This is an optimization exercise on Yosys and OpenROAD, whose aim is small area, not a production implementation.
Only simulation tests tie the RTL to the original design; equivalence was not proved.
The series may have gaps, and a smaller design here may also do less where the tests do not look.

==> flow/design.v <==
module UCIE_ctl_CNTL (
	input 				i_rst_n,
	input 				i_fdi_lclk,
	input 		[3:0] 	i_fdi_lp_state_req,
	input 				i_fdi_lp_rx_active_sts,
	input				i_fdi_lp_linkerror,
	input 		[3:0] 	i_rdi_pl_state_sts,
	input 				i_rdi_pl_inband_pres,
	input 		[2:0] 	i_rdi_pl_speedmode,
	input 		[2:0] 	i_rdi_pl_lnk_cfg,
	input 				i_rdi_pl_phyinrecenter,
	input 				i_rdi_pl_error,
	input 				i_rdi_pl_cerror,
	input 				i_rdi_pl_nferror,
	input 				i_rdi_pl_trainerror,
	input  			 	i_csr_UCIe_Link_Control_Retrain,
	input 		[31:0] 	i_csr_ADVCAP,
	input 				i_tx_overflow,
	input 				i_rx_overflow,
	input 				i_sb_busy_flag,
	input 				i_sb_pl_valid,
	input 		[4:0] 	i_sb_pl_decode,
	input 		[31:0] 	i_sb_pl_adv_cap_val,
	input 				i_sb_src_error,
	input 				i_sb_dst_error,
	input 				i_sb_opcode_error,
	input 				i_sb_unsupported_message,
	input 				i_sb_parity_error,
	output reg 	[3:0] 	o_fdi_pl_state_sts,
	output reg 			o_fdi_pl_inband_pres,
	output 	 			o_fdi_pl_rx_active_req,
	output 	 	[2:0] 	o_fdi_pl_protocol,
	output 	 	[3:0] 	o_fdi_pl_protocol_flitfmt,
	output 	 			o_fdi_pl_protocol_vld,
	output 	 	[2:0]	o_fdi_pl_speedmode,
	output 	 	[2:0]	o_fdi_pl_lnk_cfg,
	output 				o_fdi_pl_error,
	output 				o_fdi_pl_cerror,
	output 				o_fdi_pl_nferror,
	output 				o_fdi_pl_phyinrecenter,
	output 				o_fdi_pl_trainerror,
	output reg 	[3:0] 	o_rdi_lp_state_req,
	output 	 			o_rdi_lp_linkerror,
	output reg 	[4:0]	o_sb_lp_decode,
	output 	 			o_sb_lp_valid,
	output 	 	[31:0]	o_sb_lp_adv_cap_val,
	output reg			o_csr_wr,
	output reg [7:0]	o_csr_addr,
	output reg [31:0] 	o_csr_wdata
);
	localparam [4:0] GR   = 5'b00000;	 
	localparam [4:0] RST  = 5'b00001;	 
	localparam [4:0] REQ  = 5'b00011;	 
	localparam [4:0] SEE  = 5'b00010;	 
	localparam [4:0] NF   = 5'b00110;	 
	localparam [4:0] ND   = 5'b00111;	 
	localparam [4:0] SSAR = 5'b00101;	 
	localparam [4:0] SARR = 5'b00100;	 
	localparam [4:0] WRX  = 5'b01100;	 
	localparam [4:0] ORX  = 5'b01101;	 
	localparam [4:0] SSAP = 5'b01111;	 
	localparam [4:0] ACT  = 5'b01110;	 
	localparam [4:0] PRR  = 5'b01010;	 
	localparam [4:0] RTR  = 5'b01011;	 
	localparam [4:0] PLE  = 5'b01001;	 
	localparam [4:0] LE   = 5'b01000;	 
	localparam [4:0] SLQ  = 5'b11000;	 
	localparam [4:0] SLP  = 5'b11001;	 
	localparam [4:0] PLR  = 5'b11011;	 
	localparam [4:0] LR   = 5'b11010;	 
	localparam [4:0] PAR  = 5'b11110;	 
	reg [4:0] cs, ns;
	wire s_gr   = (cs == GR);
	wire s_rst  = (cs == RST);
	wire s_req  = (cs == REQ);
	wire s_see  = (cs == SEE);
	wire s_nf   = (cs == NF);
	wire s_nd   = (cs == ND);
	wire s_ssar = (cs == SSAR);
	wire s_sarr = (cs == SARR);
	wire s_wrx  = (cs == WRX);
	wire s_orx  = (cs == ORX);
	wire s_ssap = (cs == SSAP);
	wire s_act  = (cs == ACT);
	wire s_prr  = (cs == PRR);
	wire s_rtr  = (cs == RTR);
	wire s_ple  = (cs == PLE);
	wire s_le   = (cs == LE);
	wire s_slq  = (cs == SLQ);
	wire s_slp  = (cs == SLP);
	wire s_plr  = (cs == PLR);
	wire s_lr   = (cs == LR);
	wire s_par  = (cs == PAR);
	reg [2:0] sts_q;		 
	reg       inb_q;		 
	reg       te_q;			 
	reg [1:0] prot_q;		 
	reg       fmt_q;		 
	reg [2:0] spd_q, cfg_q;	 
	reg       lpr_q;		 
	reg       lerr_q;		 
	reg       nop_q;		 
	reg       tx_q, rx_q;	 
	reg       tnop_q;		 
	reg       busy_q;		 
	reg       ent_q;		 
	reg [3:0] caps_q;		 
	reg [3:0] neg_q;		 
	reg [7:0] tcnt;			 
	reg       tflag;		 
	wire les     = (i_rdi_pl_state_sts == 4'b1010);
	wire pl_rst  = (i_rdi_pl_state_sts == 4'b0000);
	wire pl_act  = (i_rdi_pl_state_sts == 4'b0001);
	wire pl_lr   = (i_rdi_pl_state_sts == 4'b1001);
	wire pl_rtr  = (i_rdi_pl_state_sts == 4'b1011);
	wire lp_nop  = (i_fdi_lp_state_req == 4'b0000);
	wire lp_act  = (i_fdi_lp_state_req == 4'b0001);
	wire lp_lr   = (i_fdi_lp_state_req == 4'b1001);
	wire lp_rtr  = (i_fdi_lp_state_req == 4'b1011);
	wire sb_cap  = i_sb_pl_valid & (i_sb_pl_decode == 5'b00000);
	wire sb_areq = i_sb_pl_valid & (i_sb_pl_decode == 5'b10101);
	wire sb_arsp = i_sb_pl_valid & (i_sb_pl_decode == 5'b11001);
	wire sb_lreq = i_sb_pl_valid & (i_sb_pl_decode == 5'b10111);
	wire sb_lrsp = i_sb_pl_valid & (i_sb_pl_decode == 5'b11011);
	wire cap_eq  = (i_csr_ADVCAP == i_sb_pl_adv_cap_val);
	wire sb_err  = i_sb_src_error | i_sb_dst_error | i_sb_opcode_error |
	               i_sb_parity_error | i_sb_unsupported_message;
	wire to      = tflag;
	wire sts_hold = s_req | s_ssar | s_sarr | s_wrx | s_orx | s_ssap | s_ple | s_slq | s_par;
	always @(*) begin
		if (sts_hold)               o_fdi_pl_state_sts = {sts_q[2], 1'b0, sts_q[1], sts_q[0]};
		else if (s_act | s_prr)     o_fdi_pl_state_sts = 4'b0001;
		else if (s_rtr)             o_fdi_pl_state_sts = 4'b1011;
		else if (s_le)              o_fdi_pl_state_sts = 4'b1010;
		else if (s_slp | s_plr | s_lr) o_fdi_pl_state_sts = 4'b1001;
		else                        o_fdi_pl_state_sts = 4'b0000;
	end
	always @(*) begin
		if (s_req | s_ple)
			o_fdi_pl_inband_pres = inb_q;
		else
			o_fdi_pl_inband_pres = s_nd | s_ssar | s_sarr | s_wrx | s_orx | s_ssap | s_act | s_prr | s_rtr;
	end
	wire te_i = s_nf | (s_ple & te_q);
	assign o_fdi_pl_rx_active_req = s_orx | s_ssap | s_act;
	assign o_fdi_pl_protocol_vld  = s_nd | s_ssar | s_sarr | s_wrx | s_orx | s_ssap | s_act | s_rtr | (s_req & sts_q[2]);
	wire phy_i = s_req | s_see | s_nf | s_nd | s_ssar | s_sarr | s_wrx | s_orx | s_ssap | s_prr | s_rtr;
	wire see_ok = s_see & cap_eq & sb_cap;
	wire [2:0] prot_sel = i_csr_ADVCAP[4] ? 3'b111 : i_csr_ADVCAP[3] ? 3'b100 : (i_csr_ADVCAP[1] | i_csr_ADVCAP[2]) ? 3'b101 : 3'b000;
	wire [1:0] prot_d = ((s_gr | see_ok) & prot_sel[2]) ? prot_sel[1:0] : s_nf ? 2'b00 : prot_q;
	assign o_fdi_pl_protocol = {prot_d[1], prot_d[0], prot_d[0]};
	wire fmt_d = (s_gr | s_see) ? 1'b1 : s_nf ? 1'b0 : fmt_q;
	assign o_fdi_pl_protocol_flitfmt = {3'b000, fmt_d};
	wire lnk_upd = s_see | s_act | s_prr | s_rtr;
	assign o_fdi_pl_speedmode = s_gr ? 3'b000 : lnk_upd ? i_rdi_pl_speedmode : spd_q;
	assign o_fdi_pl_lnk_cfg   = s_gr ? 3'b001 : lnk_upd ? i_rdi_pl_lnk_cfg   : cfg_q;
	wire req_act = s_req & (nop_q | (~sts_q[2] & ~sts_q[0] & i_rdi_pl_inband_pres));
	always @(*) begin
		if (s_prr | (s_rtr & lpr_q))     o_rdi_lp_state_req = 4'b1011;
		else if (s_plr | (s_lr & lpr_q)) o_rdi_lp_state_req = 4'b1001;
		else if (s_par | req_act)        o_rdi_lp_state_req = 4'b0001;
		else                             o_rdi_lp_state_req = 4'b0000;
	end
	assign o_rdi_lp_linkerror = s_ple | (s_le & lerr_q);
	always @(*) begin
		case (1'b1)
			s_ssar:  o_sb_lp_decode = 5'b10101;
			s_ssap:  o_sb_lp_decode = 5'b11001;
			s_slq:   o_sb_lp_decode = 5'b10111;
			s_slp:   o_sb_lp_decode = 5'b11011;
			default: o_sb_lp_decode = 5'b00000;
		endcase
	end
	assign o_sb_lp_valid = s_see | s_ssar | s_ssap | s_slq | s_slp;
	assign o_sb_lp_adv_cap_val = s_see ? i_csr_ADVCAP : 32'd0;
	wire busy_edge = i_sb_busy_flag & ~busy_q;
	wire ent = (s_see | s_ssar | s_ssap | s_slq | s_slp) & (ent_q | busy_edge);
	wire [3:0] caps = s_gr ? 4'd0 : s_nd ? neg_q : caps_q;
	wire sts_is_act = (~sts_q[2] & sts_q[0] & s_slq) | s_act | s_prr;
	wire ld = (sts_is_act & (i_tx_overflow | i_rx_overflow)) | i_fdi_lp_linkerror | sb_err;
	wire to_par_exch = s_see & to;
	wire to_adapter  = (s_ssar | s_wrx | s_orx | s_slq) & to;
	wire to_sst      = (s_prr | s_plr | s_par) & to;
	reg tnop_d;
	always @(*) begin
		tnop_d = tnop_q;
		ns = cs;
		case (cs)
			GR: ns = RST;
			RST: begin
				if (les) ns = LE;
				else if (ld) ns = PLE;
				else if (sb_lreq) ns = SLP;
				else if (lp_lr & tnop_q) ns = SLQ;
				else begin
					if (i_rdi_pl_inband_pres | (lp_act & tnop_q)) ns = REQ;
					tnop_d = lp_nop & ~i_rdi_pl_inband_pres;
				end
			end
			REQ, SEE, SSAR, WRX, ORX, PRR, ND, SARR, SSAP, ACT, RTR: begin
				if (les) ns = LE;
				else if (ld | (to & (s_req | s_see | s_ssar | s_wrx | s_orx | s_prr))) ns = PLE;
				else if (sb_lreq) ns = SLP;
				else if (lp_lr) ns = SLQ;
				else case (cs)
					REQ:  if (pl_act) ns = inb_q ? SSAR : SEE;
					SEE:  if (sb_cap & ent_q | sb_cap & busy_edge) ns = cap_eq ? ND : NF;
					ND:   ns = lp_act ? SSAR : WRX;
					SSAR: if (i_sb_pl_valid & ent) begin
					          if (sb_areq & ~rx_q) ns = ORX;
					          else if (sb_arsp) ns = SARR;
					      end
					SARR: ns = rx_q ? ACT : WRX;
					WRX:  if (sb_areq) ns = ORX;
					      else if (lp_act & ~tx_q) ns = SSAR;
					ORX:  if (i_fdi_lp_rx_active_sts) ns = SSAP;
					SSAP: if (ent) begin
					          if (tx_q) ns = ACT;
					          else if (sb_arsp) ns = SARR;
					          else if (lp_act) ns = SSAR;
					      end
					ACT:  if (pl_rtr) ns = RTR;
					      else if (lp_rtr | i_csr_UCIe_Link_Control_Retrain | i_rdi_pl_error) ns = PRR;
					PRR:  if (pl_rtr) ns = RTR;
					RTR:  begin
					          if (lp_act & tnop_q) ns = REQ;
					          tnop_d = lp_nop;
					      end
					default: ;
				endcase
			end
			NF: ns = PLE;
			PLE: if (les) ns = LE;
			LE: begin
				if (pl_rst) ns = RST;
				else if (to & ~ld & lp_act) ns = PAR;
			end
			SLQ: begin
				if (les) ns = LE;
				else if (ld | to) ns = PLE;
				else if (ent) begin
					if (sb_lrsp) ns = PLR;
					else if (sb_lreq) ns = SLP;
				end
			end
			SLP: begin
				if (les) ns = LE;
				else if (ld) ns = PLE;
				else if (ent & pl_lr) ns = LR;
			end
			PLR: begin
				if (les) ns = LE;
				else if (ld | to) ns = PLE;
				else if (pl_lr) ns = LR;
			end
			LR: begin
				if (les) ns = LE;
				else if (ld) ns = PLE;
				else if (pl_rst) ns = RST;
				else if (lp_act) ns = PAR;
			end
			PAR: begin
				if (ld | to) ns = PLE;
				else if (sb_lreq) ns = SLP;
				else if (lp_lr) ns = SLQ;
				else if (pl_rst) ns = RST;
			end
			default: ns = GR;
		endcase
	end
	wire t_en = (s_req | s_see | s_ssar | s_wrx | s_orx | s_prr | s_le | s_slq | s_plr | s_par) & ~tflag;
	wire t_fire = (tcnt == 8'd150);
	wire t_zero = (tcnt == 8'd0);
	wire [7:0] t_inc = tcnt + 8'd1;
	always @(posedge i_fdi_lclk or negedge i_rst_n) begin
		if (!i_rst_n) begin
			cs <= GR;
			sts_q <= 3'b000; inb_q <= 1'b0; te_q <= 1'b0; prot_q <= 2'b00; fmt_q <= 1'b0;
			spd_q <= 3'b000; cfg_q <= 3'b000; lpr_q <= 1'b0; lerr_q <= 1'b0; nop_q <= 1'b0;
			tx_q <= 1'b0; rx_q <= 1'b0; tnop_q <= 1'b0; busy_q <= 1'b0; ent_q <= 1'b0;
			caps_q <= 4'd0; neg_q <= 4'd0; tcnt <= 8'd0; tflag <= 1'b0;
		end else begin
			cs <= ns;
			sts_q <= {o_fdi_pl_state_sts[3], o_fdi_pl_state_sts[1], o_fdi_pl_state_sts[0]};
			inb_q <= o_fdi_pl_inband_pres;
			te_q <= te_i;
			prot_q <= prot_d;
			fmt_q <= fmt_d;
			spd_q <= o_fdi_pl_speedmode;
			cfg_q <= o_fdi_pl_lnk_cfg;
			lpr_q <= |o_rdi_lp_state_req;
			lerr_q <= o_rdi_lp_linkerror;
			nop_q <= s_req & (nop_q | ~(~sts_q[2] & ~sts_q[0] & i_rdi_pl_inband_pres));
			tx_q <= s_sarr | (tx_q & ~(s_gr | s_rst | s_act));
			rx_q <= s_ssap | (rx_q & ~(s_gr | s_rst | s_act));
			tnop_q <= tnop_d;
			busy_q <= i_sb_busy_flag;
			ent_q <= ent;
			caps_q <= caps;
			if (s_see) neg_q <= i_csr_ADVCAP[3:0];
			if (!t_en) begin
				tcnt <= 8'd0; tflag <= 1'b0;
			end else if (t_fire) begin
				tcnt <= 8'd0; tflag <= 1'b1;
			end else begin
				tcnt <= (t_zero & ~s_le) ? 8'd61 : t_inc;
				tflag <= 1'b0;
			end
		end
	end
	assign o_fdi_pl_error         = i_rdi_pl_error;
	assign o_fdi_pl_cerror        = i_rdi_pl_cerror;
	assign o_fdi_pl_nferror       = i_rdi_pl_nferror;
	assign o_fdi_pl_trainerror    = i_rdi_pl_trainerror | te_i;
	assign o_fdi_pl_phyinrecenter = i_rdi_pl_phyinrecenter | phy_i;
	localparam [2:0] L_IDLE = 3'd0, L_LINK = 3'd1, L_INT = 3'd2, L_ADP = 3'd3, L_UNC = 3'd4, L_CLR = 3'd5;
	reg [2:0] ls, lns;
	reg q_err, q_cerr, q_nferr, q_trerr, q_corr, q_nfat, q_fat;
	reg q_src, q_dst, q_opc, q_uns, q_par, q_tx, q_rx, q_phy;
	reg [2:0] l_cfg, l_spd;			 
	reg l_b17, l_b19, l_b20, l_b21, l_upd;
	reg [6:0] l_int;				 
	reg [5:0] l_unc;
	reg [1:0] l_adp;
	reg l_ertr;
	wire sb_corr = i_sb_pl_valid & (i_sb_pl_decode == 5'b11100);
	wire sb_nfat = i_sb_pl_valid & (i_sb_pl_decode == 5'b11101);
	wire sb_fat  = i_sb_pl_valid & (i_sb_pl_decode == 5'b11110);
	wire p_err   = i_rdi_pl_error   & ~q_err;
	wire p_cerr  = i_rdi_pl_cerror  & ~q_cerr;
	wire p_nferr = i_rdi_pl_nferror & ~q_nferr;
	wire p_inv   = te_i & ~te_q;
	wire p_trerr = o_fdi_pl_trainerror & ~q_trerr;
	wire p_corr  = sb_corr & ~q_corr;
	wire p_nfat  = sb_nfat & ~q_nfat;
	wire p_fat   = sb_fat  & ~q_fat;
	wire p_src   = i_sb_src_error & ~q_src;
	wire p_dst   = i_sb_dst_error & ~q_dst;
	wire p_opc   = i_sb_opcode_error & ~q_opc;
	wire p_uns   = i_sb_unsupported_message & ~q_uns;
	wire p_par   = i_sb_parity_error & ~q_par;
	wire p_tx    = i_tx_overflow & ~q_tx;
	wire p_rx    = i_rx_overflow & ~q_rx;
	wire link_st   = (o_fdi_pl_state_sts == 4'b0001) | (o_fdi_pl_state_sts == 4'b1011);
	wire link_st_q = sts_q[0] & (~sts_q[2] | sts_q[1]);
	wire ertr      = (o_fdi_pl_state_sts == 4'b1011);
	wire ertr_q    = sts_q[2] & sts_q[1] & sts_q[0];
	wire p_link    = link_st ^ link_st_q;
	wire p_ertr    = ertr & ~ertr_q;
	wire p_phy     = o_fdi_pl_phyinrecenter ^ q_phy;
	wire p_caps    = (caps != caps_q);
	wire p_cfg     = (o_fdi_pl_lnk_cfg != cfg_q);
	wire p_spd     = (o_fdi_pl_speedmode != spd_q);
	wire       u_upd = l_upd | (p_caps & (caps != 4'd0)) | (link_st & (p_cfg | p_spd)) | p_link | p_phy;
	wire [2:0] u_cfg = (link_st & p_cfg) ? o_fdi_pl_lnk_cfg : l_cfg;
	wire [2:0] u_spd = (link_st & p_spd) ? o_fdi_pl_speedmode : l_spd;
	wire       u_b17 = l_b17 | p_link;
	wire       u_b19 = l_b19 | p_err | p_cerr | p_corr;
	wire       u_b20 = l_b20 | p_nferr;
	wire       u_b21 = l_b21 | p_trerr;
	wire [6:0] u_int = l_int | {p_rx, p_tx, p_par, p_uns, p_opc, p_dst, p_src};
	wire [5:0] u_unc = l_unc | {p_inv, p_nfat, p_fat, (p_src | p_dst | p_opc | p_par | p_uns | p_tx | p_rx), p_rx, to_adapter};
	wire [1:0] u_adp = l_adp | {to_sst, to_par_exch};
	wire       u_ertr = l_ertr | p_ertr;
	wire link_pend = u_upd | u_b19 | u_b20 | u_b21;
	wire int_pend  = |u_int;
	wire unc_pend  = |u_unc;
	wire adp_pend  = |u_adp;
	always @(*) begin
		case (ls)
			L_IDLE: lns = link_pend ? L_LINK : int_pend ? L_INT : unc_pend ? L_UNC : adp_pend ? L_ADP : u_ertr ? L_CLR : L_IDLE;
			L_LINK: lns = int_pend ? L_INT : unc_pend ? L_UNC : adp_pend ? L_ADP : L_IDLE;
			L_INT:  lns = link_pend ? L_LINK : unc_pend ? L_UNC : adp_pend ? L_ADP : L_IDLE;
			L_UNC:  lns = link_pend ? L_LINK : int_pend ? L_INT : adp_pend ? L_ADP : L_IDLE;
			L_ADP:  lns = link_pend ? L_LINK : int_pend ? L_INT : unc_pend ? L_UNC : L_IDLE;
			default: lns = L_IDLE;
		endcase
	end
	always @(*) begin
		o_csr_wr = 1'b1;
		o_csr_addr = 8'h00;
		o_csr_wdata = 32'd0;
		case (ls)
			L_CLR:  o_csr_addr = 8'h10;
			L_LINK: begin
				o_csr_addr = 8'h14;
				o_csr_wdata = {10'd0, u_b21, u_b20, u_b19, 1'b0, u_b17, o_fdi_pl_phyinrecenter, link_st,
				               1'b0, u_spd, 1'b0, u_cfg, 3'b000, caps};
			end
			L_INT: begin o_csr_addr = 8'h24; o_csr_wdata = {24'd0, u_int[6:5], 1'b0, u_int[4:0]}; end
			L_UNC: begin o_csr_addr = 8'h34; o_csr_wdata = {26'd0, u_unc}; end
			L_ADP: begin o_csr_addr = 8'h2c; o_csr_wdata = {30'd0, u_adp}; end
			default: o_csr_wr = 1'b0;
		endcase
	end
	always @(posedge i_fdi_lclk or negedge i_rst_n) begin
		if (!i_rst_n) begin
			ls <= L_IDLE;
			q_err <= 1'b0; q_cerr <= 1'b0; q_nferr <= 1'b0; q_trerr <= 1'b0;
			q_corr <= 1'b0; q_nfat <= 1'b0; q_fat <= 1'b0;
			q_src <= 1'b0; q_dst <= 1'b0; q_opc <= 1'b0; q_uns <= 1'b0; q_par <= 1'b0;
			q_tx <= 1'b0; q_rx <= 1'b0; q_phy <= 1'b0;
			l_cfg <= 3'd0; l_spd <= 3'd0;
			l_b17 <= 1'b0; l_b19 <= 1'b0; l_b20 <= 1'b0; l_b21 <= 1'b0; l_upd <= 1'b0;
			l_int <= 7'd0; l_unc <= 6'd0; l_adp <= 2'd0; l_ertr <= 1'b0;
		end else begin
			ls <= lns;
			q_err <= i_rdi_pl_error; q_cerr <= i_rdi_pl_cerror; q_nferr <= i_rdi_pl_nferror;
			q_trerr <= o_fdi_pl_trainerror;
			q_corr <= sb_corr; q_nfat <= sb_nfat; q_fat <= sb_fat;
			q_src <= i_sb_src_error; q_dst <= i_sb_dst_error; q_opc <= i_sb_opcode_error;
			q_uns <= i_sb_unsupported_message; q_par <= i_sb_parity_error;
			q_tx <= i_tx_overflow; q_rx <= i_rx_overflow;
			q_phy <= o_fdi_pl_phyinrecenter;
			l_cfg <= u_cfg; l_spd <= u_spd;
			l_b17 <= u_b17 & (ls != L_LINK);
			l_b19 <= u_b19 & (ls != L_LINK);
			l_b20 <= u_b20 & (ls != L_LINK);
			l_b21 <= u_b21 & (ls != L_LINK);
			l_upd <= u_upd & (ls != L_LINK);
			l_int <= u_int & {7{ls != L_INT}};
			l_unc <= u_unc & {6{ls != L_UNC}};
			l_adp <= u_adp & {2{ls != L_ADP}};
			l_ertr <= u_ertr & (ls != L_CLR);
		end
	end
endmodule
==> flow/run.sh <==
#!/bin/bash
# synth_recipe.tcl (not shown) runs the flow's synth.tcl, then flattens the netlist and writes it again
# the make line also repeats each setting of config.mk as NAME=value (left out here)
make -C /OpenROAD-flow-scripts/flow DESIGN_CONFIG=/design/flow/config.mk WORK_HOME=/design/flow/orfs CLKGATE_MAP_FILE= SYNTH_SCRIPT=/design/flow/synth_recipe.tcl finish
==> flow/config.mk <==
export PLATFORM = sky130hd
export DESIGN_NAME = UCIE_ctl_CNTL
export DESIGN_NICKNAME = UCIE_ctl_CNTL
export VERILOG_FILES = /design/flow/design.v
export SDC_FILE = /design/flow/constraint.sdc
export NUM_CORES = 4
export LEC_CHECK = 0
export CAP_MARGIN = 20
export CORE_MARGIN = 2
export CORE_UTILIZATION = 40
export SLEW_MARGIN = 20
==> flow/constraint.sdc <==
create_clock -name core_clock -period 6.0 [get_ports {i_fdi_lclk}]
set_input_delay 1.2000 -clock core_clock [delete_from_list [all_inputs] [get_ports {i_fdi_lclk}]]
set_output_delay 1.2000 -clock core_clock [all_outputs]
set_load 0.01 [all_outputs]
run_1/route_heat.png
26 x 26 tiles, from dark blue (low) to red (high), scaled to the fullest tile. Values are wire area over tile area, all layers added.
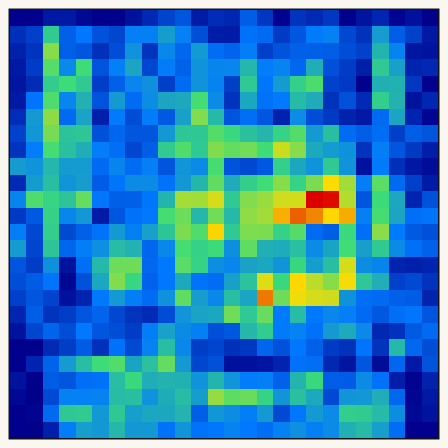
densest ninth of the die: middle
tiles over half the peak: 12%
mean over tiles: 0.21
nearly empty tiles: 4.1%
fullest tile: 0.74
final WL: 23600 µm
overall via count from detail_route: 6714
routed wirelength normalized by instance count: 19.9 µm
Total GRT Usage: 27.1%

run_1/sizing.png
Scale bar: 50 µm.
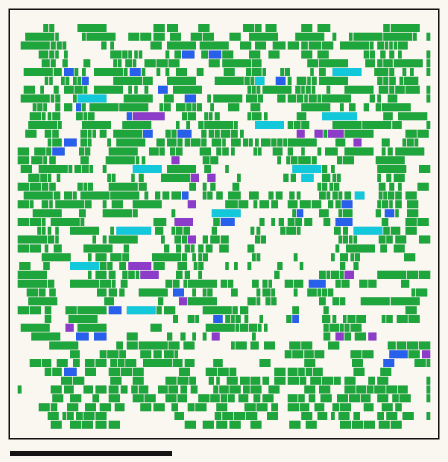
| size | colour | cells | share |
|---|---|---|---|
| x3 and x4 | purple | 20 | 2.1% |
| x1 and smaller | green | 906 | 93% |
| x2 | blue | 30 | 3.1% |
| x6 and larger | cyan | 14 | 1.4% |

==> metrics.md, run 1 <==
| Metric | Value |
|---|---|
| Status | `timing/DRC/antenna clean` |
| Via count of the first global-routing pass | `6495` |
| Portion of the post-synthesis area used by sequential elements | `34.0%` |
| Hold Violations, Final | `0` |
| Place WS | `roughly 660 ps` |
| Proportion of synthesized flip-flops having asynchronous set or reset | `100%` |
| Max capacitance violation total | `0` |
| CP Capture Type | `primary output` |
| Count leader, synth | `sky130_fd_sc_hd__nor2_1` |
| Most instantiated flip-flop cell in the synthesis netlist | `sky130_fd_sc_hd__dfrtp_1` |
| Rows | `46` |
| Insertion delay to the later sink of the worst-skew pair | `350 ps` |
| Starting density of the core | `41.1%` |
| Largest cells by area after synthesis | `sky130_fd_sc_hd__dfrtp_1, sky130_fd_sc_hd__nor2_1, sky130_fd_sc_hd__xor2_1` |
| Hold-fix buffers, CTS | `0` |
| RSZ-0062 raised after global routing | `no` |
| Maximum frequency from static timing analysis | `187 MHz` |
| GP Congestion | `1.02` |
| Portion of the clock cycle consumed by the worst path in the final layout | `88.9%` |
| Flops & latches, synth | `89` |
| Number of design rule violations left after detail routing | `0` |
| Drt first-iter violations | `between 600 and 700` |
| Total count of max-transition violations in the final report | `0` |
| Port Buffers | `189` |
| Total gr overflow | `0` |
| TritonCTS clock tree | `built` |
| Slowest cell on the critical path | `sky130_fd_sc_hd__clkdlybuf4s50_1` |
| Worst slew margin | `35.6%` |
| Count of endpoints failing setup in the final report | `0` |
run_1/top_view.png
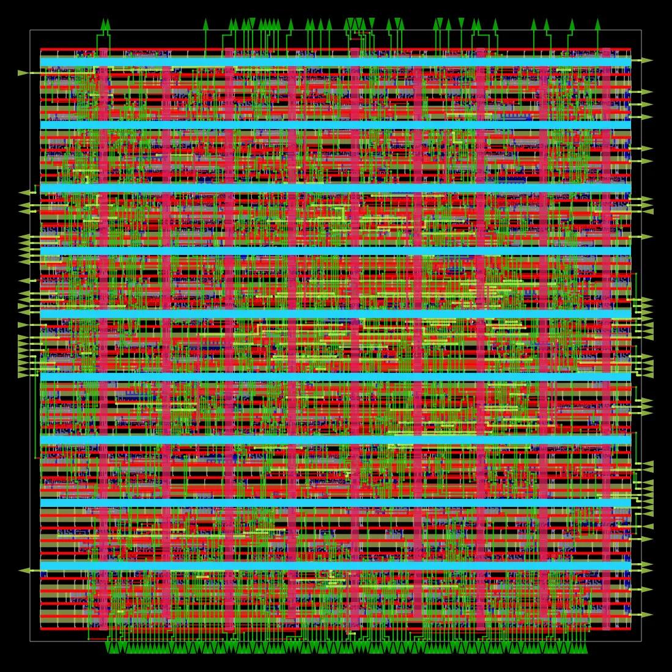
final standard cell count with taps included and fillers excluded: 1186
core utilization of the finished layout: 55.1%
Top-Level Pins: 212
Die W: 132 µm

==> run 1: state kept, by name, summed over array words and instances, names as in the netlist, 3 cells and up <==
name / cells
caps_q: 4
cfg_q: 3
cs: 5
l_cfg: 3
l_int: 7
l_spd: 3
l_unc: 6
ls: 3
neg_q: 4
spd_q: 3
sts_q: 3
tcnt: 8
==> run 1: cell families (layout without fill, tap and decap cells) <==
logic type	after synthesis	in the layout	synth area share [%]
and+or+nand+nor	367	367	29.3
buffers and inverters	96	247	8.44
muxes	22	22	3.65
other	1	22	0.0572
DFF	89	89	34.0
AOI/OAI and AO/OA	172	172	17.6
adders and majority gates	3	3	0.573
xor gates and xnor gates	48	48	6.41
==> run 1: layout make-up <==
cell class	instances	area, µm²
tap	216	270
multi-input combinational	634	3860
clock buffer	9	225
timing repair buffer	202	1990
clock inverter	7	98.8
fill	1475	7160
inverter	29	109
sequential	89	2230
==> run 1: layout by cell type (no fill, tap or decap), types with 6 or more instances in the layout <==
cell                              Yosys  routed
sky130_fd_sc_hd__xor2_1              42      42
sky130_fd_sc_hd__o211ai_1             8       8
sky130_fd_sc_hd__a21oi_1             50      50
sky130_fd_sc_hd__nor3_1              23      23
sky130_fd_sc_hd__dfrtp_1             89      89
sky130_fd_sc_hd__nand2b_1            12      12
sky130_fd_sc_hd__and3_1              38      38
sky130_fd_sc_hd__o21ai_0             32      32
sky130_fd_sc_hd__a31oi_1             10      10
sky130_fd_sc_hd__mux2_1               7       7
sky130_fd_sc_hd__nand2_1             63      63
sky130_fd_sc_hd__mux2i_1              7       7
sky130_fd_sc_hd__or3_1                7       7
sky130_fd_sc_hd__conb_1               1      22
sky130_fd_sc_hd__clkbuf_16            0       9
sky130_fd_sc_hd__nand3_1             22      22
sky130_fd_sc_hd__nor4_1              20      20
sky130_fd_sc_hd__xnor2_1              6       6
sky130_fd_sc_hd__nor2b_1             22      21
sky130_fd_sc_hd__nand4_1              7       7
sky130_fd_sc_hd__clkdlybuf4s50_1      0     188
sky130_fd_sc_hd__a21o_1               6       6
sky130_fd_sc_hd__and2_1               9       9
sky130_fd_sc_hd__nor2_1             107     107
sky130_fd_sc_hd__inv_1               28      28
sky130_fd_sc_hd__buf_4               33      14
sky130_fd_sc_hd__o22ai_1              9       9
sky130_fd_sc_hd__mux2_2               8       8
==> run 1: routing by layer <==
layer,up-vias,global-route usage (%),wire (µm),share of wire (%)
met3,24,4.77,1330,5.6
met5,-,0,0,0
met2,258,44.2,11500,49
li1,3139,-,-,-
met1,3293,38.0,10600,45
met4,0,5.25,194,0.82
==> run 1: through the flow <==
| stage | hold WS [ps] | instance area, µm² |
|---|---|---|
| floorplan | 452 | 6640 |
| global placement | 464 | 8460 |
| detailed placement | 471 | 8460 |
| CTS | 487 | 8780 |
| global route | 506 | 8780 |
| finish | 484 | 8780 |
==> run 1: worst reg2reg max path, cell delays in order, from the launching register on <==
cell	delay, ps
sky130_fd_sc_hd__dfrtp_1	660
sky130_fd_sc_hd__buf_4	350
sky130_fd_sc_hd__or3b_1	300
sky130_fd_sc_hd__nor4_2	120
sky130_fd_sc_hd__or3_1	420
sky130_fd_sc_hd__nor4b_1	650
sky130_fd_sc_hd__o31ai_1	240
sky130_fd_sc_hd__nand3_2	230
sky130_fd_sc_hd__mux2_1	370
==> run 1: path summary, 6_finish.rpt <==
path / cells past startpoint / slack, ps / end / startpoint
max in group asynchronous: 2 / 4110 / q_nferr$_DFF_PN0_ / i_rst_n
hold / removal: 1 / 480 / l_spd[2]$_DFF_PN0_ / l_spd[2]$_DFF_PN0_
setup / recovery: 10 / 670 / o_fdi_pl_protocol[1] / i_csr_ADVCAP[3]
min in group asynchronous: 1 / 830 / tnop_q$_DFFE_PN0P_ / i_rst_n
hold reg to reg: 1 / 480 / l_spd[2]$_DFF_PN0_ / l_spd[2]$_DFF_PN0_
setup reg to reg: 8 / 2530 / cs[0]$_DFFE_PN0P_ / cs[2]$_DFFE_PN0P_
run_1/placed.png
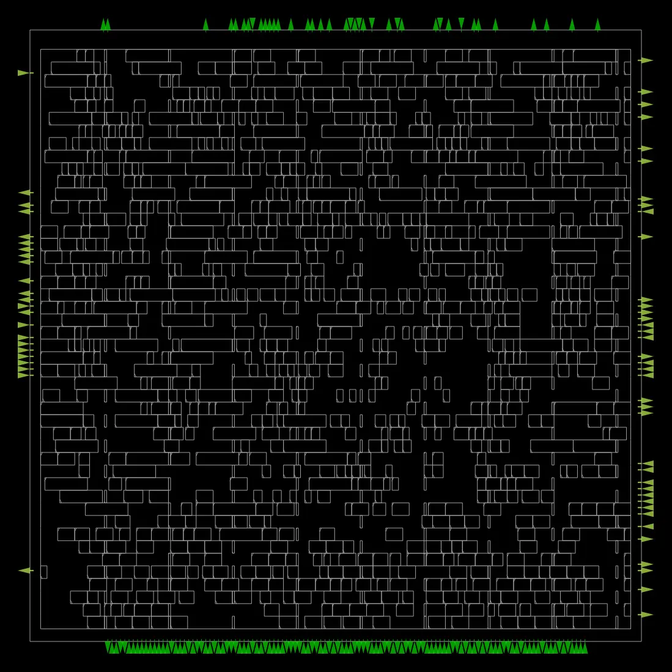

==> run 2: changes to the inputs <==
--- a/flow/config.mk
+++ b/flow/config.mk
@@ -8,4 +8,5 @@
 export CAP_MARGIN = 20
 export CORE_MARGIN = 2
 export CORE_UTILIZATION = 40
+export CTS_BUF_LIST = sky130_fd_sc_hd__clkbuf_8
 export SLEW_MARGIN = 20
run_2/placed.png
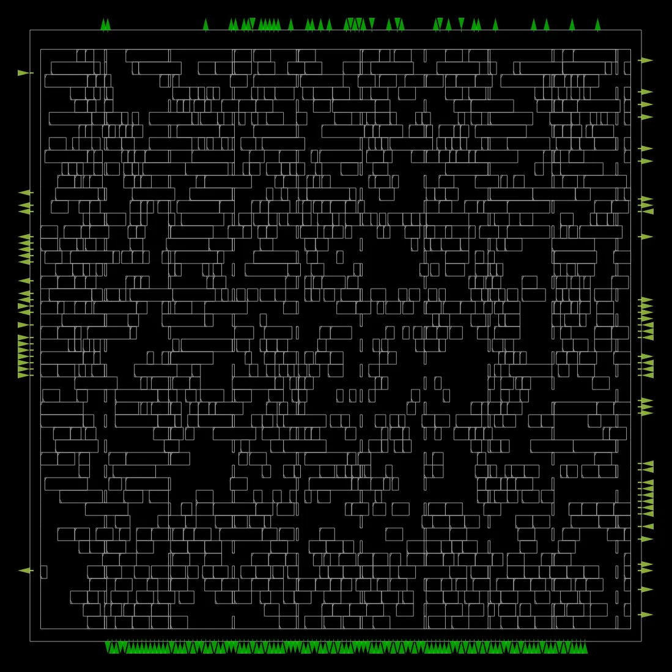
total core area: 15900 µm²
fill cell total of the finished layout: 1494
core utilization of the finished layout: 54.4%
Rows: 46

run_2/gates.png
Scale bar: 50 µm.
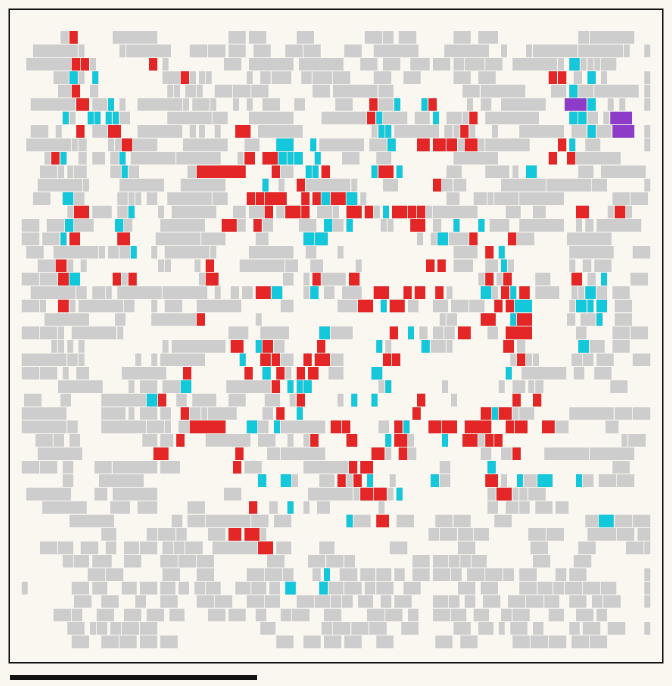
| family | colour | cells | most used |
|---|---|---|---|
| nand cells | cyan | 110 | nand2_1 |
| aoi and oai cells | red | 153 | a21oi_1 |
| fa/ha/maj cells | purple | 3 | ha_1 |
commonest non-fill, non-tap cell in the layout: sky130_fd_sc_hd__clkdlybuf4s50_1
share of the final layout cell area in multi-input gates: 44.5%

run_2/top_view.png
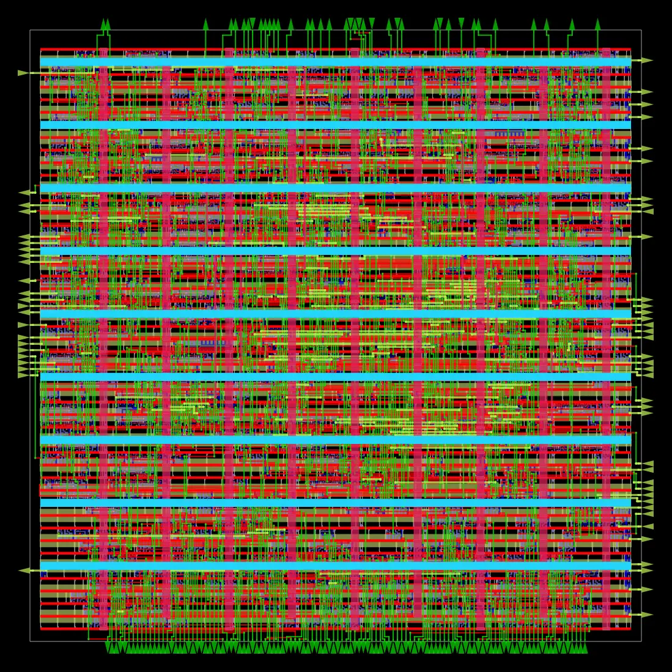
final WL: 23600 µm
chip height: 132 µm
post-route cell area: 8680 µm²

==> run 2 against run 1 <==
- synthesized area stayed put
- final cell count is the same
- core utilization decreased by 0.64 points
- clock skew shrank 2.0 ps
- count of clock-buffer cells in the layout unchanged
- setup slack got worse by 42 ps
- global-route usage shrank 0.19 points
- critical endpoint unchanged
==> metrics.md, run 2 <==
| Metric | Value |
|---|---|
| Biggest regs | `tcnt: 8 flops, l_int: 7 flops, l_unc: 6 flops` |
| CP Capture Type | `primary output` |
| Portion of the post-synthesis area used by sequential elements | `34.0% (unchanged)` |
| Routed wirelength normalized by instance count | `19.9 µm (-0.19%)` |
| Port Buffers | `189 (unchanged)` |
| Most instantiated flip-flop cell in the synthesis netlist | `sky130_fd_sc_hd__dfrtp_1` |
| Number of nets at the end of the flow | `~1.1k` |
| Hold-fix buffers, CTS | `0 (unchanged)` |
| Drt first-iter violations | `691 (+2.8%)` |
| Insertion delay to the later sink of the worst-skew pair | `380 ps (+30 ps)` |
| Hold Violations, Final | `0 (unchanged)` |
| Hold Startpoint | `l_spd[2]$_DFF_PN0_` |
| Maximum frequency from static timing analysis | `186 MHz (-0.78%)` |
| Critical Path Max Stage Delay | `630 ps` |
| Via count of the first global-routing pass | `6496 (+0.015%)` |
| Count of endpoints failing setup in the final report | `0 (unchanged)` |
| Post-Synthesis Mean Instance Area | `8.22 µm²` |
| Max capacitance violation total | `0 (unchanged)` |
| Start point of the critical path | `i_csr_ADVCAP[3]` |
| Flops & latches, synth | `89 (unchanged)` |
| Post-detailed-placement cell area | `8460 µm² (unchanged)` |
| Top-Level Pins | `212 (unchanged)` |
| Worst min-delay path category | `flop to flop` |
| RSZ-0062 raised after global routing | `no` |
| Count of instances resized after the clock tree is built | `0` |
| Commonest non-fill, non-tap cells in the layout | `sky130_fd_sc_hd__clkdlybuf4s50_1, sky130_fd_sc_hd__nor2_1, sky130_fd_sc_hd__dfrtp_1` |
| Count leader, synth | `sky130_fd_sc_hd__nor2_1` |
| Proportion of synthesized flip-flops having asynchronous set or reset | `100% (unchanged)` |
| Status | `timing/DRC/antenna clean` |
| Largest cells by area after synthesis | `sky130_fd_sc_hd__dfrtp_1, sky130_fd_sc_hd__nor2_1, sky130_fd_sc_hd__xor2_1` |
| Worst slew margin | `33.9% (-1.6 points)` |
| Number of flip-flops under the largest register name | `8 (unchanged)` |
| Cell type group with the largest total delay on the critical path | `buffers and inverters` |
| Starting density of the core | `41.1% (unchanged)` |
| Portion of the clock cycle consumed by the worst path in the final layout | `89.6% (+0.70 points)` |
| TritonCTS clock tree | `built` |
| Register name with the most flops | `tcnt` |
| Overall via count from detail_route | `6689 (-0.37%)` |
| Die W | `132 µm (unchanged)` |
| GP Congestion | `1.02 (unchanged)` |
| Total GRT Usage | `26.9% (-0.19 points)` |
| Pin count of the biggest net entering global routing | `55` |
| Slowest cell on the critical path | `sky130_fd_sc_hd__clkdlybuf4s50_1` |
| Total gr overflow | `0 (unchanged)` |
| Total count of max-transition violations in the final report | `0 (unchanged)` |
| Number of design rule violations left after detail routing | `0 (unchanged)` |
| Critical R2R Launch | `cs[2]$_DFFE_PN0P_` |
-- run 2: area by class of cell --
| cell class | count | area, µm² | share of cell area, % |
|---|---|---|---|
| Clock buffer | 9 | 124 | 1.43 |
| Timing Repair Buffer | 202 | 1990 | 22.9 |
| Inverter | 29 | 109 | 1.25 |
| Sequential cell | 89 | 2230 | 25.7 |
| Multi-Input combinational cell | 634 | 3860 | 44.5 |
| Tap cell | 216 | 270 | 3.11 |
| Clock inverter | 7 | 98.8 | 1.14 |
-- run 2: cells by family (layout without fill, tap and decap cells) --
group                    after synthesis  count (layout)  share of synthesized area (%)
multiplexers                          22              22                           3.65
XOR/XNOR                              48              48                           6.41
AO/OA/AOI/OAI                        172             172                           17.6
buffers and inverters                 96             247                           8.44
adder cells (fa/ha/maj)                3               3                          0.573
other                                  1              22                         0.0572
flip-flops                            89              89                           34.0
AND/OR/NAND/NOR                      367             367                           29.3
-- run 2: final timing paths --
kind / end / slack, ps / cells after the start
max: o_fdi_pl_protocol[1] / 620 / 10
min: l_spd[2]$_DFF_PN0_ / 490 / 1
max reg2reg: cs[0]$_DFFE_PN0P_ / 2480 / 8
min reg2reg: l_spd[2]$_DFF_PN0_ / 490 / 1
max in group asynchronous: l_b21$_DFF_PN0_ / 4160 / 2
min in group asynchronous: busy_q$_DFF_PN0_ / 790 / 1
-- run 2: metal layers --
layer	share of wire, %	up-vias	track usage [%]
met1	44	3250	38.0
met4	0.93	0	4.65
met5	0	-	0
met2	49	280	44.0
met3	6.4	21	4.50
li1	-	3138	-
-- run 2: worst register-to-register path, delay by kind of cell, from the launching register on --
family,cells,cell delay (ps)
simple gates,5,1740
buf+inv,1,360
flops,1,670
mux,1,370
compound gates,1,240
-- run 2: through the flow --
stage / setup slack (ps) / instances / hold slack (ps)
detailed placement: 661 / 1170 / 471
finish: 624 / 1186 / 490
floorplan: 1970 / 819 / 452
global route: 420 / 1186 / 513
global placement: 802 / 1170 / 464
CTS: 667 / 1186 / 493
==> run 3: changes to the inputs <==
==> flow/flow/run.sh (new file) <==
#!/bin/bash
set -euo pipefail
bash standard.sh finish "BUFFER_PORTS_ARGS=-buffer_cell sky130_fd_sc_hd__buf_1" > standard_flow.log 2>&1
==> flow/standard.sh (new file) <==
#!/bin/bash
# synth_recipe.tcl (not shown) runs the flow's synth.tcl, then flattens the netlist and writes it again
# the make line also repeats each setting of config.mk as NAME=value (left out here)
make -C /OpenROAD-flow-scripts/flow DESIGN_CONFIG=/design/flow/config.mk WORK_HOME=/design/flow/orfs CLKGATE_MAP_FILE= SYNTH_SCRIPT=/design/flow/synth_recipe.tcl "${@:-finish}"
--- a/flow/config.mk
+++ b/flow/config.mk
@@ -8,5 +8,4 @@
 export CAP_MARGIN = 20
 export CORE_MARGIN = 2
 export CORE_UTILIZATION = 40
-export CTS_BUF_LIST = sky130_fd_sc_hd__clkbuf_8
 export SLEW_MARGIN = 20
removed: flow/run.sh
run_3/sizing.png
Scale bar: 50 µm.
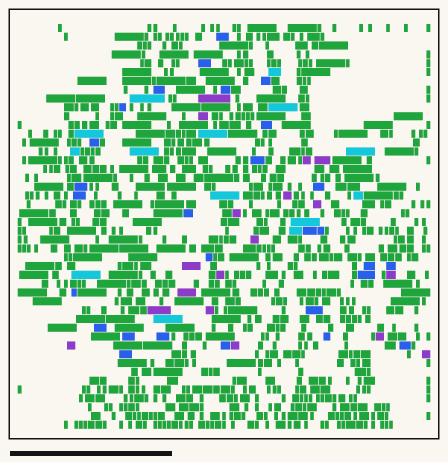
| size | colour | cells | share |
|---|---|---|---|
| x6 and larger | cyan | 14 | 1.4% |
| x1 and smaller | green | 907 | 94% |
| x2 | blue | 28 | 2.9% |
| x3 and x4 | purple | 18 | 1.9% |

run_3/route_heat.png
26 x 26 tiles, from dark blue (low) to red (high), scaled to the fullest tile. Values are wire area over tile area, all layers added.
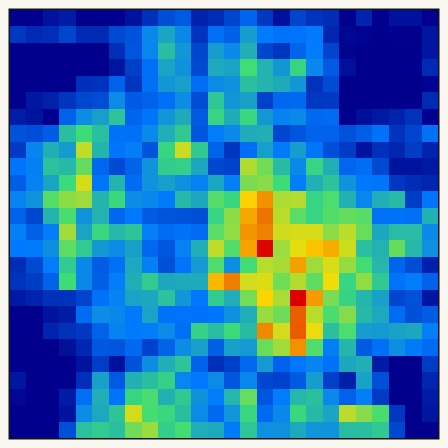
fullest tile: 0.68
nearly empty tiles: 13%
tiles over half the peak: 15%
emptiest ninth of the die: top right

==> run 3 against run 2 <==
- count of clock-buffer cells in the layout stayed put
- register-to-register slack worse by 60 ps
- final cell count is 0.25% lower
- non-clock buffer count is 3 lower
- final area is 13% lower
- fmax is 9.8% higher
- flip-flop and latch count stayed put
- critical path type is now flop to primary output
==> metrics.md, run 3 <==
| Metric | Value |
|---|---|
| Status | `timing/DRC/antenna clean` |
| Met3 layer wire length in the routed design | `1150 µm (-23%)` |
| Portion of the clock cycle consumed by the worst path in the final layout | `81.6% (-8.0 points)` |
| Worst slew margin | `37.2% (+3.3 points)` |
| Insertion delay to the later sink of the worst-skew pair | `360 ps (-20 ps)` |
| CP Capture Type | `primary output` |
| Post-Synthesis Mean Instance Area | `8.22 µm² (unchanged)` |
| Number of nets at the end of the flow | `1068 (-0.28%)` |
| Number of flip-flops under the largest register name | `8 (unchanged)` |
| Hold Startpoint | `l_spd[0]$_DFF_PN0_` |
| Register-to-Register Path Depth | `8 (unchanged)` |
| Commonest non-fill, non-tap cell in the layout | `sky130_fd_sc_hd__buf_1` |
| Number of design rule violations left after detail routing | `0 (unchanged)` |
| RSZ-0062 raised after global routing | `no` |
| Critical R2R Launch | `cs[4]$_DFFE_PN0P_` |
| Port Buffers | `189 (unchanged)` |
| Rows | `46 (unchanged)` |
| Count of endpoints failing setup in the final report | `0 (unchanged)` |
| Number of synthesized flops with an enable pin | `0` |
| Worst min-delay path category | `flop to flop` |
| Die W | `132 µm (unchanged)` |
| Endpoint, Worst Hold | `l_spd[0]$_DFF_PN0_` |
| Hold-fix buffers, CTS | `0 (unchanged)` |
| Flops & latches, synth | `89 (unchanged)` |
| Via count of the first global-routing pass | `6173 (-5.0%)` |
| Most instantiated flip-flop cell in the synthesis netlist | `sky130_fd_sc_hd__dfrtp_1` |
| Chip height | `132 µm (unchanged)` |
| Max capacitance violation total | `0 (unchanged)` |
| Routed wirelength normalized by instance count | `17.8 µm (-10%)` |
| Proportion of synthesized flip-flops having asynchronous set or reset | `100% (unchanged)` |
| Minimum setup slack among reg-to-reg paths | `2420 ps (-60 ps)` |
| TritonCTS clock tree | `built` |
| Start point of the critical path | `cs[4]$_DFFE_PN0P_` |
| Total gr overflow | `0 (unchanged)` |
| Pin count of the biggest net entering global routing | `49 (-11%)` |
| Hold path depth | `1 (unchanged)` |
| Post-route worst setup slack | `1110 ps (+482 ps)` |
| Total count of max-transition violations in the final report | `0 (unchanged)` |
| Total GRT Usage | `24.1% (-2.8 points)` |
| Top-Level Pins | `212 (unchanged)` |
| Register name with the most flops | `tcnt` |
| CP required | `between 4000 and 5000 ps` |
| Commonest non-fill, non-tap cells in the layout | `sky130_fd_sc_hd__buf_1, sky130_fd_sc_hd__nor2_1, sky130_fd_sc_hd__dfrtp_1` |
| Hold Violations, Final | `0 (unchanged)` |
| GP Congestion | `0.958 (-5.8%)` |
| Wl on met1 | `9840 µm (-5.1%)` |
| Count of instances resized after the clock tree is built | `0 (unchanged)` |
| Biggest regs | `tcnt: 8 flops, l_int: 7 flops, l_unc: 6 flops` |
| Maximum frequency from static timing analysis | `204 MHz (+9.8%)` |
| Portion of the post-synthesis area used by sequential elements | `34.0% (unchanged)` |
| Largest cells by area after synthesis | `sky130_fd_sc_hd__dfrtp_1, sky130_fd_sc_hd__nor2_1, sky130_fd_sc_hd__xor2_1` |
| Final WL | `21100 µm (-10%)` |
| Drt first-iter violations | `526 (-24%)` |
| Total core area | `15900 µm² (unchanged)` |
| Place WS | `1490 ps (+824 ps)` |
run_3/placed.png
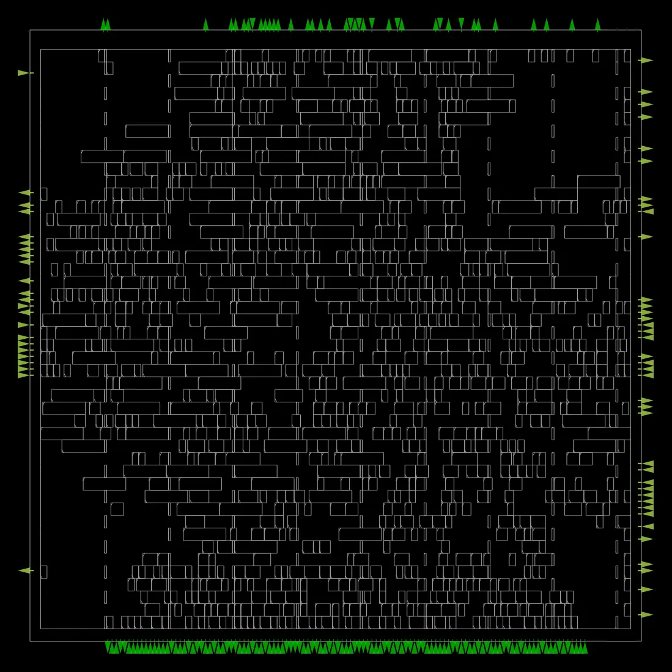
core utilization of the finished layout: 47.4%
number of tap instances: 216
FFs & Latches: 89

## run 3: critical path: stages (launching register included)
cell	delay (ps)
sky130_fd_sc_hd__dfrtp_1	680
sky130_fd_sc_hd__or3_1	640
sky130_fd_sc_hd__nor3_4	610
sky130_fd_sc_hd__nor3_1	130
sky130_fd_sc_hd__a211oi_1	400
sky130_fd_sc_hd__or2_1	230
sky130_fd_sc_hd__mux2_1	350
sky130_fd_sc_hd__and2_1	160
sky130_fd_sc_hd__buf_1	120
## run 3: worst max path at each step
stage / cells after the start / slack [ps] / to
3_3_place_gp: 8 / 1540 / o_csr_wdata[11]
6_report: 8 / 1110 / o_csr_wdata[11]
3_5_place_dp: 8 / 1490 / o_csr_wdata[12]
2_1_floorplan: 9 / 1970 / o_fdi_pl_protocol[1]
5_1_grt: 8 / 870 / o_csr_wdata[11]
4_1_cts: 8 / 1100 / o_csr_wdata[12]
## run 3: kinds of logic after synthesis
family	count (synthesis)	share of synthesized area (%)
simple gates	367	29.3
compound gates	172	17.6
buf+inv	96	8.44
flops	89	34.0
xor+xnor	48	6.41
mux	22	3.65
fa+ha+maj	3	0.573
other cells	1	0.0572
## run 3: cell type report
cell class,count,area (µm²)
clock buffers,9,225
clock inverters,7,83.8
fillers,1646,8380
inverters,29,109
multi-input cells,634,3860
flip-flops and latches,89,2230
well taps,216,270
repair buffers,199,788
## run 3: metal layers
layer / vias to the layer above / global-route usage, %
met5: - / 0
met4: 0 / 7.85
met3: 41 / 3.92
met2: 246 / 37.1
met1: 3092 / 34.5
li1: 3144 / -
## run 3: metrics by stage
stage	cell area, µm²	cells	hold slack [ps]
2_1_floorplan	6640	819	452
3_3_place_gp	7250	1167	464
3_5_place_dp	7250	1167	472
4_1_cts	7560	1183	487
5_1_grt	7560	1183	509
6_report	7560	1183	483
run_3/layers.png
Only two layers are drawn.
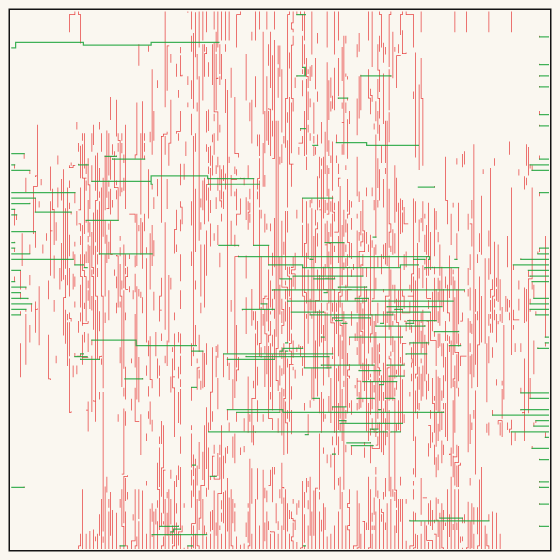

==> run 4: changes to the inputs <==
==> flow/flow/run.sh (replaced) <==
#!/bin/bash
set -euo pipefail
bash standard.sh finish \
  "BUFFER_PORTS_ARGS=-buffer_cell sky130_fd_sc_hd__buf_1" \
  "CTS_ARGS=-sink_clustering_enable -repair_clock_nets -buf_list sky130_fd_sc_hd__clkbuf_8 -dont_use_dummy_load" \
  > standard_flow.log 2>&1
run_4/layers.png
Only two layers are drawn.
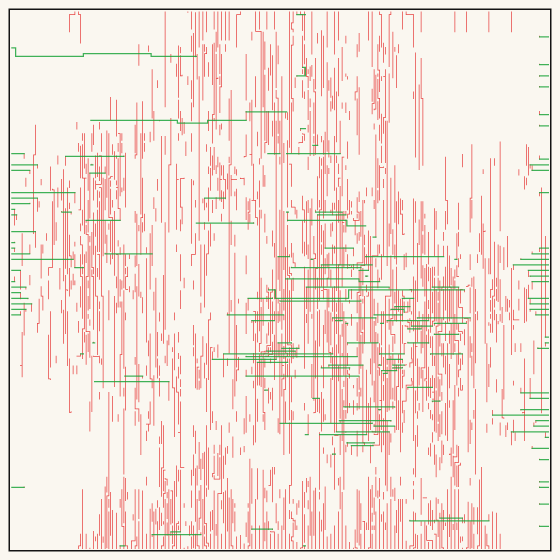
| layer | colour | wire length |
|---|---|---|
| M3 | green | 1080 µm |
| M2 | red | 9480 µm |
routed wirelength normalized by instance count: 17.9 µm
Total GRT Usage: 24.0%

run_4/route_heat.png
26 x 26 tiles, from dark blue (low) to red (high), scaled to the fullest tile. Values are wire area over tile area, all layers added.
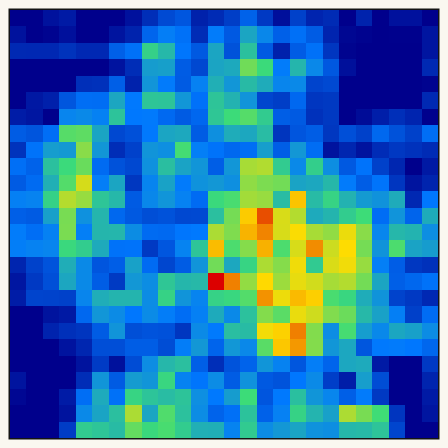
densest ninth of the die: middle
fullest tile: 0.70
nearly empty tiles: 12%
mean over tiles: 0.19
tiles over half the peak: 14%
emptiest ninth of the die: top right

==> run 4 against run 3 <==
- synthesized cell count stayed put
- wire length down 0.20%
- count of clock-buffer cells in the layout did not move
- global-route usage decreased by 0.094 points
==> metrics.md, run 4 <==
| Metric | Value |
|---|---|
| Max Root-Sink Buffers | `2` |
| Pin count of the biggest net entering global routing | `49 (unchanged)` |
| TritonCTS clock tree | `built` |
| Chip height | `132 µm (unchanged)` |
| Total gr overflow | `0 (unchanged)` |
| Worst hold slack across all endpoints | `482 ps (-0.878 ps)` |
| Maximum frequency from static timing analysis | `204 MHz (about the same)` |
| Top-Level Pins | `212 (unchanged)` |
| Most instantiated flip-flop cell in the synthesis netlist | `sky130_fd_sc_hd__dfrtp_1` |
| Max capacitance violation total | `0 (unchanged)` |
| Hold Violations, Final | `0 (unchanged)` |
| Hold-fix buffers, CTS | `0 (unchanged)` |
| Tightest Pin Transition | `a little over 900 ps` |
| Via count of the first global-routing pass | `6147 (-0.42%)` |
| Port Buffers | `189 (unchanged)` |
| Status | `timing/DRC/antenna clean` |
| Die W | `132 µm (unchanged)` |
| Worst min-delay path category | `flop to flop` |
| Drt first-iter violations | `602 (+14%)` |
| GP Congestion | `0.958 (unchanged)` |
| Portion of the post-synthesis area used by sequential elements | `34.0% (unchanged)` |
| Number of flip-flops under the largest register name | `8 (unchanged)` |
| Total count of max-transition violations in the final report | `0 (unchanged)` |
| Post-Synthesis Mean Instance Area | `8.22 µm² (unchanged)` |
| Worst slew margin | `38.3% (+1.1 points)` |
| Rows | `46 (unchanged)` |
| Proportion of synthesized flip-flops having asynchronous set or reset | `100% (unchanged)` |
| Flops & latches, synth | `89 (unchanged)` |
| Final WL | `21000 µm (-0.20%)` |
| Number of design rule violations left after detail routing | `0 (unchanged)` |
| Critical Setup Path Class | `flop to primary output` |
| Total core area | `15900 µm² (unchanged)` |
| Fill cell total of the finished layout | `1669 (+1.4%)` |
| RSZ-0062 raised after global routing | `no` |
| Insertion delay to the later sink of the worst-skew pair | `390 ps (+30 ps)` |
| Biggest regs | `tcnt: 8 flops, l_int: 7 flops, l_unc: 6 flops` |
| Count of instances resized after the clock tree is built | `0 (unchanged)` |
| CP Capture Type | `primary output` |
| Largest cells by area after synthesis | `sky130_fd_sc_hd__dfrtp_1, sky130_fd_sc_hd__nor2_1, sky130_fd_sc_hd__xor2_1` |
| Count of endpoints failing setup in the final report | `0 (unchanged)` |
| Post-detailed-placement cell area | `7250 µm² (unchanged)` |
| Portion of the clock cycle consumed by the worst path in the final layout | `81.6% (about the same)` |
| CP required | `4800 ps (about the same)` |
run_4/gates.png
Scale bar: 50 µm.
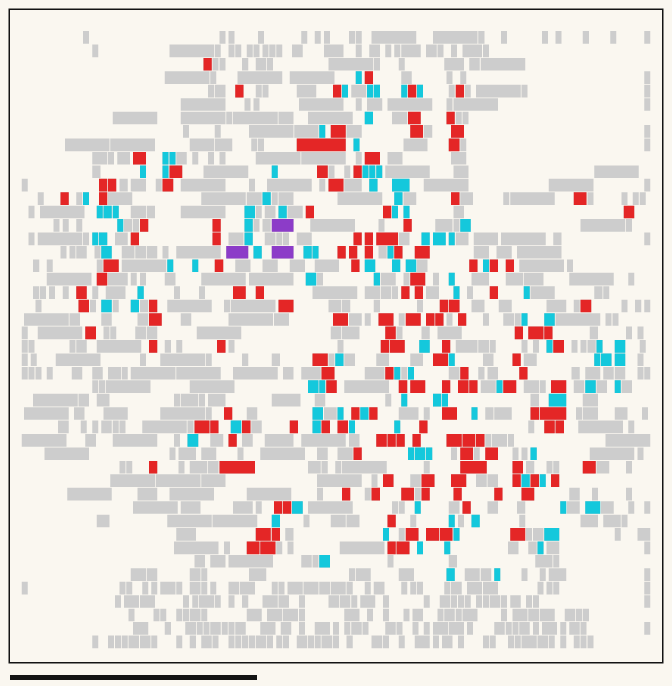
| family | colour | cells | most used |
|---|---|---|---|
| nand cells | cyan | 110 | nand2_1 |
| aoi and oai cells | red | 153 | a21oi_1 |
| fa/ha/maj cells | purple | 3 | ha_1 |
commonest non-fill, non-tap cell in the layout: sky130_fd_sc_hd__buf_1
final standard cell count with taps included and fillers excluded: 1176

[run 4: cell types whose count changed in the layout (fill, tap and decap cells not counted)]
cell | before | now
sky130_fd_sc_hd__clkinv_2 | 1 | 0
sky130_fd_sc_hd__clkinv_4 | 1 | 0
sky130_fd_sc_hd__clkbuf_16 | 9 | 0
sky130_fd_sc_hd__bufinv_16 | 1 | 0
sky130_fd_sc_hd__inv_8 | 2 | 0
sky130_fd_sc_hd__clkbuf_8 | 0 | 9
sky130_fd_sc_hd__inv_6 | 2 | 0
[run 4: path summary, 6_finish.rpt]
kind | from | endpoint | slack [ps] | cells after the start
max | cs[4]$_DFFE_PN0P_ | o_csr_wdata[11] | 1110 | 8
min | l_spd[0]$_DFF_PN0_ | l_spd[0]$_DFF_PN0_ | 480 | 1
max reg2reg | cs[4]$_DFFE_PN0P_ | cs[3]$_DFFE_PN0P_ | 2390 | 8
min reg2reg | l_spd[0]$_DFF_PN0_ | l_spd[0]$_DFF_PN0_ | 480 | 1
max in group asynchronous | i_rst_n | nop_q$_DFF_PN0_ | 4080 | 2
min in group asynchronous | i_rst_n | tnop_q$_DFFE_PN0P_ | 870 | 1
[run 4: layout make-up]
cell class | count | area [µm²] | area share, %
well taps | 216 | 270 | 3.66
clock buffers | 9 | 124 | 1.68
multi-input cells | 634 | 3860 | 52.3
repair buffers | 199 | 788 | 10.7
inverters | 29 | 109 | 1.48
flip-flops and latches | 89 | 2230 | 30.2
[run 4: kinds of logic (layout without fill, tap and decap cells)]
kind of cell             after synthesis  after routing  share of synthesized area [%]
AO/OA/AOI/OAI                        172            172                           17.6
other                                  1             22                         0.0572
flip-flops                            89             89                           34.0
buffers and inverters                 96            237                           8.44
XOR/XNOR                              48             48                           6.41
multiplexers                          22             22                           3.65
AND/OR/NAND/NOR                      367            367                           29.3
adder cells (fa/ha/maj)                3              3                          0.573
[run 4: through the flow]
step	utilization, %	instances	worst slack [ps]
final	46.3	1176	1110
after global placement	45.5	1167	1540
after global routing	46.3	1176	867
after detailed placement	45.5	1167	1490
after floorplan	-	819	1970
after CTS	46.3	1176	1080
[run 4: metal layers]
metal	vias to the layer above	share of wire [%]	track usage (%)
met5	-	0	0
met1	3084	47	34.4
met2	237	45	37.0
met3	38	5.1	3.61
li1	3124	-	-
met4	0	2.7	8.03
[run 4: worst max-delay path, cell delays in order (launching register included)]
cell,delay [ps]
sky130_fd_sc_hd__dfrtp_1,680
sky130_fd_sc_hd__or3_1,640
sky130_fd_sc_hd__nor3_4,600
sky130_fd_sc_hd__nor3_1,130
sky130_fd_sc_hd__a211oi_1,410
sky130_fd_sc_hd__or2_1,230
sky130_fd_sc_hd__mux2_1,350
sky130_fd_sc_hd__and2_1,160
sky130_fd_sc_hd__buf_1,120
==> run 5: changes to the inputs <==
--- a/flow/design.v
+++ b/flow/design.v
@@ -97,9 +97,7 @@
 	reg [1:0] prot_q;		 
 	reg       fmt_q;		 
 	reg [2:0] spd_q, cfg_q;	 
-	reg       lpr_q;		 
-	reg       lerr_q;		 
-	reg       nop_q;		 
+	reg       aux_q;		 
 	reg       tx_q, rx_q;	 
 	reg       tnop_q;		 
 	reg       busy_q;		 
@@ -107,7 +105,6 @@
 	reg [3:0] caps_q;		 
 	reg [3:0] neg_q;		 
 	reg [7:0] tcnt;			 
-	reg       tflag;		 
 	wire les     = (i_rdi_pl_state_sts == 4'b1010);
 	wire pl_rst  = (i_rdi_pl_state_sts == 4'b0000);
 	wire pl_act  = (i_rdi_pl_state_sts == 4'b0001);
@@ -125,6 +122,8 @@
 	wire cap_eq  = (i_csr_ADVCAP == i_sb_pl_adv_cap_val);
 	wire sb_err  = i_sb_src_error | i_sb_dst_error | i_sb_opcode_error |
 	               i_sb_parity_error | i_sb_unsupported_message;
+	wire t_pre   = (tcnt[7:1] == 7'b1001011);
+	wire tflag   = t_pre & tcnt[0];
 	wire to      = tflag;
 	wire sts_hold = s_req | s_ssar | s_sarr | s_wrx | s_orx | s_ssap | s_ple | s_slq | s_par;
 	always @(*) begin
@@ -154,14 +153,14 @@
 	wire lnk_upd = s_see | s_act | s_prr | s_rtr;
 	assign o_fdi_pl_speedmode = s_gr ? 3'b000 : lnk_upd ? i_rdi_pl_speedmode : spd_q;
 	assign o_fdi_pl_lnk_cfg   = s_gr ? 3'b001 : lnk_upd ? i_rdi_pl_lnk_cfg   : cfg_q;
-	wire req_act = s_req & (nop_q | (~sts_q[2] & ~sts_q[0] & i_rdi_pl_inband_pres));
+	wire req_act = s_req & (aux_q | (~sts_q[2] & ~sts_q[0] & i_rdi_pl_inband_pres));
 	always @(*) begin
-		if (s_prr | (s_rtr & lpr_q))     o_rdi_lp_state_req = 4'b1011;
-		else if (s_plr | (s_lr & lpr_q)) o_rdi_lp_state_req = 4'b1001;
+		if (s_prr | (s_rtr & aux_q))     o_rdi_lp_state_req = 4'b1011;
+		else if (s_plr | (s_lr & aux_q)) o_rdi_lp_state_req = 4'b1001;
 		else if (s_par | req_act)        o_rdi_lp_state_req = 4'b0001;
 		else                             o_rdi_lp_state_req = 4'b0000;
 	end
-	assign o_rdi_lp_linkerror = s_ple | (s_le & lerr_q);
+	assign o_rdi_lp_linkerror = s_ple | (s_le & aux_q);
 	always @(*) begin
 		case (1'b1)
 			s_ssar:  o_sb_lp_decode = 5'b10101;
@@ -269,44 +268,39 @@
 		endcase
 	end
 	wire t_en = (s_req | s_see | s_ssar | s_wrx | s_orx | s_prr | s_le | s_slq | s_plr | s_par) & ~tflag;
-	wire t_fire = (tcnt == 8'd150);
+	wire t_fire = t_pre & ~tcnt[0];
 	wire t_zero = (tcnt == 8'd0);
 	wire [7:0] t_inc = tcnt + 8'd1;
 	always @(posedge i_fdi_lclk or negedge i_rst_n) begin
 		if (!i_rst_n) begin
 			cs <= GR;
-			sts_q <= 3'b000; inb_q <= 1'b0; te_q <= 1'b0; prot_q <= 2'b00; fmt_q <= 1'b0;
-			spd_q <= 3'b000; cfg_q <= 3'b000; lpr_q <= 1'b0; lerr_q <= 1'b0; nop_q <= 1'b0;
-			tx_q <= 1'b0; rx_q <= 1'b0; tnop_q <= 1'b0; busy_q <= 1'b0; ent_q <= 1'b0;
-			caps_q <= 4'd0; neg_q <= 4'd0; tcnt <= 8'd0; tflag <= 1'b0;
+			sts_q <= 3'b000; prot_q <= 2'b00; tnop_q <= 1'b0;
 		end else begin
 			cs <= ns;
 			sts_q <= {o_fdi_pl_state_sts[3], o_fdi_pl_state_sts[1], o_fdi_pl_state_sts[0]};
+			prot_q <= prot_d;
+			tnop_q <= tnop_d;
+		end
+	end
+	always @(posedge i_fdi_lclk) begin
 			inb_q <= o_fdi_pl_inband_pres;
 			te_q <= te_i;
-			prot_q <= prot_d;
 			fmt_q <= fmt_d;
 			spd_q <= o_fdi_pl_speedmode;
 			cfg_q <= o_fdi_pl_lnk_cfg;
-			lpr_q <= |o_rdi_lp_state_req;
-			lerr_q <= o_rdi_lp_linkerror;
-			nop_q <= s_req & (nop_q | ~(~sts_q[2] & ~sts_q[0] & i_rdi_pl_inband_pres));
+			aux_q <= (~les & (s_prr | s_plr | (s_rtr & aux_q & ~(lp_act & tnop_q)) | (s_lr & aux_q) |
+			                  (s_req & (aux_q | ~(~sts_q[2] & ~sts_q[0] & i_rdi_pl_inband_pres))))) |
+			         s_ple | (s_le & aux_q);
 			tx_q <= s_sarr | (tx_q & ~(s_gr | s_rst | s_act));
 			rx_q <= s_ssap | (rx_q & ~(s_gr | s_rst | s_act));
-			tnop_q <= tnop_d;
 			busy_q <= i_sb_busy_flag;
 			ent_q <= ent;
 			caps_q <= caps;
 			if (s_see) neg_q <= i_csr_ADVCAP[3:0];
-			if (!t_en) begin
-				tcnt <= 8'd0; tflag <= 1'b0;
-			end else if (t_fire) begin
-				tcnt <= 8'd0; tflag <= 1'b1;
-			end else begin
+			if (!t_en)
+				tcnt <= 8'd0;
+			else
 				tcnt <= (t_zero & ~s_le) ? 8'd61 : t_inc;
-				tflag <= 1'b0;
-			end
-		end
 	end
 	assign o_fdi_pl_error         = i_rdi_pl_error;
 	assign o_fdi_pl_cerror        = i_rdi_pl_cerror;
@@ -315,7 +309,8 @@
 	assign o_fdi_pl_phyinrecenter = i_rdi_pl_phyinrecenter | phy_i;
 	localparam [2:0] L_IDLE = 3'd0, L_LINK = 3'd1, L_INT = 3'd2, L_ADP = 3'd3, L_UNC = 3'd4, L_CLR = 3'd5;
 	reg [2:0] ls, lns;
-	reg q_err, q_cerr, q_nferr, q_trerr, q_corr, q_nfat, q_fat;
+	reg q_err, q_cerr, q_nferr, q_trerr;
+	reg [1:0] q_sbe;
 	reg q_src, q_dst, q_opc, q_uns, q_par, q_tx, q_rx, q_phy;
 	reg [2:0] l_cfg, l_spd;			 
 	reg l_b17, l_b19, l_b20, l_b21, l_upd;
@@ -331,9 +326,9 @@
 	wire p_nferr = i_rdi_pl_nferror & ~q_nferr;
 	wire p_inv   = te_i & ~te_q;
 	wire p_trerr = o_fdi_pl_trainerror & ~q_trerr;
-	wire p_corr  = sb_corr & ~q_corr;
-	wire p_nfat  = sb_nfat & ~q_nfat;
-	wire p_fat   = sb_fat  & ~q_fat;
+	wire p_corr  = sb_corr & ~(q_sbe == 2'b11);
+	wire p_nfat  = sb_nfat & ~(q_sbe == 2'b01);
+	wire p_fat   = sb_fat  & ~(q_sbe == 2'b10);
 	wire p_src   = i_sb_src_error & ~q_src;
 	wire p_dst   = i_sb_dst_error & ~q_dst;
 	wire p_opc   = i_sb_opcode_error & ~q_opc;
@@ -341,19 +336,20 @@
 	wire p_par   = i_sb_parity_error & ~q_par;
 	wire p_tx    = i_tx_overflow & ~q_tx;
 	wire p_rx    = i_rx_overflow & ~q_rx;
-	wire link_st   = (o_fdi_pl_state_sts == 4'b0001) | (o_fdi_pl_state_sts == 4'b1011);
+	wire lnk_act   = s_act | s_prr | s_rtr;		 
+	wire link_st   = lnk_act | (sts_hold & sts_q[0] & (~sts_q[2] | sts_q[1]));
 	wire link_st_q = sts_q[0] & (~sts_q[2] | sts_q[1]);
-	wire ertr      = (o_fdi_pl_state_sts == 4'b1011);
+	wire ertr      = s_rtr | (sts_hold & sts_q[2] & sts_q[1] & sts_q[0]);
 	wire ertr_q    = sts_q[2] & sts_q[1] & sts_q[0];
 	wire p_link    = link_st ^ link_st_q;
 	wire p_ertr    = ertr & ~ertr_q;
 	wire p_phy     = o_fdi_pl_phyinrecenter ^ q_phy;
-	wire p_caps    = (caps != caps_q);
-	wire p_cfg     = (o_fdi_pl_lnk_cfg != cfg_q);
-	wire p_spd     = (o_fdi_pl_speedmode != spd_q);
-	wire       u_upd = l_upd | (p_caps & (caps != 4'd0)) | (link_st & (p_cfg | p_spd)) | p_link | p_phy;
-	wire [2:0] u_cfg = (link_st & p_cfg) ? o_fdi_pl_lnk_cfg : l_cfg;
-	wire [2:0] u_spd = (link_st & p_spd) ? o_fdi_pl_speedmode : l_spd;
+	wire n_caps    = s_nd & (neg_q != caps_q) & (neg_q != 4'd0);	 
+	wire n_cfg     = lnk_act & (i_rdi_pl_lnk_cfg != cfg_q);		 
+	wire n_spd     = lnk_act & (i_rdi_pl_speedmode != spd_q);	 
+	wire       u_upd = l_upd | n_caps | n_cfg | n_spd | p_link | p_phy;
+	wire [2:0] u_cfg = n_cfg ? i_rdi_pl_lnk_cfg : l_cfg;
+	wire [2:0] u_spd = n_spd ? i_rdi_pl_speedmode : l_spd;
 	wire       u_b17 = l_b17 | p_link;
 	wire       u_b19 = l_b19 | p_err | p_cerr | p_corr;
 	wire       u_b20 = l_b20 | p_nferr;
@@ -397,7 +393,7 @@
 		if (!i_rst_n) begin
 			ls <= L_IDLE;
 			q_err <= 1'b0; q_cerr <= 1'b0; q_nferr <= 1'b0; q_trerr <= 1'b0;
-			q_corr <= 1'b0; q_nfat <= 1'b0; q_fat <= 1'b0;
+			q_sbe <= 2'b00;
 			q_src <= 1'b0; q_dst <= 1'b0; q_opc <= 1'b0; q_uns <= 1'b0; q_par <= 1'b0;
 			q_tx <= 1'b0; q_rx <= 1'b0; q_phy <= 1'b0;
 			l_cfg <= 3'd0; l_spd <= 3'd0;
@@ -407,7 +403,7 @@
 			ls <= lns;
 			q_err <= i_rdi_pl_error; q_cerr <= i_rdi_pl_cerror; q_nferr <= i_rdi_pl_nferror;
 			q_trerr <= o_fdi_pl_trainerror;
-			q_corr <= sb_corr; q_nfat <= sb_nfat; q_fat <= sb_fat;
+			q_sbe <= {sb_corr | sb_fat, sb_corr | sb_nfat};
 			q_src <= i_sb_src_error; q_dst <= i_sb_dst_error; q_opc <= i_sb_opcode_error;
 			q_uns <= i_sb_unsupported_message; q_par <= i_sb_parity_error;
 			q_tx <= i_tx_overflow; q_rx <= i_rx_overflow;
--- a/flow/config.mk
+++ b/flow/config.mk
@@ -5,6 +5,7 @@
 export SDC_FILE = /design/flow/constraint.sdc
 export NUM_CORES = 4
 export LEC_CHECK = 0
+export ABC_AREA = 1
 export CAP_MARGIN = 20
 export CORE_MARGIN = 2
 export CORE_UTILIZATION = 40
run_5/layers.png
Only two layers are drawn.
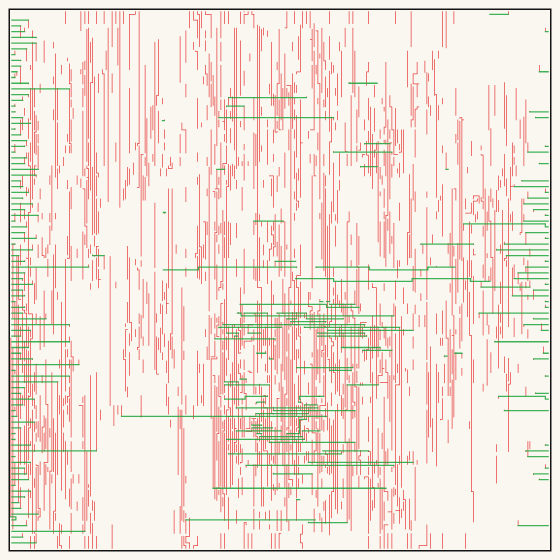
| layer | colour | wire length |
|---|---|---|
| M3 | green | 1560 µm |
| M2 | red | 8880 µm |

run_5/sizing.png
Scale bar: 50 µm.
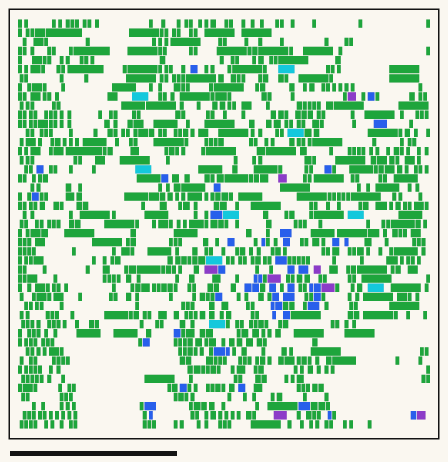
| size | colour | cells | share |
|---|---|---|---|
| x3 and x4 | purple | 8 | 0.70% |
| x2 | blue | 47 | 4.1% |
| x6 and larger | cyan | 9 | 0.78% |
| x1 and smaller | green | 1087 | 94% |
Buffers excl. clock: 192
post-route worst setup slack: 2000 ps
Area Overhead vs Synth: 15.0%

==> run 5 against run 4 <==
- still clean on timing, DRC and antenna
- global-route usage fell by 0.28 points
- first-iteration DRC count down 36%
- wire length fell by 8.7%
- critical endpoint is now o_fdi_pl_protocol[1]
- highest routed layer unchanged
==> metrics.md, run 5 <==
| Metric | Value |
|---|---|
| Status | `timing/DRC/antenna clean` |
| Via count of the first global-routing pass | `5983 (-2.7%)` |
| Number of design rule violations left after detail routing | `0 (unchanged)` |
| Post-synthesis cell type with the largest combined area | `sky130_fd_sc_hd__dfrtp_1` |
| Hold path depth | `2 (+1)` |
| Wl on met1 | `8370 µm (-15%)` |
| Flops & latches, synth | `85 (-4.5%)` |
| Hold Violations, Final | `0 (unchanged)` |
| Core utilization of the finished layout | `46.7% (+0.49 points)` |
| Final WL | `19200 µm (-8.7%)` |
| Rows | `45 (-2.2%)` |
| Endpoint, Worst Hold | `fmt_q$_DFF_P_` |
| Register-to-Register Path Depth | `12 (+4)` |
| Sequential Area | `2020 µm² (-9.4%)` |
| Routed wirelength normalized by instance count | `14.3 µm (-20%)` |
| Largest cells by area after synthesis | `sky130_fd_sc_hd__dfrtp_1, sky130_fd_sc_hd__nand2_1, sky130_fd_sc_hd__nor2_1` |
| Total count of max-transition violations in the final report | `0 (unchanged)` |
| Maximum frequency from static timing analysis | `250 MHz (+22%)` |
| Critical R2R Launch | `cs[4]$_DFFE_PN0P_` |
| Uppermost signal routing layer after detailed routing | `met4` |
| Minimum setup slack among reg-to-reg paths | `3250 ps (+860 ps)` |
| CP required | `4800 ps (about the same)` |
| Portion of the post-synthesis area used by sequential elements | `32.9% (-1.1 points)` |
| Port Buffers | `189 (unchanged)` |
| Met2 Routed Length | `8880 µm (-6.4%)` |
| Fill cell total of the finished layout | `1675 (+0.36%)` |
| Worst min-delay path category | `flop to flop` |
| Max Root-Sink Buffers | `2 (unchanged)` |
| Hold Startpoint | `fmt_q$_DFF_P_` |
| Insertion delay to the later sink of the worst-skew pair | `380 ps (about the same)` |
| Number of flip-flops under the largest register name | `8 (unchanged)` |
| GP Congestion | `0.989 (+3.2%)` |
| Total GRT Usage | `23.7% (-0.28 points)` |
| Chip height | `128 µm (-3.2%)` |
| Worst slew margin | `48.1% (+9.8 points)` |
| Max capacitance violation total | `0 (unchanged)` |
| Proportion of synthesized flip-flops having asynchronous set or reset | `64.7% (-35 points)` |
| TritonCTS clock tree | `built` |
| Drt first-iter violations | `384 (-36%)` |
| Multi-input gate area in the final layout | `3270 µm² (-15%)` |
| Count of instances resized after the clock tree is built | `0 (unchanged)` |
| Tightest Pin Transition | `772 ps (-146 ps)` |
| Post-Synthesis Mean Instance Area | `6.34 µm² (-23%)` |
| Portion of the clock cycle consumed by the worst path in the final layout | `66.6% (-15 points)` |
| Critical Setup Path Class | `input pin to primary output` |
| Reg-to-reg endpoint | `cs[3]$_DFFE_PN0P_` |
run_5/gates.png
Scale bar: 50 µm.
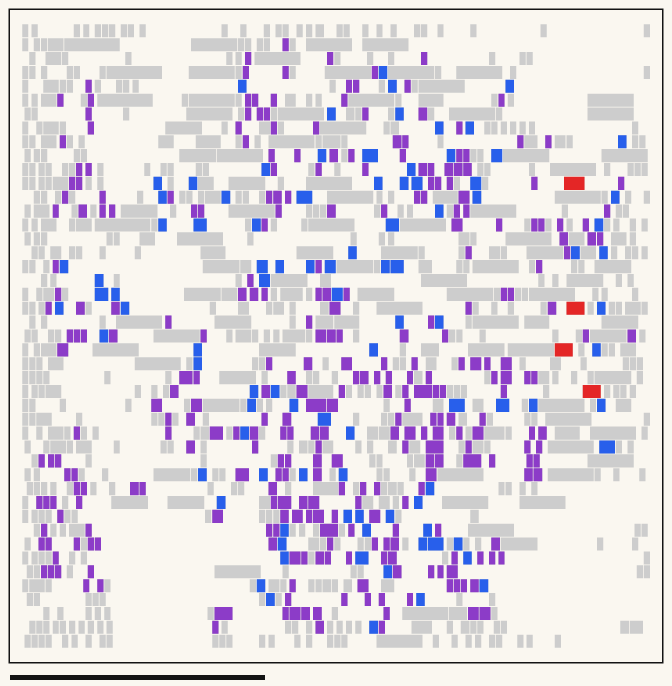
| family | colour | cells | most used |
|---|---|---|---|
| mux cells | red | 4 | mux2i_1 |
| nand cells | purple | 310 | nand2_1 |
| aoi and oai cells | blue | 95 | o21ai_0 |
commonest non-fill, non-tap cell in the layout: sky130_fd_sc_hd__nand2_1
final standard cell count with taps included and fillers excluded: 1339
share of the final layout cell area in multi-input gates: 46.4%

-- run 5: per-layer routing --
layer,global-route usage (%),vias up
met5,0,-
met4,7.24,0
met3,4.42,31
met2,39.8,286
met1,31.1,2851
li1,-,3318
-- run 5: layout make-up --
type,instances,area share [%]
Multi-Input combinational cell,686,46.4
Inverter,179,9.56
Sequential cell,85,28.6
Tap cell,188,3.33
Timing Repair Buffer,192,10.4
Clock buffer,9,1.76
-- run 5: kinds of logic (layout without fill, tap and decap cells) --
logic type	Yosys count	in the layout	synth area share (%)
simple gates	530	530	37.6
buf+inv	218	380	15.2
compound gates	97	97	8.77
flops	85	85	32.9
xor+xnor	31	31	4.43
mux	4	4	0.673
fa+ha+maj	2	2	0.408
other cells	1	22	0.0611
-- run 5: through the flow --
| step | hold slack [ps] | cells | setup WS, ps |
|---|---|---|---|
| detailed placement | 442 | 1330 | 2000 |
| global placement | 436 | 1330 | 2080 |
| CTS | 463 | 1339 | 1990 |
| global route | 494 | 1339 | 1700 |
| finish | 461 | 1339 | 2000 |
| floorplan | 428 | 989 | 2130 |
-- run 5: worst max-delay path by stage --
stage	end	startpoint
floorplan	o_fdi_pl_protocol[1]	i_csr_ADVCAP[5]
global placement	o_fdi_pl_protocol[1]	i_csr_ADVCAP[9]
detailed placement	o_fdi_pl_protocol[0]	i_csr_ADVCAP[9]
CTS	o_fdi_pl_protocol[0]	i_csr_ADVCAP[9]
global route	o_fdi_pl_protocol[0]	cs[2]$_DFFE_PN0P_
finish	o_fdi_pl_protocol[1]	i_csr_ADVCAP[9]
-- run 5: worst max-delay path, stage by stage --
cell	delay, ps
sky130_fd_sc_hd__buf_1	90
sky130_fd_sc_hd__or2_2	290
sky130_fd_sc_hd__a21oi_1	130
sky130_fd_sc_hd__nand2_1	60
sky130_fd_sc_hd__nor2_1	120
sky130_fd_sc_hd__nand3_1	110
sky130_fd_sc_hd__o21ai_0	170
sky130_fd_sc_hd__o31ai_1	140
sky130_fd_sc_hd__o21ai_0	300
sky130_fd_sc_hd__buf_1	190
==> run 6: changes to the inputs <==
--- a/flow/config.mk
+++ b/flow/config.mk
@@ -5,7 +5,6 @@
 export SDC_FILE = /design/flow/constraint.sdc
 export NUM_CORES = 4
 export LEC_CHECK = 0
-export ABC_AREA = 1
 export CAP_MARGIN = 20
 export CORE_MARGIN = 2
 export CORE_UTILIZATION = 40
==> run 6 against run 5 <==
- still clean
- first-iteration DRC count is 4.2% higher
- critical path depth is 2 lower
- via count decreased by 1.4%
- wire length grew 7.7%
- synthesized cell count shrank 18%
- synthesized area increased by 3.4%
- final cell count fell by 13%
- count of clock-buffer cells in the layout did not move
- highest routed layer unchanged
==> metrics.md, run 6 <==
| Metric | Value |
|---|---|
| Post-Synthesis Mean Instance Area | `7.98 µm² (+26%)` |
| Cell type group with the largest total delay on the critical path | `simple AND/OR/NAND/NOR gates` |
| Fill cell total of the finished layout | `1630 (-2.7%)` |
| Critical Setup Path Class | `flop to primary output` |
| Count of endpoints failing setup in the final report | `0` |
| Insertion delay to the later sink of the worst-skew pair | `390 ps (about the same)` |
| Cell count after placement | `1158 (-13%)` |
| CP required | `4800 ps (about the same)` |
| Worst slew margin | `40.0% (-8.2 points)` |
| Worst min-delay path category | `flop to flop` |
| Clk slew on worst S/H paths | `80 ps` |
| GP Congestion | `0.952 (-3.7%)` |
| Flops & latches, synth | `85 (unchanged)` |
| Port Buffers | `189 (unchanged)` |
| Proportion of synthesized flip-flops having asynchronous set or reset | `64.7% (unchanged)` |
| Area Overhead vs Synth | `13.5%` |
| Commonest non-fill, non-tap cell in the layout | `sky130_fd_sc_hd__buf_1` |
| Slowest cell on the critical path | `sky130_fd_sc_hd__dfrtp_1` |
| Maximum frequency from static timing analysis | `221 MHz (-12%)` |
| Number of design rule violations left after detail routing | `0 (unchanged)` |
| Wl on met1 | `9150 µm (+9.4%)` |
| Critical Path Max Stage Delay | `720 ps (+420 ps)` |
| Count of instances resized after the clock tree is built | `0 (unchanged)` |
| Uppermost signal routing layer after detailed routing | `met4` |
| Largest cells by area after synthesis | `sky130_fd_sc_hd__dfrtp_1, sky130_fd_sc_hd__dfxtp_1, sky130_fd_sc_hd__nor2_1` |
| First-pass detailed-route iteration total | `5` |
| Total count of max-transition violations in the final report | `0 (unchanged)` |
| Portion of the post-synthesis area used by sequential elements | `31.8% (-1.1 points)` |
| Max Root-Sink Buffers | `2 (unchanged)` |
| Top-Level Pins | `between 200 and 250` |
| Max capacitance violation total | `0 (unchanged)` |
| Critical Path, Cell by Cell | `buf_4 > or2_2 > nor3_2 > buf_4 > or2_2 > mux2i_1 > o21ai_0 > buf_1` |
| Number of flip-flops under the largest register name | `8 (unchanged)` |
| Portion of the clock cycle consumed by the worst path in the final layout | `75.4% (+8.8 points)` |
| Via count of the first global-routing pass | `5790 (-3.2%)` |
| Met2 Routed Length | `9470 µm (+6.7%)` |
| Multi-input gate area in the final layout | `3940 µm² (+21%)` |
| Total CTS buffers | `9` |
| Sequential Area | `2020 µm² (unchanged)` |
| Buffers and inverters on the worst path | `3 (+1)` |
| Rows | `46 (+2.2%)` |
| TritonCTS clock tree | `built` |
| Tightest Pin Transition | `894 ps (+121 ps)` |
| Status | `timing/DRC/antenna clean` |
| Post-synthesis cell type with the largest combined area | `sky130_fd_sc_hd__dfrtp_1` |
| Drt first-iter violations | `400 (+4.2%)` |
[run 6: cell types whose count changed in the layout (fill, tap and decap cells not counted), sizes merged, moves of 10 or more]
cell / change
inv: -162
nand2: -162
nor2: -87
nand3: -41
and2: +37
xor2: +30
nor2b: +26
nor4: +17
nand2b: +15
a21oi: +12
mux2i: +10
xnor2: -10
[run 6: stage by stage]
step,setup WS [ps],hold slack (ps)
2_1_floorplan,2250,446
3_3_place_gp,1800,470
3_5_place_dp,1770,467
4_1_cts,1450,491
5_1_grt,1270,510
6_report,1480,487
[run 6: path summary, 6_finish.rpt]
kind / start / to / slack (ps) / cells past startpoint
worst max-delay path: cs[2]$_DFFE_PN0P_ / o_fdi_pl_lnk_cfg[0] / 1480 / 8
worst min-delay path: fmt_q$_DFF_P_ / fmt_q$_DFF_P_ / 490 / 2
worst max register to register: cs[0]$_DFFE_PN0P_ / ls[0]$_DFF_PN0_ / 2180 / 8
worst min register to register: fmt_q$_DFF_P_ / fmt_q$_DFF_P_ / 490 / 2
max in group asynchronous: i_rst_n / l_cfg[1]$_DFF_PN0_ / 4520 / 2
min in group asynchronous: i_rst_n / cs[2]$_DFFE_PN0P_ / 950 / 2
[run 6: tightest hold or removal path, stage by stage (launching register included)]
cell	delay, ps
sky130_fd_sc_hd__dfxtp_1	300
sky130_fd_sc_hd__o21ai_0	60
sky130_fd_sc_hd__o31ai_1	80
[run 6: area by class of cell]
class / instances / area share [%]
sequential: 85 / 28.0
tap: 216 / 3.76
multi-input combinational: 641 / 54.8
timing repair buffer: 197 / 10.7
clock buffer: 9 / 1.72
inverter: 19 / 0.991
[run 6: logic make-up after synthesis]
| family | synth area share, % |
|---|---|
| DFF | 31.8 |
| AOI/OAI and AO/OA | 17.7 |
| and+or+nand+nor | 31.9 |
| adders and majority gates | 0.394 |
| buffers and inverters | 7.36 |
| other | 0.0591 |
| xor gates and xnor gates | 7.04 |
| muxes | 3.83 |
[run 6: per-layer routing]
| metal | vias up | GRT usage (%) |
|---|---|---|
| met4 | 0 | 6.58 |
| met5 | - | 0 |
| li1 | 3091 | - |
| met3 | 37 | 6.44 |
| met1 | 3006 | 34.2 |
| met2 | 260 | 37.7 |
run_6/top_view.png
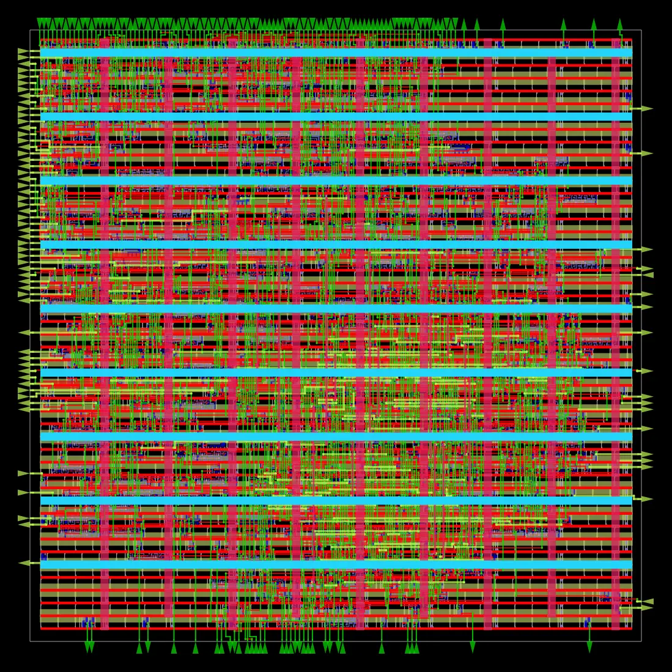
final standard cell count with taps included and fillers excluded: 1167
Die W: 130 µm

run_6/route_heat.png
26 x 26 tiles, from dark blue (low) to red (high), scaled to the fullest tile. Values are wire area over tile area, all layers added.
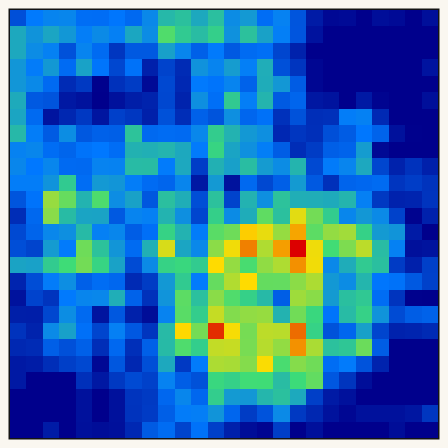
mean over tiles: 0.20
tiles over half the peak: 12%
nearly empty tiles: 14%
Total GRT Usage: 24.5%
routed wirelength normalized by instance count: 17.7 µm
final WL: 20700 µm
overall via count from detail_route: 6394

run_6/placed.png
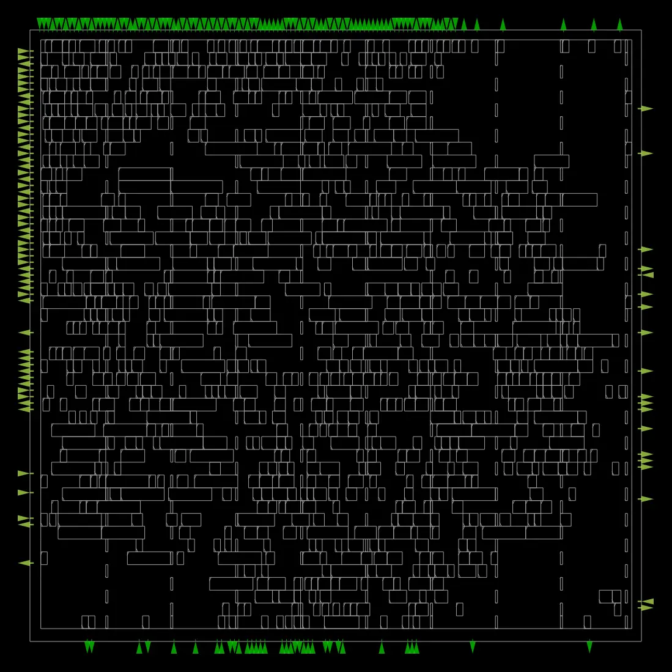
core utilization of the finished layout: 45.8%
FFs & Latches: 85
sequential portion of the cell area: 28.0%

==> run 7: changes to the inputs <==
==> flow/flow/run.sh (replaced) <==
#!/bin/bash
# Layout flow: the standard synthesis, then the combinational logic between
# the (unchanged) registers is re-mapped by ABC with an area-oriented script,
# then the standard layout from floorplan on, with buf_1 port buffers and
# a clkbuf_8 clock tree without dummy loads.
set -euo pipefail
HERE=$(pwd)
RES=$HERE/orfs/results/sky130hd/UCIE_ctl_CNTL/base
LIB=$FLOW_HOME/platforms/sky130hd/lib/sky130_fd_sc_hd__tt_025C_1v80.lib
KNOBS=("BUFFER_PORTS_ARGS=-buffer_cell sky130_fd_sc_hd__buf_1"
       "CTS_ARGS=-sink_clustering_enable -repair_clock_nets -buf_list sky130_fd_sc_hd__clkbuf_8 -dont_use_dummy_load")

# 1. standard synthesis
bash standard.sh synth "${KNOBS[@]}" > standard_synth.log 2>&1
cp $RES/1_2_yosys.v std_1_2_yosys.v

# 2. re-map the combinational logic; registers and tie cells are kept as they are
DONT_USE=$(sed -n '/^export DONT_USE_CELLS/,/^$/p' $FLOW_HOME/platforms/sky130hd/config.mk \
           | grep -o 'sky130_fd_sc_hd__[a-z0-9_]*' | sed 's/^/-dont_use /' | tr '\n' ' ')
FF=$(grep -o 'sky130_fd_sc_hd__[a-z0-9_]*' std_1_2_yosys.v | sort -u | grep -E '__(df|edf|sdf|dl|conb)' | tr '\n' ' ')
cat > resyn.ys <<EOT
read_liberty -ignore_miss_func $LIB
blackbox $FF
read_verilog std_1_2_yosys.v
hierarchy -top $FLOW_TOP
flatten
opt -purge
abc -liberty $LIB $DONT_USE -script $HERE/flow/area.abc
opt_clean -purge
setundef -zero
splitnets
opt_clean -purge
hilomap -singleton -hicell sky130_fd_sc_hd__conb_1 HI -locell sky130_fd_sc_hd__conb_1 LO
insbuf -buf sky130_fd_sc_hd__buf_1 A X
opt_clean -purge
stat -liberty $LIB
write_verilog -noattr -nohex -nodec resyn_1_2_yosys.v
EOT
yosys -s resyn.ys > resyn_yosys.log 2>&1
cp resyn_1_2_yosys.v $RES/1_2_yosys.v
rm -f $RES/1_synth.odb $RES/1_synth.sdc

# 3. rest of the standard flow
bash standard.sh finish "${KNOBS[@]}" > standard_flow.log 2>&1
==> flow/flow/area.abc (new file) <==
strash
ifraig
dc2
dch -f
amap
topo
run_7/layers.png
Only two layers are drawn.
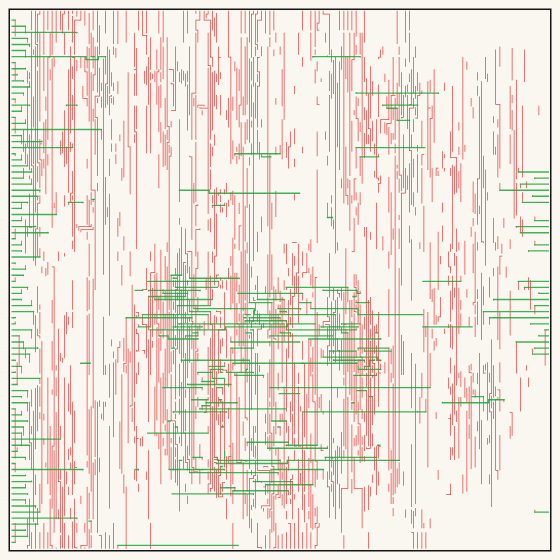
| layer | colour | wire length |
|---|---|---|
| M2 | red | 9240 µm |
| M3 | green | 1580 µm |

run_7/sizing.png
Scale bar: 20 µm.
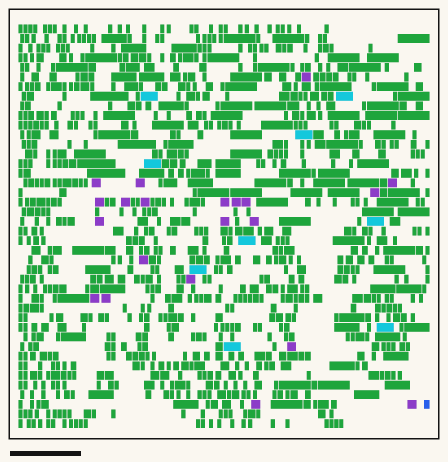
| size | colour | cells | share |
|---|---|---|---|
| x1 and smaller | green | 978 | 97% |
| x3 and x4 | purple | 21 | 2.1% |
| x2 | blue | 1 | 0.099% |
| x6 and larger | cyan | 9 | 0.89% |
post-route worst setup slack: 534 ps
Area Overhead vs Synth: 21.8%
Buffers excl. clock: 210

run_7/gates.png
Scale bar: 20 µm.
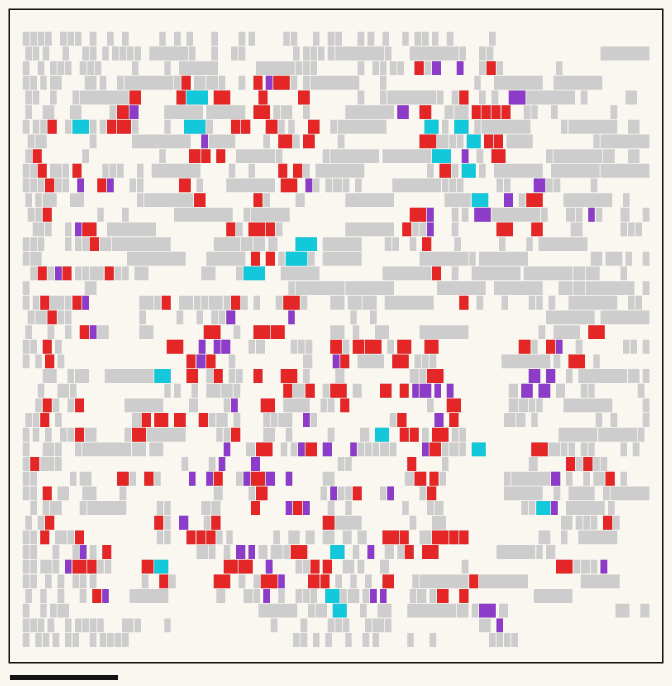
| family | colour | cells | most used |
|---|---|---|---|
| aoi and oai cells | red | 177 | a21oi_1 |
| nand cells | purple | 73 | nand2_1 |
| non-inverting ao/oa cells | cyan | 20 | o21a_1 |
share of the final layout cell area in multi-input gates: 45.8%
commonest non-fill, non-tap cell in the layout: sky130_fd_sc_hd__nor2_1
final standard cell count with taps included and fillers excluded: 1185

==> run 7 against run 6 <==
- synthesized cell count rose by 0.13%
- still clean
- critical endpoint is now o_fdi_pl_protocol[1]
- via count rose by 1.1%
- flip-flop and latch count did not move
- die area fell by 13%
- final area fell by 7.5%
- fmax fell by 17%
- highest routed layer unchanged
- critical path depth rose by 11
==> metrics.md, run 7 <==
| Metric | Value |
|---|---|
| Status | `timing/DRC/antenna clean` |
| Drt first-iter violations | `732 (+83%)` |
| Die W | `121 µm (-6.9%)` |
| Maximum frequency from static timing analysis | `183 MHz (-17%)` |
| Worst min-delay path category | `flop to flop` |
| Routed wirelength normalized by instance count | `17.2 µm (-2.9%)` |
| Via-per-instance ratio | `5.45` |
| CP required | `4800 ps (about the same)` |
| Top-Level Pins | `212 (unchanged)` |
| Count of endpoints failing setup in the final report | `0 (unchanged)` |
| Total core area | `13300 µm²` |
| Worst slew margin | `35.9% (-4.1 points)` |
| Rows | `42 (-8.7%)` |
| Tightest Pin Transition | `955 ps (+60.9 ps)` |
| Final WL | `20400 µm (-1.4%)` |
| Port Buffers | `189 (unchanged)` |
| Wl on met1 | `8860 µm (-3.3%)` |
| Post-Synthesis Mean Instance Area | `6.87 µm² (-14%)` |
| Number of design rule violations left after detail routing | `0 (unchanged)` |
| Total CTS buffers | `9 (unchanged)` |
| Portion of the clock cycle consumed by the worst path in the final layout | `91.1% (+16 points)` |
| Max Root-Sink Buffers | `2 (unchanged)` |
| Overall via count from detail_route | `6464 (+1.1%)` |
| Number of flip-flops under the largest register name | `8 (unchanged)` |
| Total gr overflow | `0` |
| First-pass detailed-route iteration total | `6 (+1)` |
| Critical Setup Path Class | `flop to primary output` |
| Uppermost signal routing layer after detailed routing | `met4` |
| Fraction of layout cells with a size suffix above 1 | `3.07%` |
| Insertion delay to the later sink of the worst-skew pair | `390 ps (about the same)` |
| Via count of the first global-routing pass | `6021 (+4.0%)` |
| GP Congestion | `0.994 (+4.4%)` |
| Clk slew on worst S/H paths | `70 ps (about the same)` |
| Met2 Routed Length | `9240 µm (-2.4%)` |
| Gate Count Post-Synth | `between 700 and 800` |
| Largest driver fanout on the critical path | `7` |
| Total GRT Usage | `27.8% (+3.3 points)` |
| Core utilization of the finished layout | `50.1% (+4.3 points)` |
| RSZ-0062 raised after global routing | `no` |
| Max capacitance violation total | `0 (unchanged)` |
| Fill cell total of the finished layout | `1390 (-15%)` |
| TritonCTS clock tree | `built` |
| Count of instances resized after the clock tree is built | `0 (unchanged)` |
| Total count of max-transition violations in the final report | `0 (unchanged)` |
-- run 7: layout make-up --
type                       count  area (µm²)  share of cell area (%)
timing repair buffer         210         868                    13.0
sequential                    85        2020                    30.3
multi-input combinational    604        3050                    45.8
clock buffer                   9         124                    1.86
inverter                     101         379                    5.69
tap                          176         220                    3.31
-- run 7: final timing paths --
check | from | endpoint | slack, ps | cells after the start
min reg2reg | tcnt[0]$_SDFF_PN0_ | tcnt[0]$_SDFF_PN0_ | 450 | 1
max reg2reg | cs[1]$_DFFE_PN0P_ | cs[0]$_DFFE_PN0P_ | 1970 | 21
max | cs[1]$_DFFE_PN0P_ | o_fdi_pl_protocol[1] | 530 | 19
min in group asynchronous | i_rst_n | sts_q[0]$_DFF_PN0_ | 960 | 2
min | tcnt[0]$_SDFF_PN0_ | tcnt[0]$_SDFF_PN0_ | 450 | 1
max in group asynchronous | i_rst_n | cs[3]$_DFFE_PN0P_ | 4550 | 2
-- run 7: routing by layer --
metal | vias up | global-route usage (%)
li1 | 3165 | -
met4 | 0 | 11.6
met5 | - | 0
met1 | 2901 | 37.3
met3 | 61 | 5.31
met2 | 337 | 43.9
-- run 7: through the flow --
stage | hold slack [ps] | instances | area, µm² | setup slack [ps]
5_1_grt | 464 | 1185 | 6660 | 95.2
6_report | 448 | 1185 | 6660 | 534
3_3_place_gp | 434 | 1176 | 6540 | 682
3_5_place_dp | 437 | 1176 | 6540 | 594
2_1_floorplan | 409 | 817 | 5550 | 145
4_1_cts | 450 | 1185 | 6660 | 451
-- run 7: critical path, stage by stage (launching register included) --
cell and delay [ps]:
sky130_fd_sc_hd__dfrtp_1 370, sky130_fd_sc_hd__clkinv_1 90, sky130_fd_sc_hd__nor2_1 110, sky130_fd_sc_hd__buf_4 180
sky130_fd_sc_hd__clkinv_1 90, sky130_fd_sc_hd__nor2_1 170, sky130_fd_sc_hd__clkinv_1 190, sky130_fd_sc_hd__nor2_1 120
sky130_fd_sc_hd__buf_4 190, sky130_fd_sc_hd__clkinv_1 90, sky130_fd_sc_hd__or4_1 450, sky130_fd_sc_hd__or3_1 380
sky130_fd_sc_hd__nor4_1 210, sky130_fd_sc_hd__buf_4 170, sky130_fd_sc_hd__clkinv_1 40, sky130_fd_sc_hd__o21ai_0 290
sky130_fd_sc_hd__o21ai_0 180, sky130_fd_sc_hd__a21boi_0 160, sky130_fd_sc_hd__o22ai_1 230, sky130_fd_sc_hd__buf_1 180
==> run 8: changes to the inputs <==
==> flow/flow/area.abc (replaced) <==
strash
&get -n
&deepsyn -T 30
&put
dch -f
amap
--- a/flow/config.mk
+++ b/flow/config.mk
@@ -5,7 +5,8 @@
 export SDC_FILE = /design/flow/constraint.sdc
 export NUM_CORES = 4
 export LEC_CHECK = 0
-export CAP_MARGIN = 20
+export ABC_AREA = 1
+export CAP_MARGIN = 0
 export CORE_MARGIN = 2
 export CORE_UTILIZATION = 40
-export SLEW_MARGIN = 20
+export SLEW_MARGIN = 0
run_8/sizing.png
Scale bar: 20 µm.
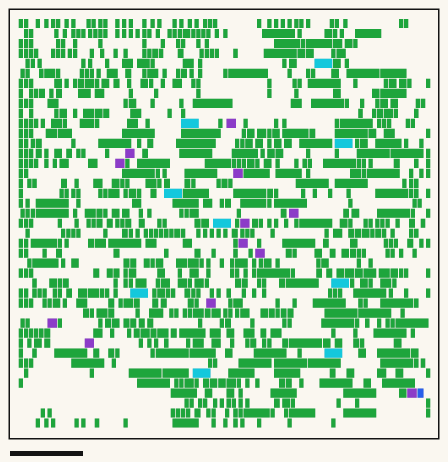
| size | colour | cells | share |
|---|---|---|---|
| x2 | blue | 1 | 0.11% |
| x3 and x4 | purple | 12 | 1.3% |
| x1 and smaller | green | 909 | 98% |
| x6 and larger | cyan | 9 | 0.97% |
post-route worst setup slack: 1140 ps
post-route cell area: 6180 µm²

run_8/gates.png
Scale bar: 20 µm.
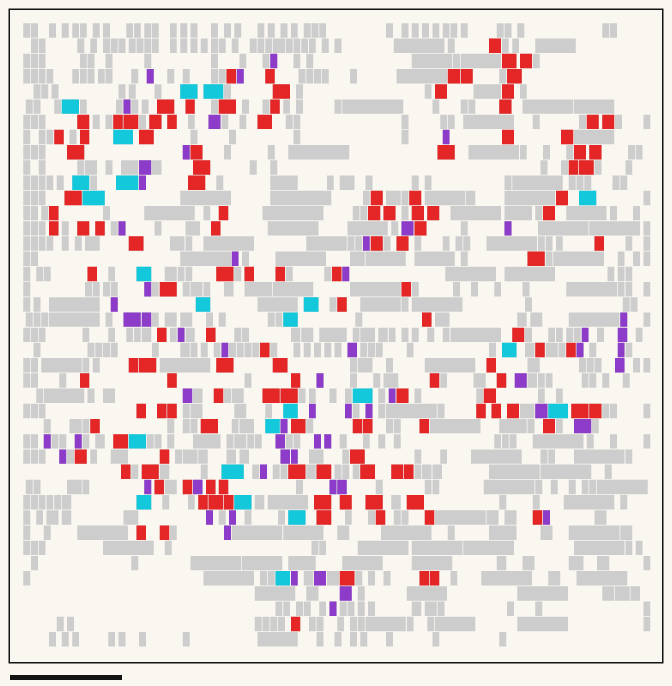
| family | colour | cells | most used |
|---|---|---|---|
| nand cells | purple | 59 | nand2_1 |
| non-inverting ao/oa cells | cyan | 23 | o21a_1 |
| aoi and oai cells | red | 136 | a21oi_1 |
final standard cell count with taps included and fillers excluded: 1103
share of the final layout cell area in multi-input gates: 41.5%

run_8/route_heat.png
23 x 23 tiles, from dark blue (low) to red (high), scaled to the fullest tile. Values are wire area over tile area, all layers added.
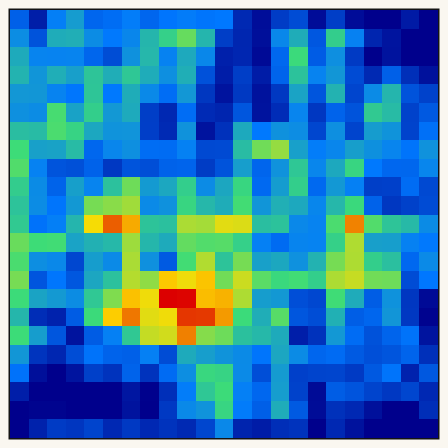
emptiest ninth of the die: bottom right
densest ninth of the die: middle
fullest tile: 0.70
tiles over half the peak: 14%
nearly empty tiles: 5.9%
overall via count from detail_route: 5770
routed wirelength normalized by instance count: 15.5 µm

==> run 8 against run 7 <==
- still clean on timing, DRC and antenna
- sequential share of layout area rose by 2.3 points
- critical path type unchanged
- non-clock buffer count down 9
- highest routed layer unchanged
- largest cell class unchanged
- via count decreased by 11%
==> metrics.md, run 8 <==
| Metric | Value |
|---|---|
| Status | `timing/DRC/antenna clean` |
| Count of instances resized after the clock tree is built | `0 (unchanged)` |
| Commonest non-fill, non-tap cell in the layout | `sky130_fd_sc_hd__nor2_1` |
| Total gr overflow | `0 (unchanged)` |
| Via count of the first global-routing pass | `5031 (-16%)` |
| Register-to-Register Path Depth | `18 (-14%)` |
| Maximum frequency from static timing analysis | `206 MHz (+12%)` |
| Worst min-delay path category | `flop to flop` |
| Critical Path Max Stage Delay | `520 ps (+70 ps)` |
| Portion of the clock cycle consumed by the worst path in the final layout | `81.0% (-10 points)` |
| Max Root-Sink Buffers | `2 (unchanged)` |
| Port Buffers | `189 (unchanged)` |
| Total CTS buffers | `9 (unchanged)` |
| Largest driver fanout on the critical path | `33 (+26)` |
| Rows | `41 (-2.4%)` |
| Gate Count Post-Synth | `727 (-8.7%)` |
| Via-per-instance ratio | `5.23 (-4.1%)` |
| Total core area | `12500 µm² (-5.9%)` |
| Start point of the critical path | `cs[4]$_DFFE_PN0P_` |
| Critical Setup Path Class | `flop to primary output` |
| Final WL | `17100 µm (-16%)` |
| Die W | `117 µm (-3.6%)` |
| Minimum setup slack among reg-to-reg paths | `1460 ps (-510 ps)` |
| Crit path capture | `o_fdi_pl_protocol[2]` |
| Fraction of layout cells with a size suffix above 1 | `2.36% (-0.71 points)` |
| Critical Path, Cell by Cell | `clkinv_1 > buf_4 > nand2_1 > nor3_1 > clkinv_1 > nor2_1 > clkinv_1 > buf_4 > nor3_1 > nand4_1 > o21a_1 > a211oi_1 > nor3b_1 > nor2_1 > nor2_1 > buf_1` |
| Clk slew on worst S/H paths | `80 ps (about the same)` |
| Insertion delay to the later sink of the worst-skew pair | `380 ps (about the same)` |
| First-pass detailed-route iteration total | `5 (-1)` |
| RSZ-0062 raised after global routing | `no` |
| Worst path depth | `16 (-3)` |
| Slowest cell on the critical path | `sky130_fd_sc_hd__dfrtp_1` |
| Tightest Pin Transition | `728 ps (-227 ps)` |
| CP Capture Type | `primary output` |
| Place WS | `1190 ps (+594 ps)` |
| Total count of max-transition violations in the final report | `0 (unchanged)` |
| Worst slew margin | `51.3% (+15 points)` |
| Cell type group with the largest total delay on the critical path | `simple AND/OR/NAND/NOR gates` |
| Area Overhead vs Synth | `22.0%` |
| CP required | `4800 ps (about the same)` |
| GP Congestion | `0.927 (-6.8%)` |
| Count of endpoints failing setup in the final report | `0 (unchanged)` |
| Buffers and inverters on the worst path | `6 (-3)` |
| Top-Level Pins | `212 (unchanged)` |
| Cell count after placement | `1094 (-7.0%)` |
| Max capacitance violation total | `0 (unchanged)` |
| Number of design rule violations left after detail routing | `0 (unchanged)` |
| Drt first-iter violations | `547 (-25%)` |
| Total GRT Usage | `25.1% (-2.7 points)` |
| Number of flip-flops under the largest register name | `8 (unchanged)` |
| Post-Synthesis Mean Instance Area | `6.97 µm² (+1.4%)` |
## run 8: cell count changes in the layout (fill, tap and decap cells not counted), sizes merged, moves of 5 or more
| cell | before | now |
|---|---|---|
| o22ai | 16 | 29 |
| nand2 | 50 | 41 |
| nor3 | 40 | 27 |
| buf | 209 | 200 |
| nand3 | 14 | 9 |
| nor4 | 14 | 7 |
| nor2b | 34 | 11 |
| a21oi | 59 | 32 |
| o21ai | 45 | 29 |
| clkinv | 101 | 123 |
## run 8: metrics by stage
stage	hold WS [ps]	util, %
global route	514	49.4
CTS	442	49.4
finish	439	49.4
detailed placement	423	48.4
floorplan	409	-
global placement	424	48.4
## run 8: worst reg2reg max path, cell delays in order (launching register included)
cell and delay (ps):
sky130_fd_sc_hd__dfrtp_1 520, sky130_fd_sc_hd__clkinv_1 370, sky130_fd_sc_hd__nor3_1 340, sky130_fd_sc_hd__clkinv_1 280, sky130_fd_sc_hd__nor2_1 200, sky130_fd_sc_hd__nor2_1 80
sky130_fd_sc_hd__o21ai_0 140, sky130_fd_sc_hd__buf_4 200, sky130_fd_sc_hd__clkinv_1 70, sky130_fd_sc_hd__buf_4 160, sky130_fd_sc_hd__nand2_1 130, sky130_fd_sc_hd__o211ai_1 110
sky130_fd_sc_hd__o31a_1 280, sky130_fd_sc_hd__a2111oi_0 310, sky130_fd_sc_hd__o21ai_0 190, sky130_fd_sc_hd__a21oi_1 280, sky130_fd_sc_hd__o21ai_0 180, sky130_fd_sc_hd__or4_1 440
sky130_fd_sc_hd__o21a_1 130
## run 8: cell type report
cell class                 count  area, µm²
multi-input combinational    513       2570
fill                        1356       6330
tap                          172        215
sequential                    85       2020
inverter                     123        462
clock buffer                   9        124
timing repair buffer         201        801
## run 8: how the worst min path moves through the flow
| stage | from | to | slack (ps) | cells after the start |
|---|---|---|---|---|
| 3_3_place_gp | tcnt[0]$_SDFF_PN0_ | tcnt[0]$_SDFF_PN0_ | 420 | 1 |
| 5_1_grt | tcnt[0]$_SDFF_PN0_ | tcnt[0]$_SDFF_PN0_ | 510 | 1 |
| 3_5_place_dp | tcnt[0]$_SDFF_PN0_ | tcnt[0]$_SDFF_PN0_ | 420 | 1 |
| 6_report | tcnt[0]$_SDFF_PN0_ | tcnt[0]$_SDFF_PN0_ | 440 | 1 |
| 4_1_cts | tcnt[0]$_SDFF_PN0_ | tcnt[0]$_SDFF_PN0_ | 440 | 1 |
| 2_1_floorplan | tcnt[0]$_SDFF_PN0_ | tcnt[0]$_SDFF_PN0_ | 410 | 1 |
## run 8: metal layers
metal | vias to the layer above | part of all wire [%] | GRT usage [%]
met5 | - | 0 | 0
met1 | 2635 | 45 | 35.0
met2 | 271 | 45 | 39.5
met3 | 29 | 8.2 | 4.15
met4 | 0 | 2.1 | 8.71
li1 | 2835 | - | -
run_8/top_view.png
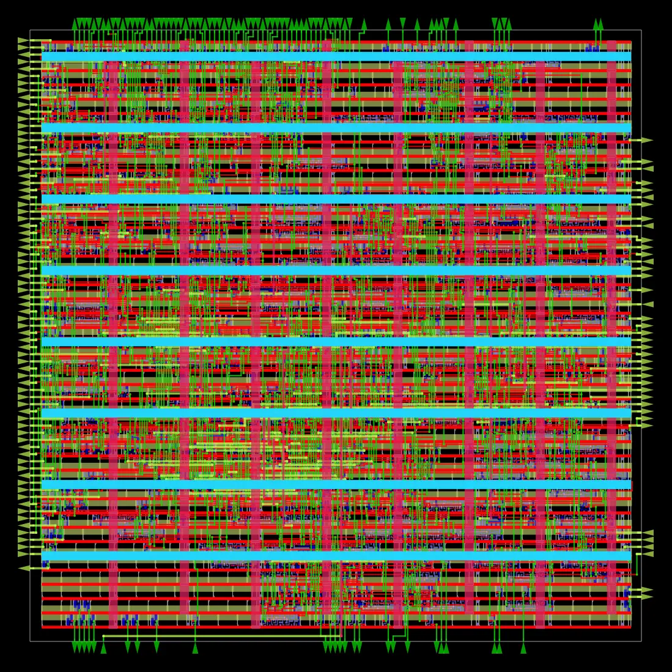

==> run 9: changes to the inputs <==
--- a/flow/flow/run.sh
+++ b/flow/flow/run.sh
@@ -8,6 +8,7 @@
 RES=$HERE/orfs/results/sky130hd/UCIE_ctl_CNTL/base
 LIB=$FLOW_HOME/platforms/sky130hd/lib/sky130_fd_sc_hd__tt_025C_1v80.lib
 KNOBS=("BUFFER_PORTS_ARGS=-buffer_cell sky130_fd_sc_hd__buf_1"
+       "SKIP_REPAIR_TIE_FANOUT=1"
        "CTS_ARGS=-sink_clustering_enable -repair_clock_nets -buf_list sky130_fd_sc_hd__clkbuf_8 -dont_use_dummy_load")
 
 # 1. standard synthesis
run_9/top_view.png
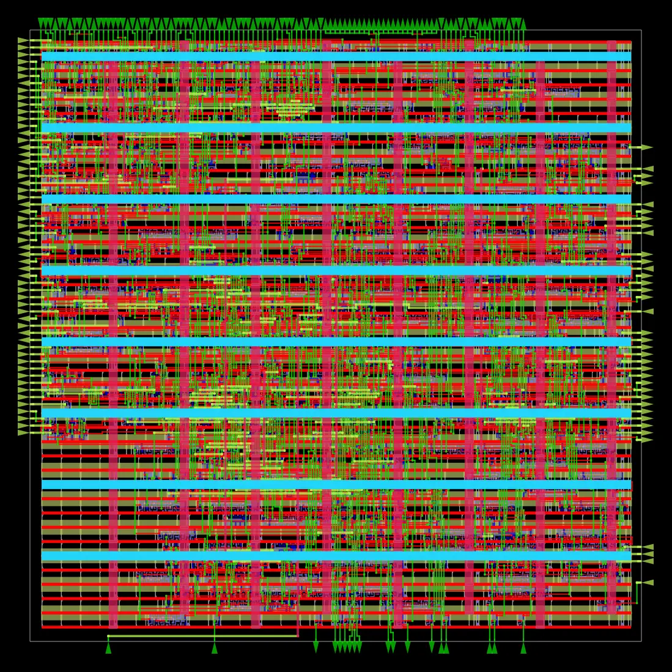
final standard cell count with taps included and fillers excluded: 1082
final WL: 17100 µm

run_9/layers.png
Only two layers are drawn.
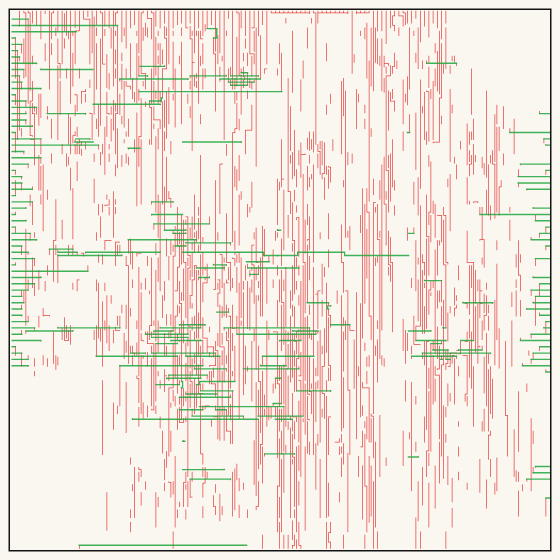
| layer | colour | wire length |
|---|---|---|
| M3 | green | 1180 µm |
| M2 | red | 7380 µm |

run_9/gates.png
Scale bar: 20 µm.
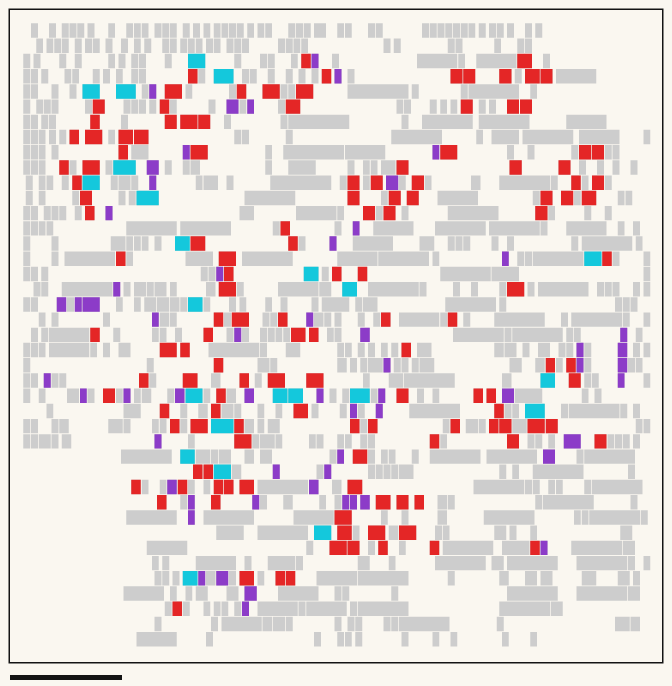
| family | colour | cells | most used |
|---|---|---|---|
| non-inverting ao/oa cells | cyan | 23 | o21a_1 |
| nand cells | purple | 59 | nand2_1 |
| aoi and oai cells | red | 136 | a21oi_1 |
share of the final layout cell area in multi-input gates: 40.7%

==> run 9 against run 8 <==
- first-iteration DRC count is 0.18% higher
- sequential share of layout area rose by 0.42 points
- global-route usage is 0.066 points lower
- final area down 1.3%
- non-clock buffer count unchanged
- via count down 1.5%
- synthesized cell count unchanged
- final cell count decreased by 1.9%
- critical path type is now input pin to primary output
==> metrics.md, run 9 <==
| Metric | Value |
|---|---|
| Status | `timing/DRC/antenna clean` |
| Fraction of layout cells with a size suffix above 1 | `2.42% (+0.055 points)` |
| Total core area | `12500 µm² (unchanged)` |
| Hold Violations, Final | `0` |
| Top-Level Pins | `212 (unchanged)` |
| Number of flip-flops under the largest register name | `8 (unchanged)` |
| Port Buffers | `189 (unchanged)` |
| Routed wirelength normalized by instance count | `15.8 µm (+1.6%)` |
| Area Overhead vs Synth | `20.5%` |
| Portion of the clock cycle consumed by the worst path in the final layout | `81.8% (+0.80 points)` |
| Slowest cell on the critical path | `sky130_fd_sc_hd__a2111oi_0` |
| Maximum frequency from static timing analysis | `204 MHz (-0.98%)` |
| Insertion delay to the later sink of the worst-skew pair | `390 ps (about the same)` |
| Count of endpoints failing setup in the final report | `0 (unchanged)` |
| Total CTS buffers | `9 (unchanged)` |
| CP required | `4800 ps (about the same)` |
| Synth Warn # | `1` |
| RSZ-0062 raised after global routing | `no` |
| HPWL after DPL | `13700 µm` |
| Rows | `41 (unchanged)` |
| Commonest non-fill, non-tap cell in the layout | `sky130_fd_sc_hd__nor2_1` |
| Max Root-Sink Buffers | `2 (unchanged)` |
| Cell count after placement | `1073 (-1.9%)` |
| Via count of the first global-routing pass | `5008 (-0.46%)` |
| Post-route cell area | `6110 µm² (-1.3%)` |
| Post-Synthesis Mean Instance Area | `6.97 µm² (unchanged)` |
| Core utilization of the finished layout | `48.8% (-0.63 points)` |
| Tightest Pin Transition | `710 ps (-18.6 ps)` |
| Critical Setup Path Class | `input pin to primary output` |
| Worst min-delay path category | `flop to flop` |
| Largest driver fanout on the critical path | `3 (-91%)` |
| CP Capture Type | `primary output` |
| Total gr overflow | `0 (unchanged)` |
| Worst slew margin | `52.7% (+1.4 points)` |
| Fill cell total of the finished layout | `1355 (-0.074%)` |
| Gate Count Post-Synth | `727 (unchanged)` |
| Total count of max-transition violations in the final report | `0 (unchanged)` |
| Drt first-iter violations | `548 (+0.18%)` |
| Die W | `117 µm (unchanged)` |
| Max capacitance violation total | `0 (unchanged)` |
| Total GRT Usage | `25.0% (-0.066 points)` |
| Via-per-instance ratio | `5.25 (+0.44%)` |
| Overall via count from detail_route | `5685 (-1.5%)` |
| Count of instances resized after the clock tree is built | `0 (unchanged)` |
-- run 9: changes by cell type in the layout (fill, tap and decap cells not counted) --
| cell | delta |
|---|---|
| sky130_fd_sc_hd__conb_1 | -21 |
-- run 9: final cells by class --
class | count | area (µm²) | area share (%)
tap | 172 | 215 | 3.52
clock buffer | 9 | 124 | 2.03
inverter | 123 | 462 | 7.56
sequential | 85 | 2020 | 33.0
multi-input combinational | 492 | 2490 | 40.7
timing repair buffer | 201 | 801 | 13.1
-- run 9: final timing paths --
| path | startpoint | end | slack, ps | cells past startpoint |
|---|---|---|---|---|
| min | tcnt[0]$_SDFF_PN0_ | tcnt[0]$_SDFF_PN0_ | 450 | 1 |
| min reg2reg | tcnt[0]$_SDFF_PN0_ | tcnt[0]$_SDFF_PN0_ | 450 | 1 |
| max in group asynchronous | i_rst_n | cs[0]$_DFFE_PN0P_ | 4550 | 2 |
| max | i_csr_ADVCAP[0] | o_fdi_pl_protocol[0] | 1090 | 13 |
| max reg2reg | cs[1]$_DFFE_PN0P_ | cs[1]$_DFFE_PN0P_ | 1580 | 17 |
| min in group asynchronous | i_rst_n | q_trerr$_DFF_PN0_ | 950 | 2 |
-- run 9: worst reg2reg max path, delay by kind of cell, from the launching register on --
family          cells  cell delay, ps
simple gates        7            1520
buf+inv             2             340
compound gates      8            1860
flops               1             600
-- run 9: metal layers --
| layer | GRT usage (%) | part of all wire [%] |
|---|---|---|
| met1 | 36.3 | 48 |
| met5 | 0 | 0 |
| met4 | 8.78 | 2.0 |
| met2 | 37.5 | 43 |
| met3 | 4.31 | 6.9 |
-- run 9: through the flow --
step           setup WS, ps  hold slack (ps)
6_report               1090              446
5_1_grt                 836              475
3_3_place_gp           1290              423
4_1_cts                1110              444
3_5_place_dp           1130              428
2_1_floorplan          1350              409
==> run 10: changes to the inputs <==
--- a/flow/flow/run.sh
+++ b/flow/flow/run.sh
@@ -8,8 +8,7 @@
 RES=$HERE/orfs/results/sky130hd/UCIE_ctl_CNTL/base
 LIB=$FLOW_HOME/platforms/sky130hd/lib/sky130_fd_sc_hd__tt_025C_1v80.lib
 KNOBS=("BUFFER_PORTS_ARGS=-buffer_cell sky130_fd_sc_hd__buf_1"
-       "SKIP_REPAIR_TIE_FANOUT=1"
-       "CTS_ARGS=-sink_clustering_enable -repair_clock_nets -buf_list sky130_fd_sc_hd__clkbuf_8 -dont_use_dummy_load")
+       "CTS_ARGS=-sink_clustering_enable -repair_clock_nets -buf_list sky130_fd_sc_hd__clkbuf_8 -dont_use_dummy_load -sink_clustering_size 22")
 
 # 1. standard synthesis
 bash standard.sh synth "${KNOBS[@]}" > standard_synth.log 2>&1
run_10/layers.png
Only two layers are drawn.
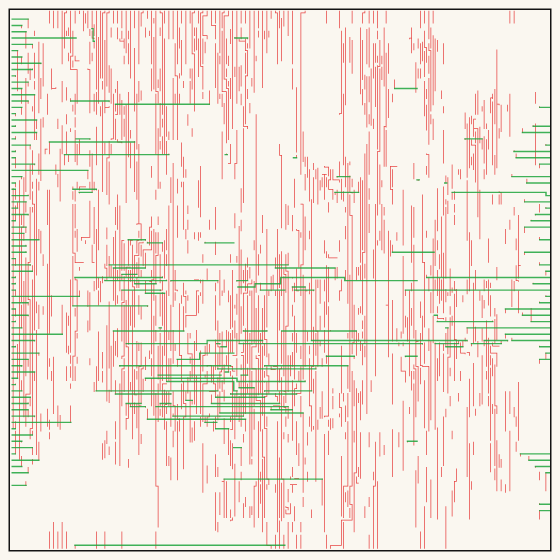
| layer | colour | wire length |
|---|---|---|
| M2 | red | 7670 µm |
| M3 | green | 1400 µm |
final WL: 17100 µm
Total GRT Usage: 25.1%

==> run 10 against run 9 <==
- still clean
- wire length is 0.36% higher
- core utilization grew 0.63 points
- synthesized cell count stayed put
- global-route usage increased by 0.066 points
- critical path depth increased by 3
- fmax rose by 0.99%
- sequential share of layout area decreased by 0.42 points
- setup slack improved by 48 ps
- die area is the same
- critical endpoint is now o_fdi_pl_protocol[2]
- highest routed layer unchanged
==> metrics.md, run 10 <==
| Metric | Value |
|---|---|
| Status | `timing/DRC/antenna clean` |
| Slowest cell on the critical path | `sky130_fd_sc_hd__dfrtp_1` |
| Critical R2R Launch | `cs[3]$_DFFE_PN0P_` |
| Critical Setup Path Class | `flop to primary output` |
| Hold Violations, Final | `0 (unchanged)` |
| Max Root-Sink Buffers | `2 (unchanged)` |
| Worst slew margin | `51.3% (-1.4 points)` |
| Gate Count Post-Synth | `727 (unchanged)` |
| Reg-to-reg endpoint | `cs[1]$_DFFE_PN0P_` |
| Post-Synthesis Mean Instance Area | `6.97 µm² (unchanged)` |
| Post-route worst setup slack | `1140 ps (+48.1 ps)` |
| Via count of the first global-routing pass | `5031 (+0.46%)` |
| Largest driver fanout on the critical path | `33 (+30)` |
| Count of instances resized after the clock tree is built | `0 (unchanged)` |
| Worst path depth | `16 (+3)` |
| Drt first-iter violations | `547 (-0.18%)` |
| Top-Level Pins | `212 (unchanged)` |
| CP required | `4800 ps (about the same)` |
| Tightest Pin Transition | `728 ps (+18.6 ps)` |
| Multi-input gate area in the final layout | `2570 µm² (+3.2%)` |
| Minimum setup slack among reg-to-reg paths | `1460 ps (-120 ps)` |
| Total gr overflow | `0 (unchanged)` |
| Overall via count from detail_route | `5770 (+1.5%)` |
| Fraction of layout cells with a size suffix above 1 | `2.36% (-0.055 points)` |
| Port Buffers | `189 (unchanged)` |
| Area Overhead vs Synth | `22.0%` |
| Worst min-delay path category | `flop to flop` |
| Register-to-Register Path Depth | `18 (+1)` |
| Hold Startpoint | `tcnt[0]$_SDFF_PN0_` |
| Synth Warn # | `1 (unchanged)` |
| Max capacitance violation total | `0 (unchanged)` |
| Crit path capture | `o_fdi_pl_protocol[2]` |
| Commonest non-fill, non-tap cell in the layout | `sky130_fd_sc_hd__nor2_1` |
| RSZ-0062 raised after global routing | `no` |
| Number of flip-flops under the largest register name | `8 (unchanged)` |
| Maximum frequency from static timing analysis | `206 MHz (+0.99%)` |
| Total CTS buffers | `9 (unchanged)` |
run_10/placed.png
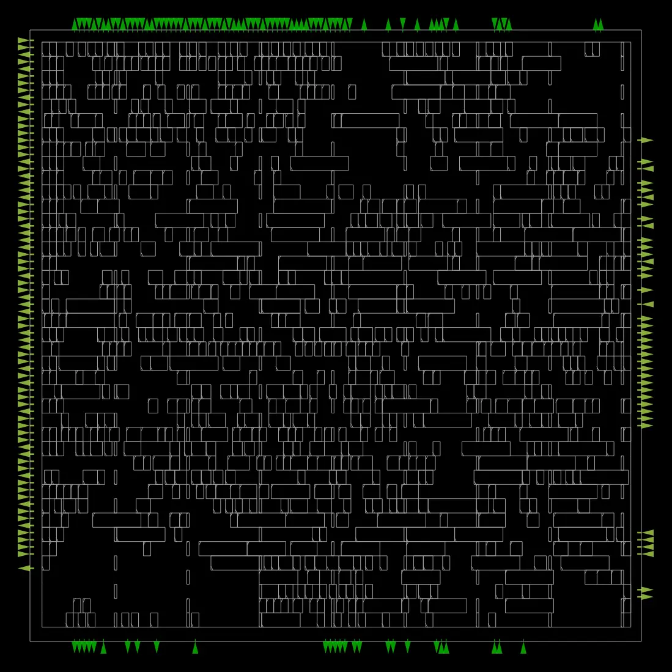
fill cell total of the finished layout: 1356
Rows: 41
total core area: 12500 µm²

run 10: cell types whose count changed in the layout (fill, tap and decap cells not counted):
| cell | change |
|---|---|
| sky130_fd_sc_hd__conb_1 | +21 |
run 10: layout make-up:
| cell class | count | area share, % |
|---|---|---|
| tap | 172 | 3.48 |
| multi-input combinational | 513 | 41.5 |
| clock buffer | 9 | 2.00 |
| timing repair buffer | 201 | 12.9 |
| sequential | 85 | 32.6 |
| inverter | 123 | 7.47 |
run 10: how the worst min path moves through the flow:
stage                     slack (ps)  cells past startpoint                  to
after floorplan                  410                      1  tcnt[0]$_SDFF_PN0_
final                            440                      1  tcnt[0]$_SDFF_PN0_
after CTS                        440                      1  tcnt[0]$_SDFF_PN0_
after global placement           420                      1  tcnt[0]$_SDFF_PN0_
after global routing             510                      1  tcnt[0]$_SDFF_PN0_
after detailed placement         420                      1  tcnt[0]$_SDFF_PN0_
run 10: layer usage:
layer	track usage, %	vias up	wire length, µm
li1	-	2835	-
met1	35.0	2635	7690
met2	39.5	271	7670
met3	4.15	29	1400
met4	8.71	0	356
met5	0	-	0
run 10: per-stage QoR:
stage | hold WS [ps] | instances | area [µm²] | util [%]
detailed placement | 423 | 1094 | 6060 | 48.4
finish | 439 | 1103 | 6180 | 49.4
CTS | 442 | 1103 | 6180 | 49.4
floorplan | 409 | 748 | 5150 | -
global placement | 424 | 1094 | 6060 | 48.4
global route | 514 | 1103 | 6180 | 49.4

==> separate check: timing with driven ports <==
The flow's constraints put no driver on any port. The routed layouts listed below were extracted and timed again, unchanged, in two steps. Step 1 (the two cells are an assumption about what drives the block):
set clk [get_ports {i_fdi_lclk}]
set_driving_cell -lib_cell sky130_fd_sc_hd__clkbuf_16 $clk
set_driving_cell -lib_cell sky130_fd_sc_hd__buf_2 [delete_from_list [all_inputs] $clk]
Step 2 moves the port delays by t, midway between the first and last clock arrival at a register: inputs arrive t later, outputs are due t later. That takes back most of the time a late clock gives input paths. a / b / c = ideal / step 1 / step 2; a / b = the first two.
run	t (ns)	slack for setup (ns)	worst slew at a driven data input, ns
run 1	0.395	0.666 / 0.637 / 0.637	0.07
run 2	0.411	0.624 / 0.595 / 0.595	0.07
run 3	0.394	1.106 / 1.065 / 1.459	0.07
run 4	0.409	1.105 / 1.071 / 1.480	0.07
run 5	0.406	2.003 / 1.966 / 1.966	0.06
run 6	0.417	1.478 / 1.438 / 1.778	0.06
run 7	0.408	0.534 / 0.499 / 0.616	0.04
run 8	0.401	1.140 / 1.105 / 1.159	0.05
run 9	0.405	1.092 / 1.049 / 1.049	0.06
run 10	0.401	1.140 / 1.105 / 1.159	0.05
After both steps setup and hold are still met in every run listed. The setup slack of run 9, which loses most, moves by -0.043 ns with the drivers and by -0.043 ns with both steps.
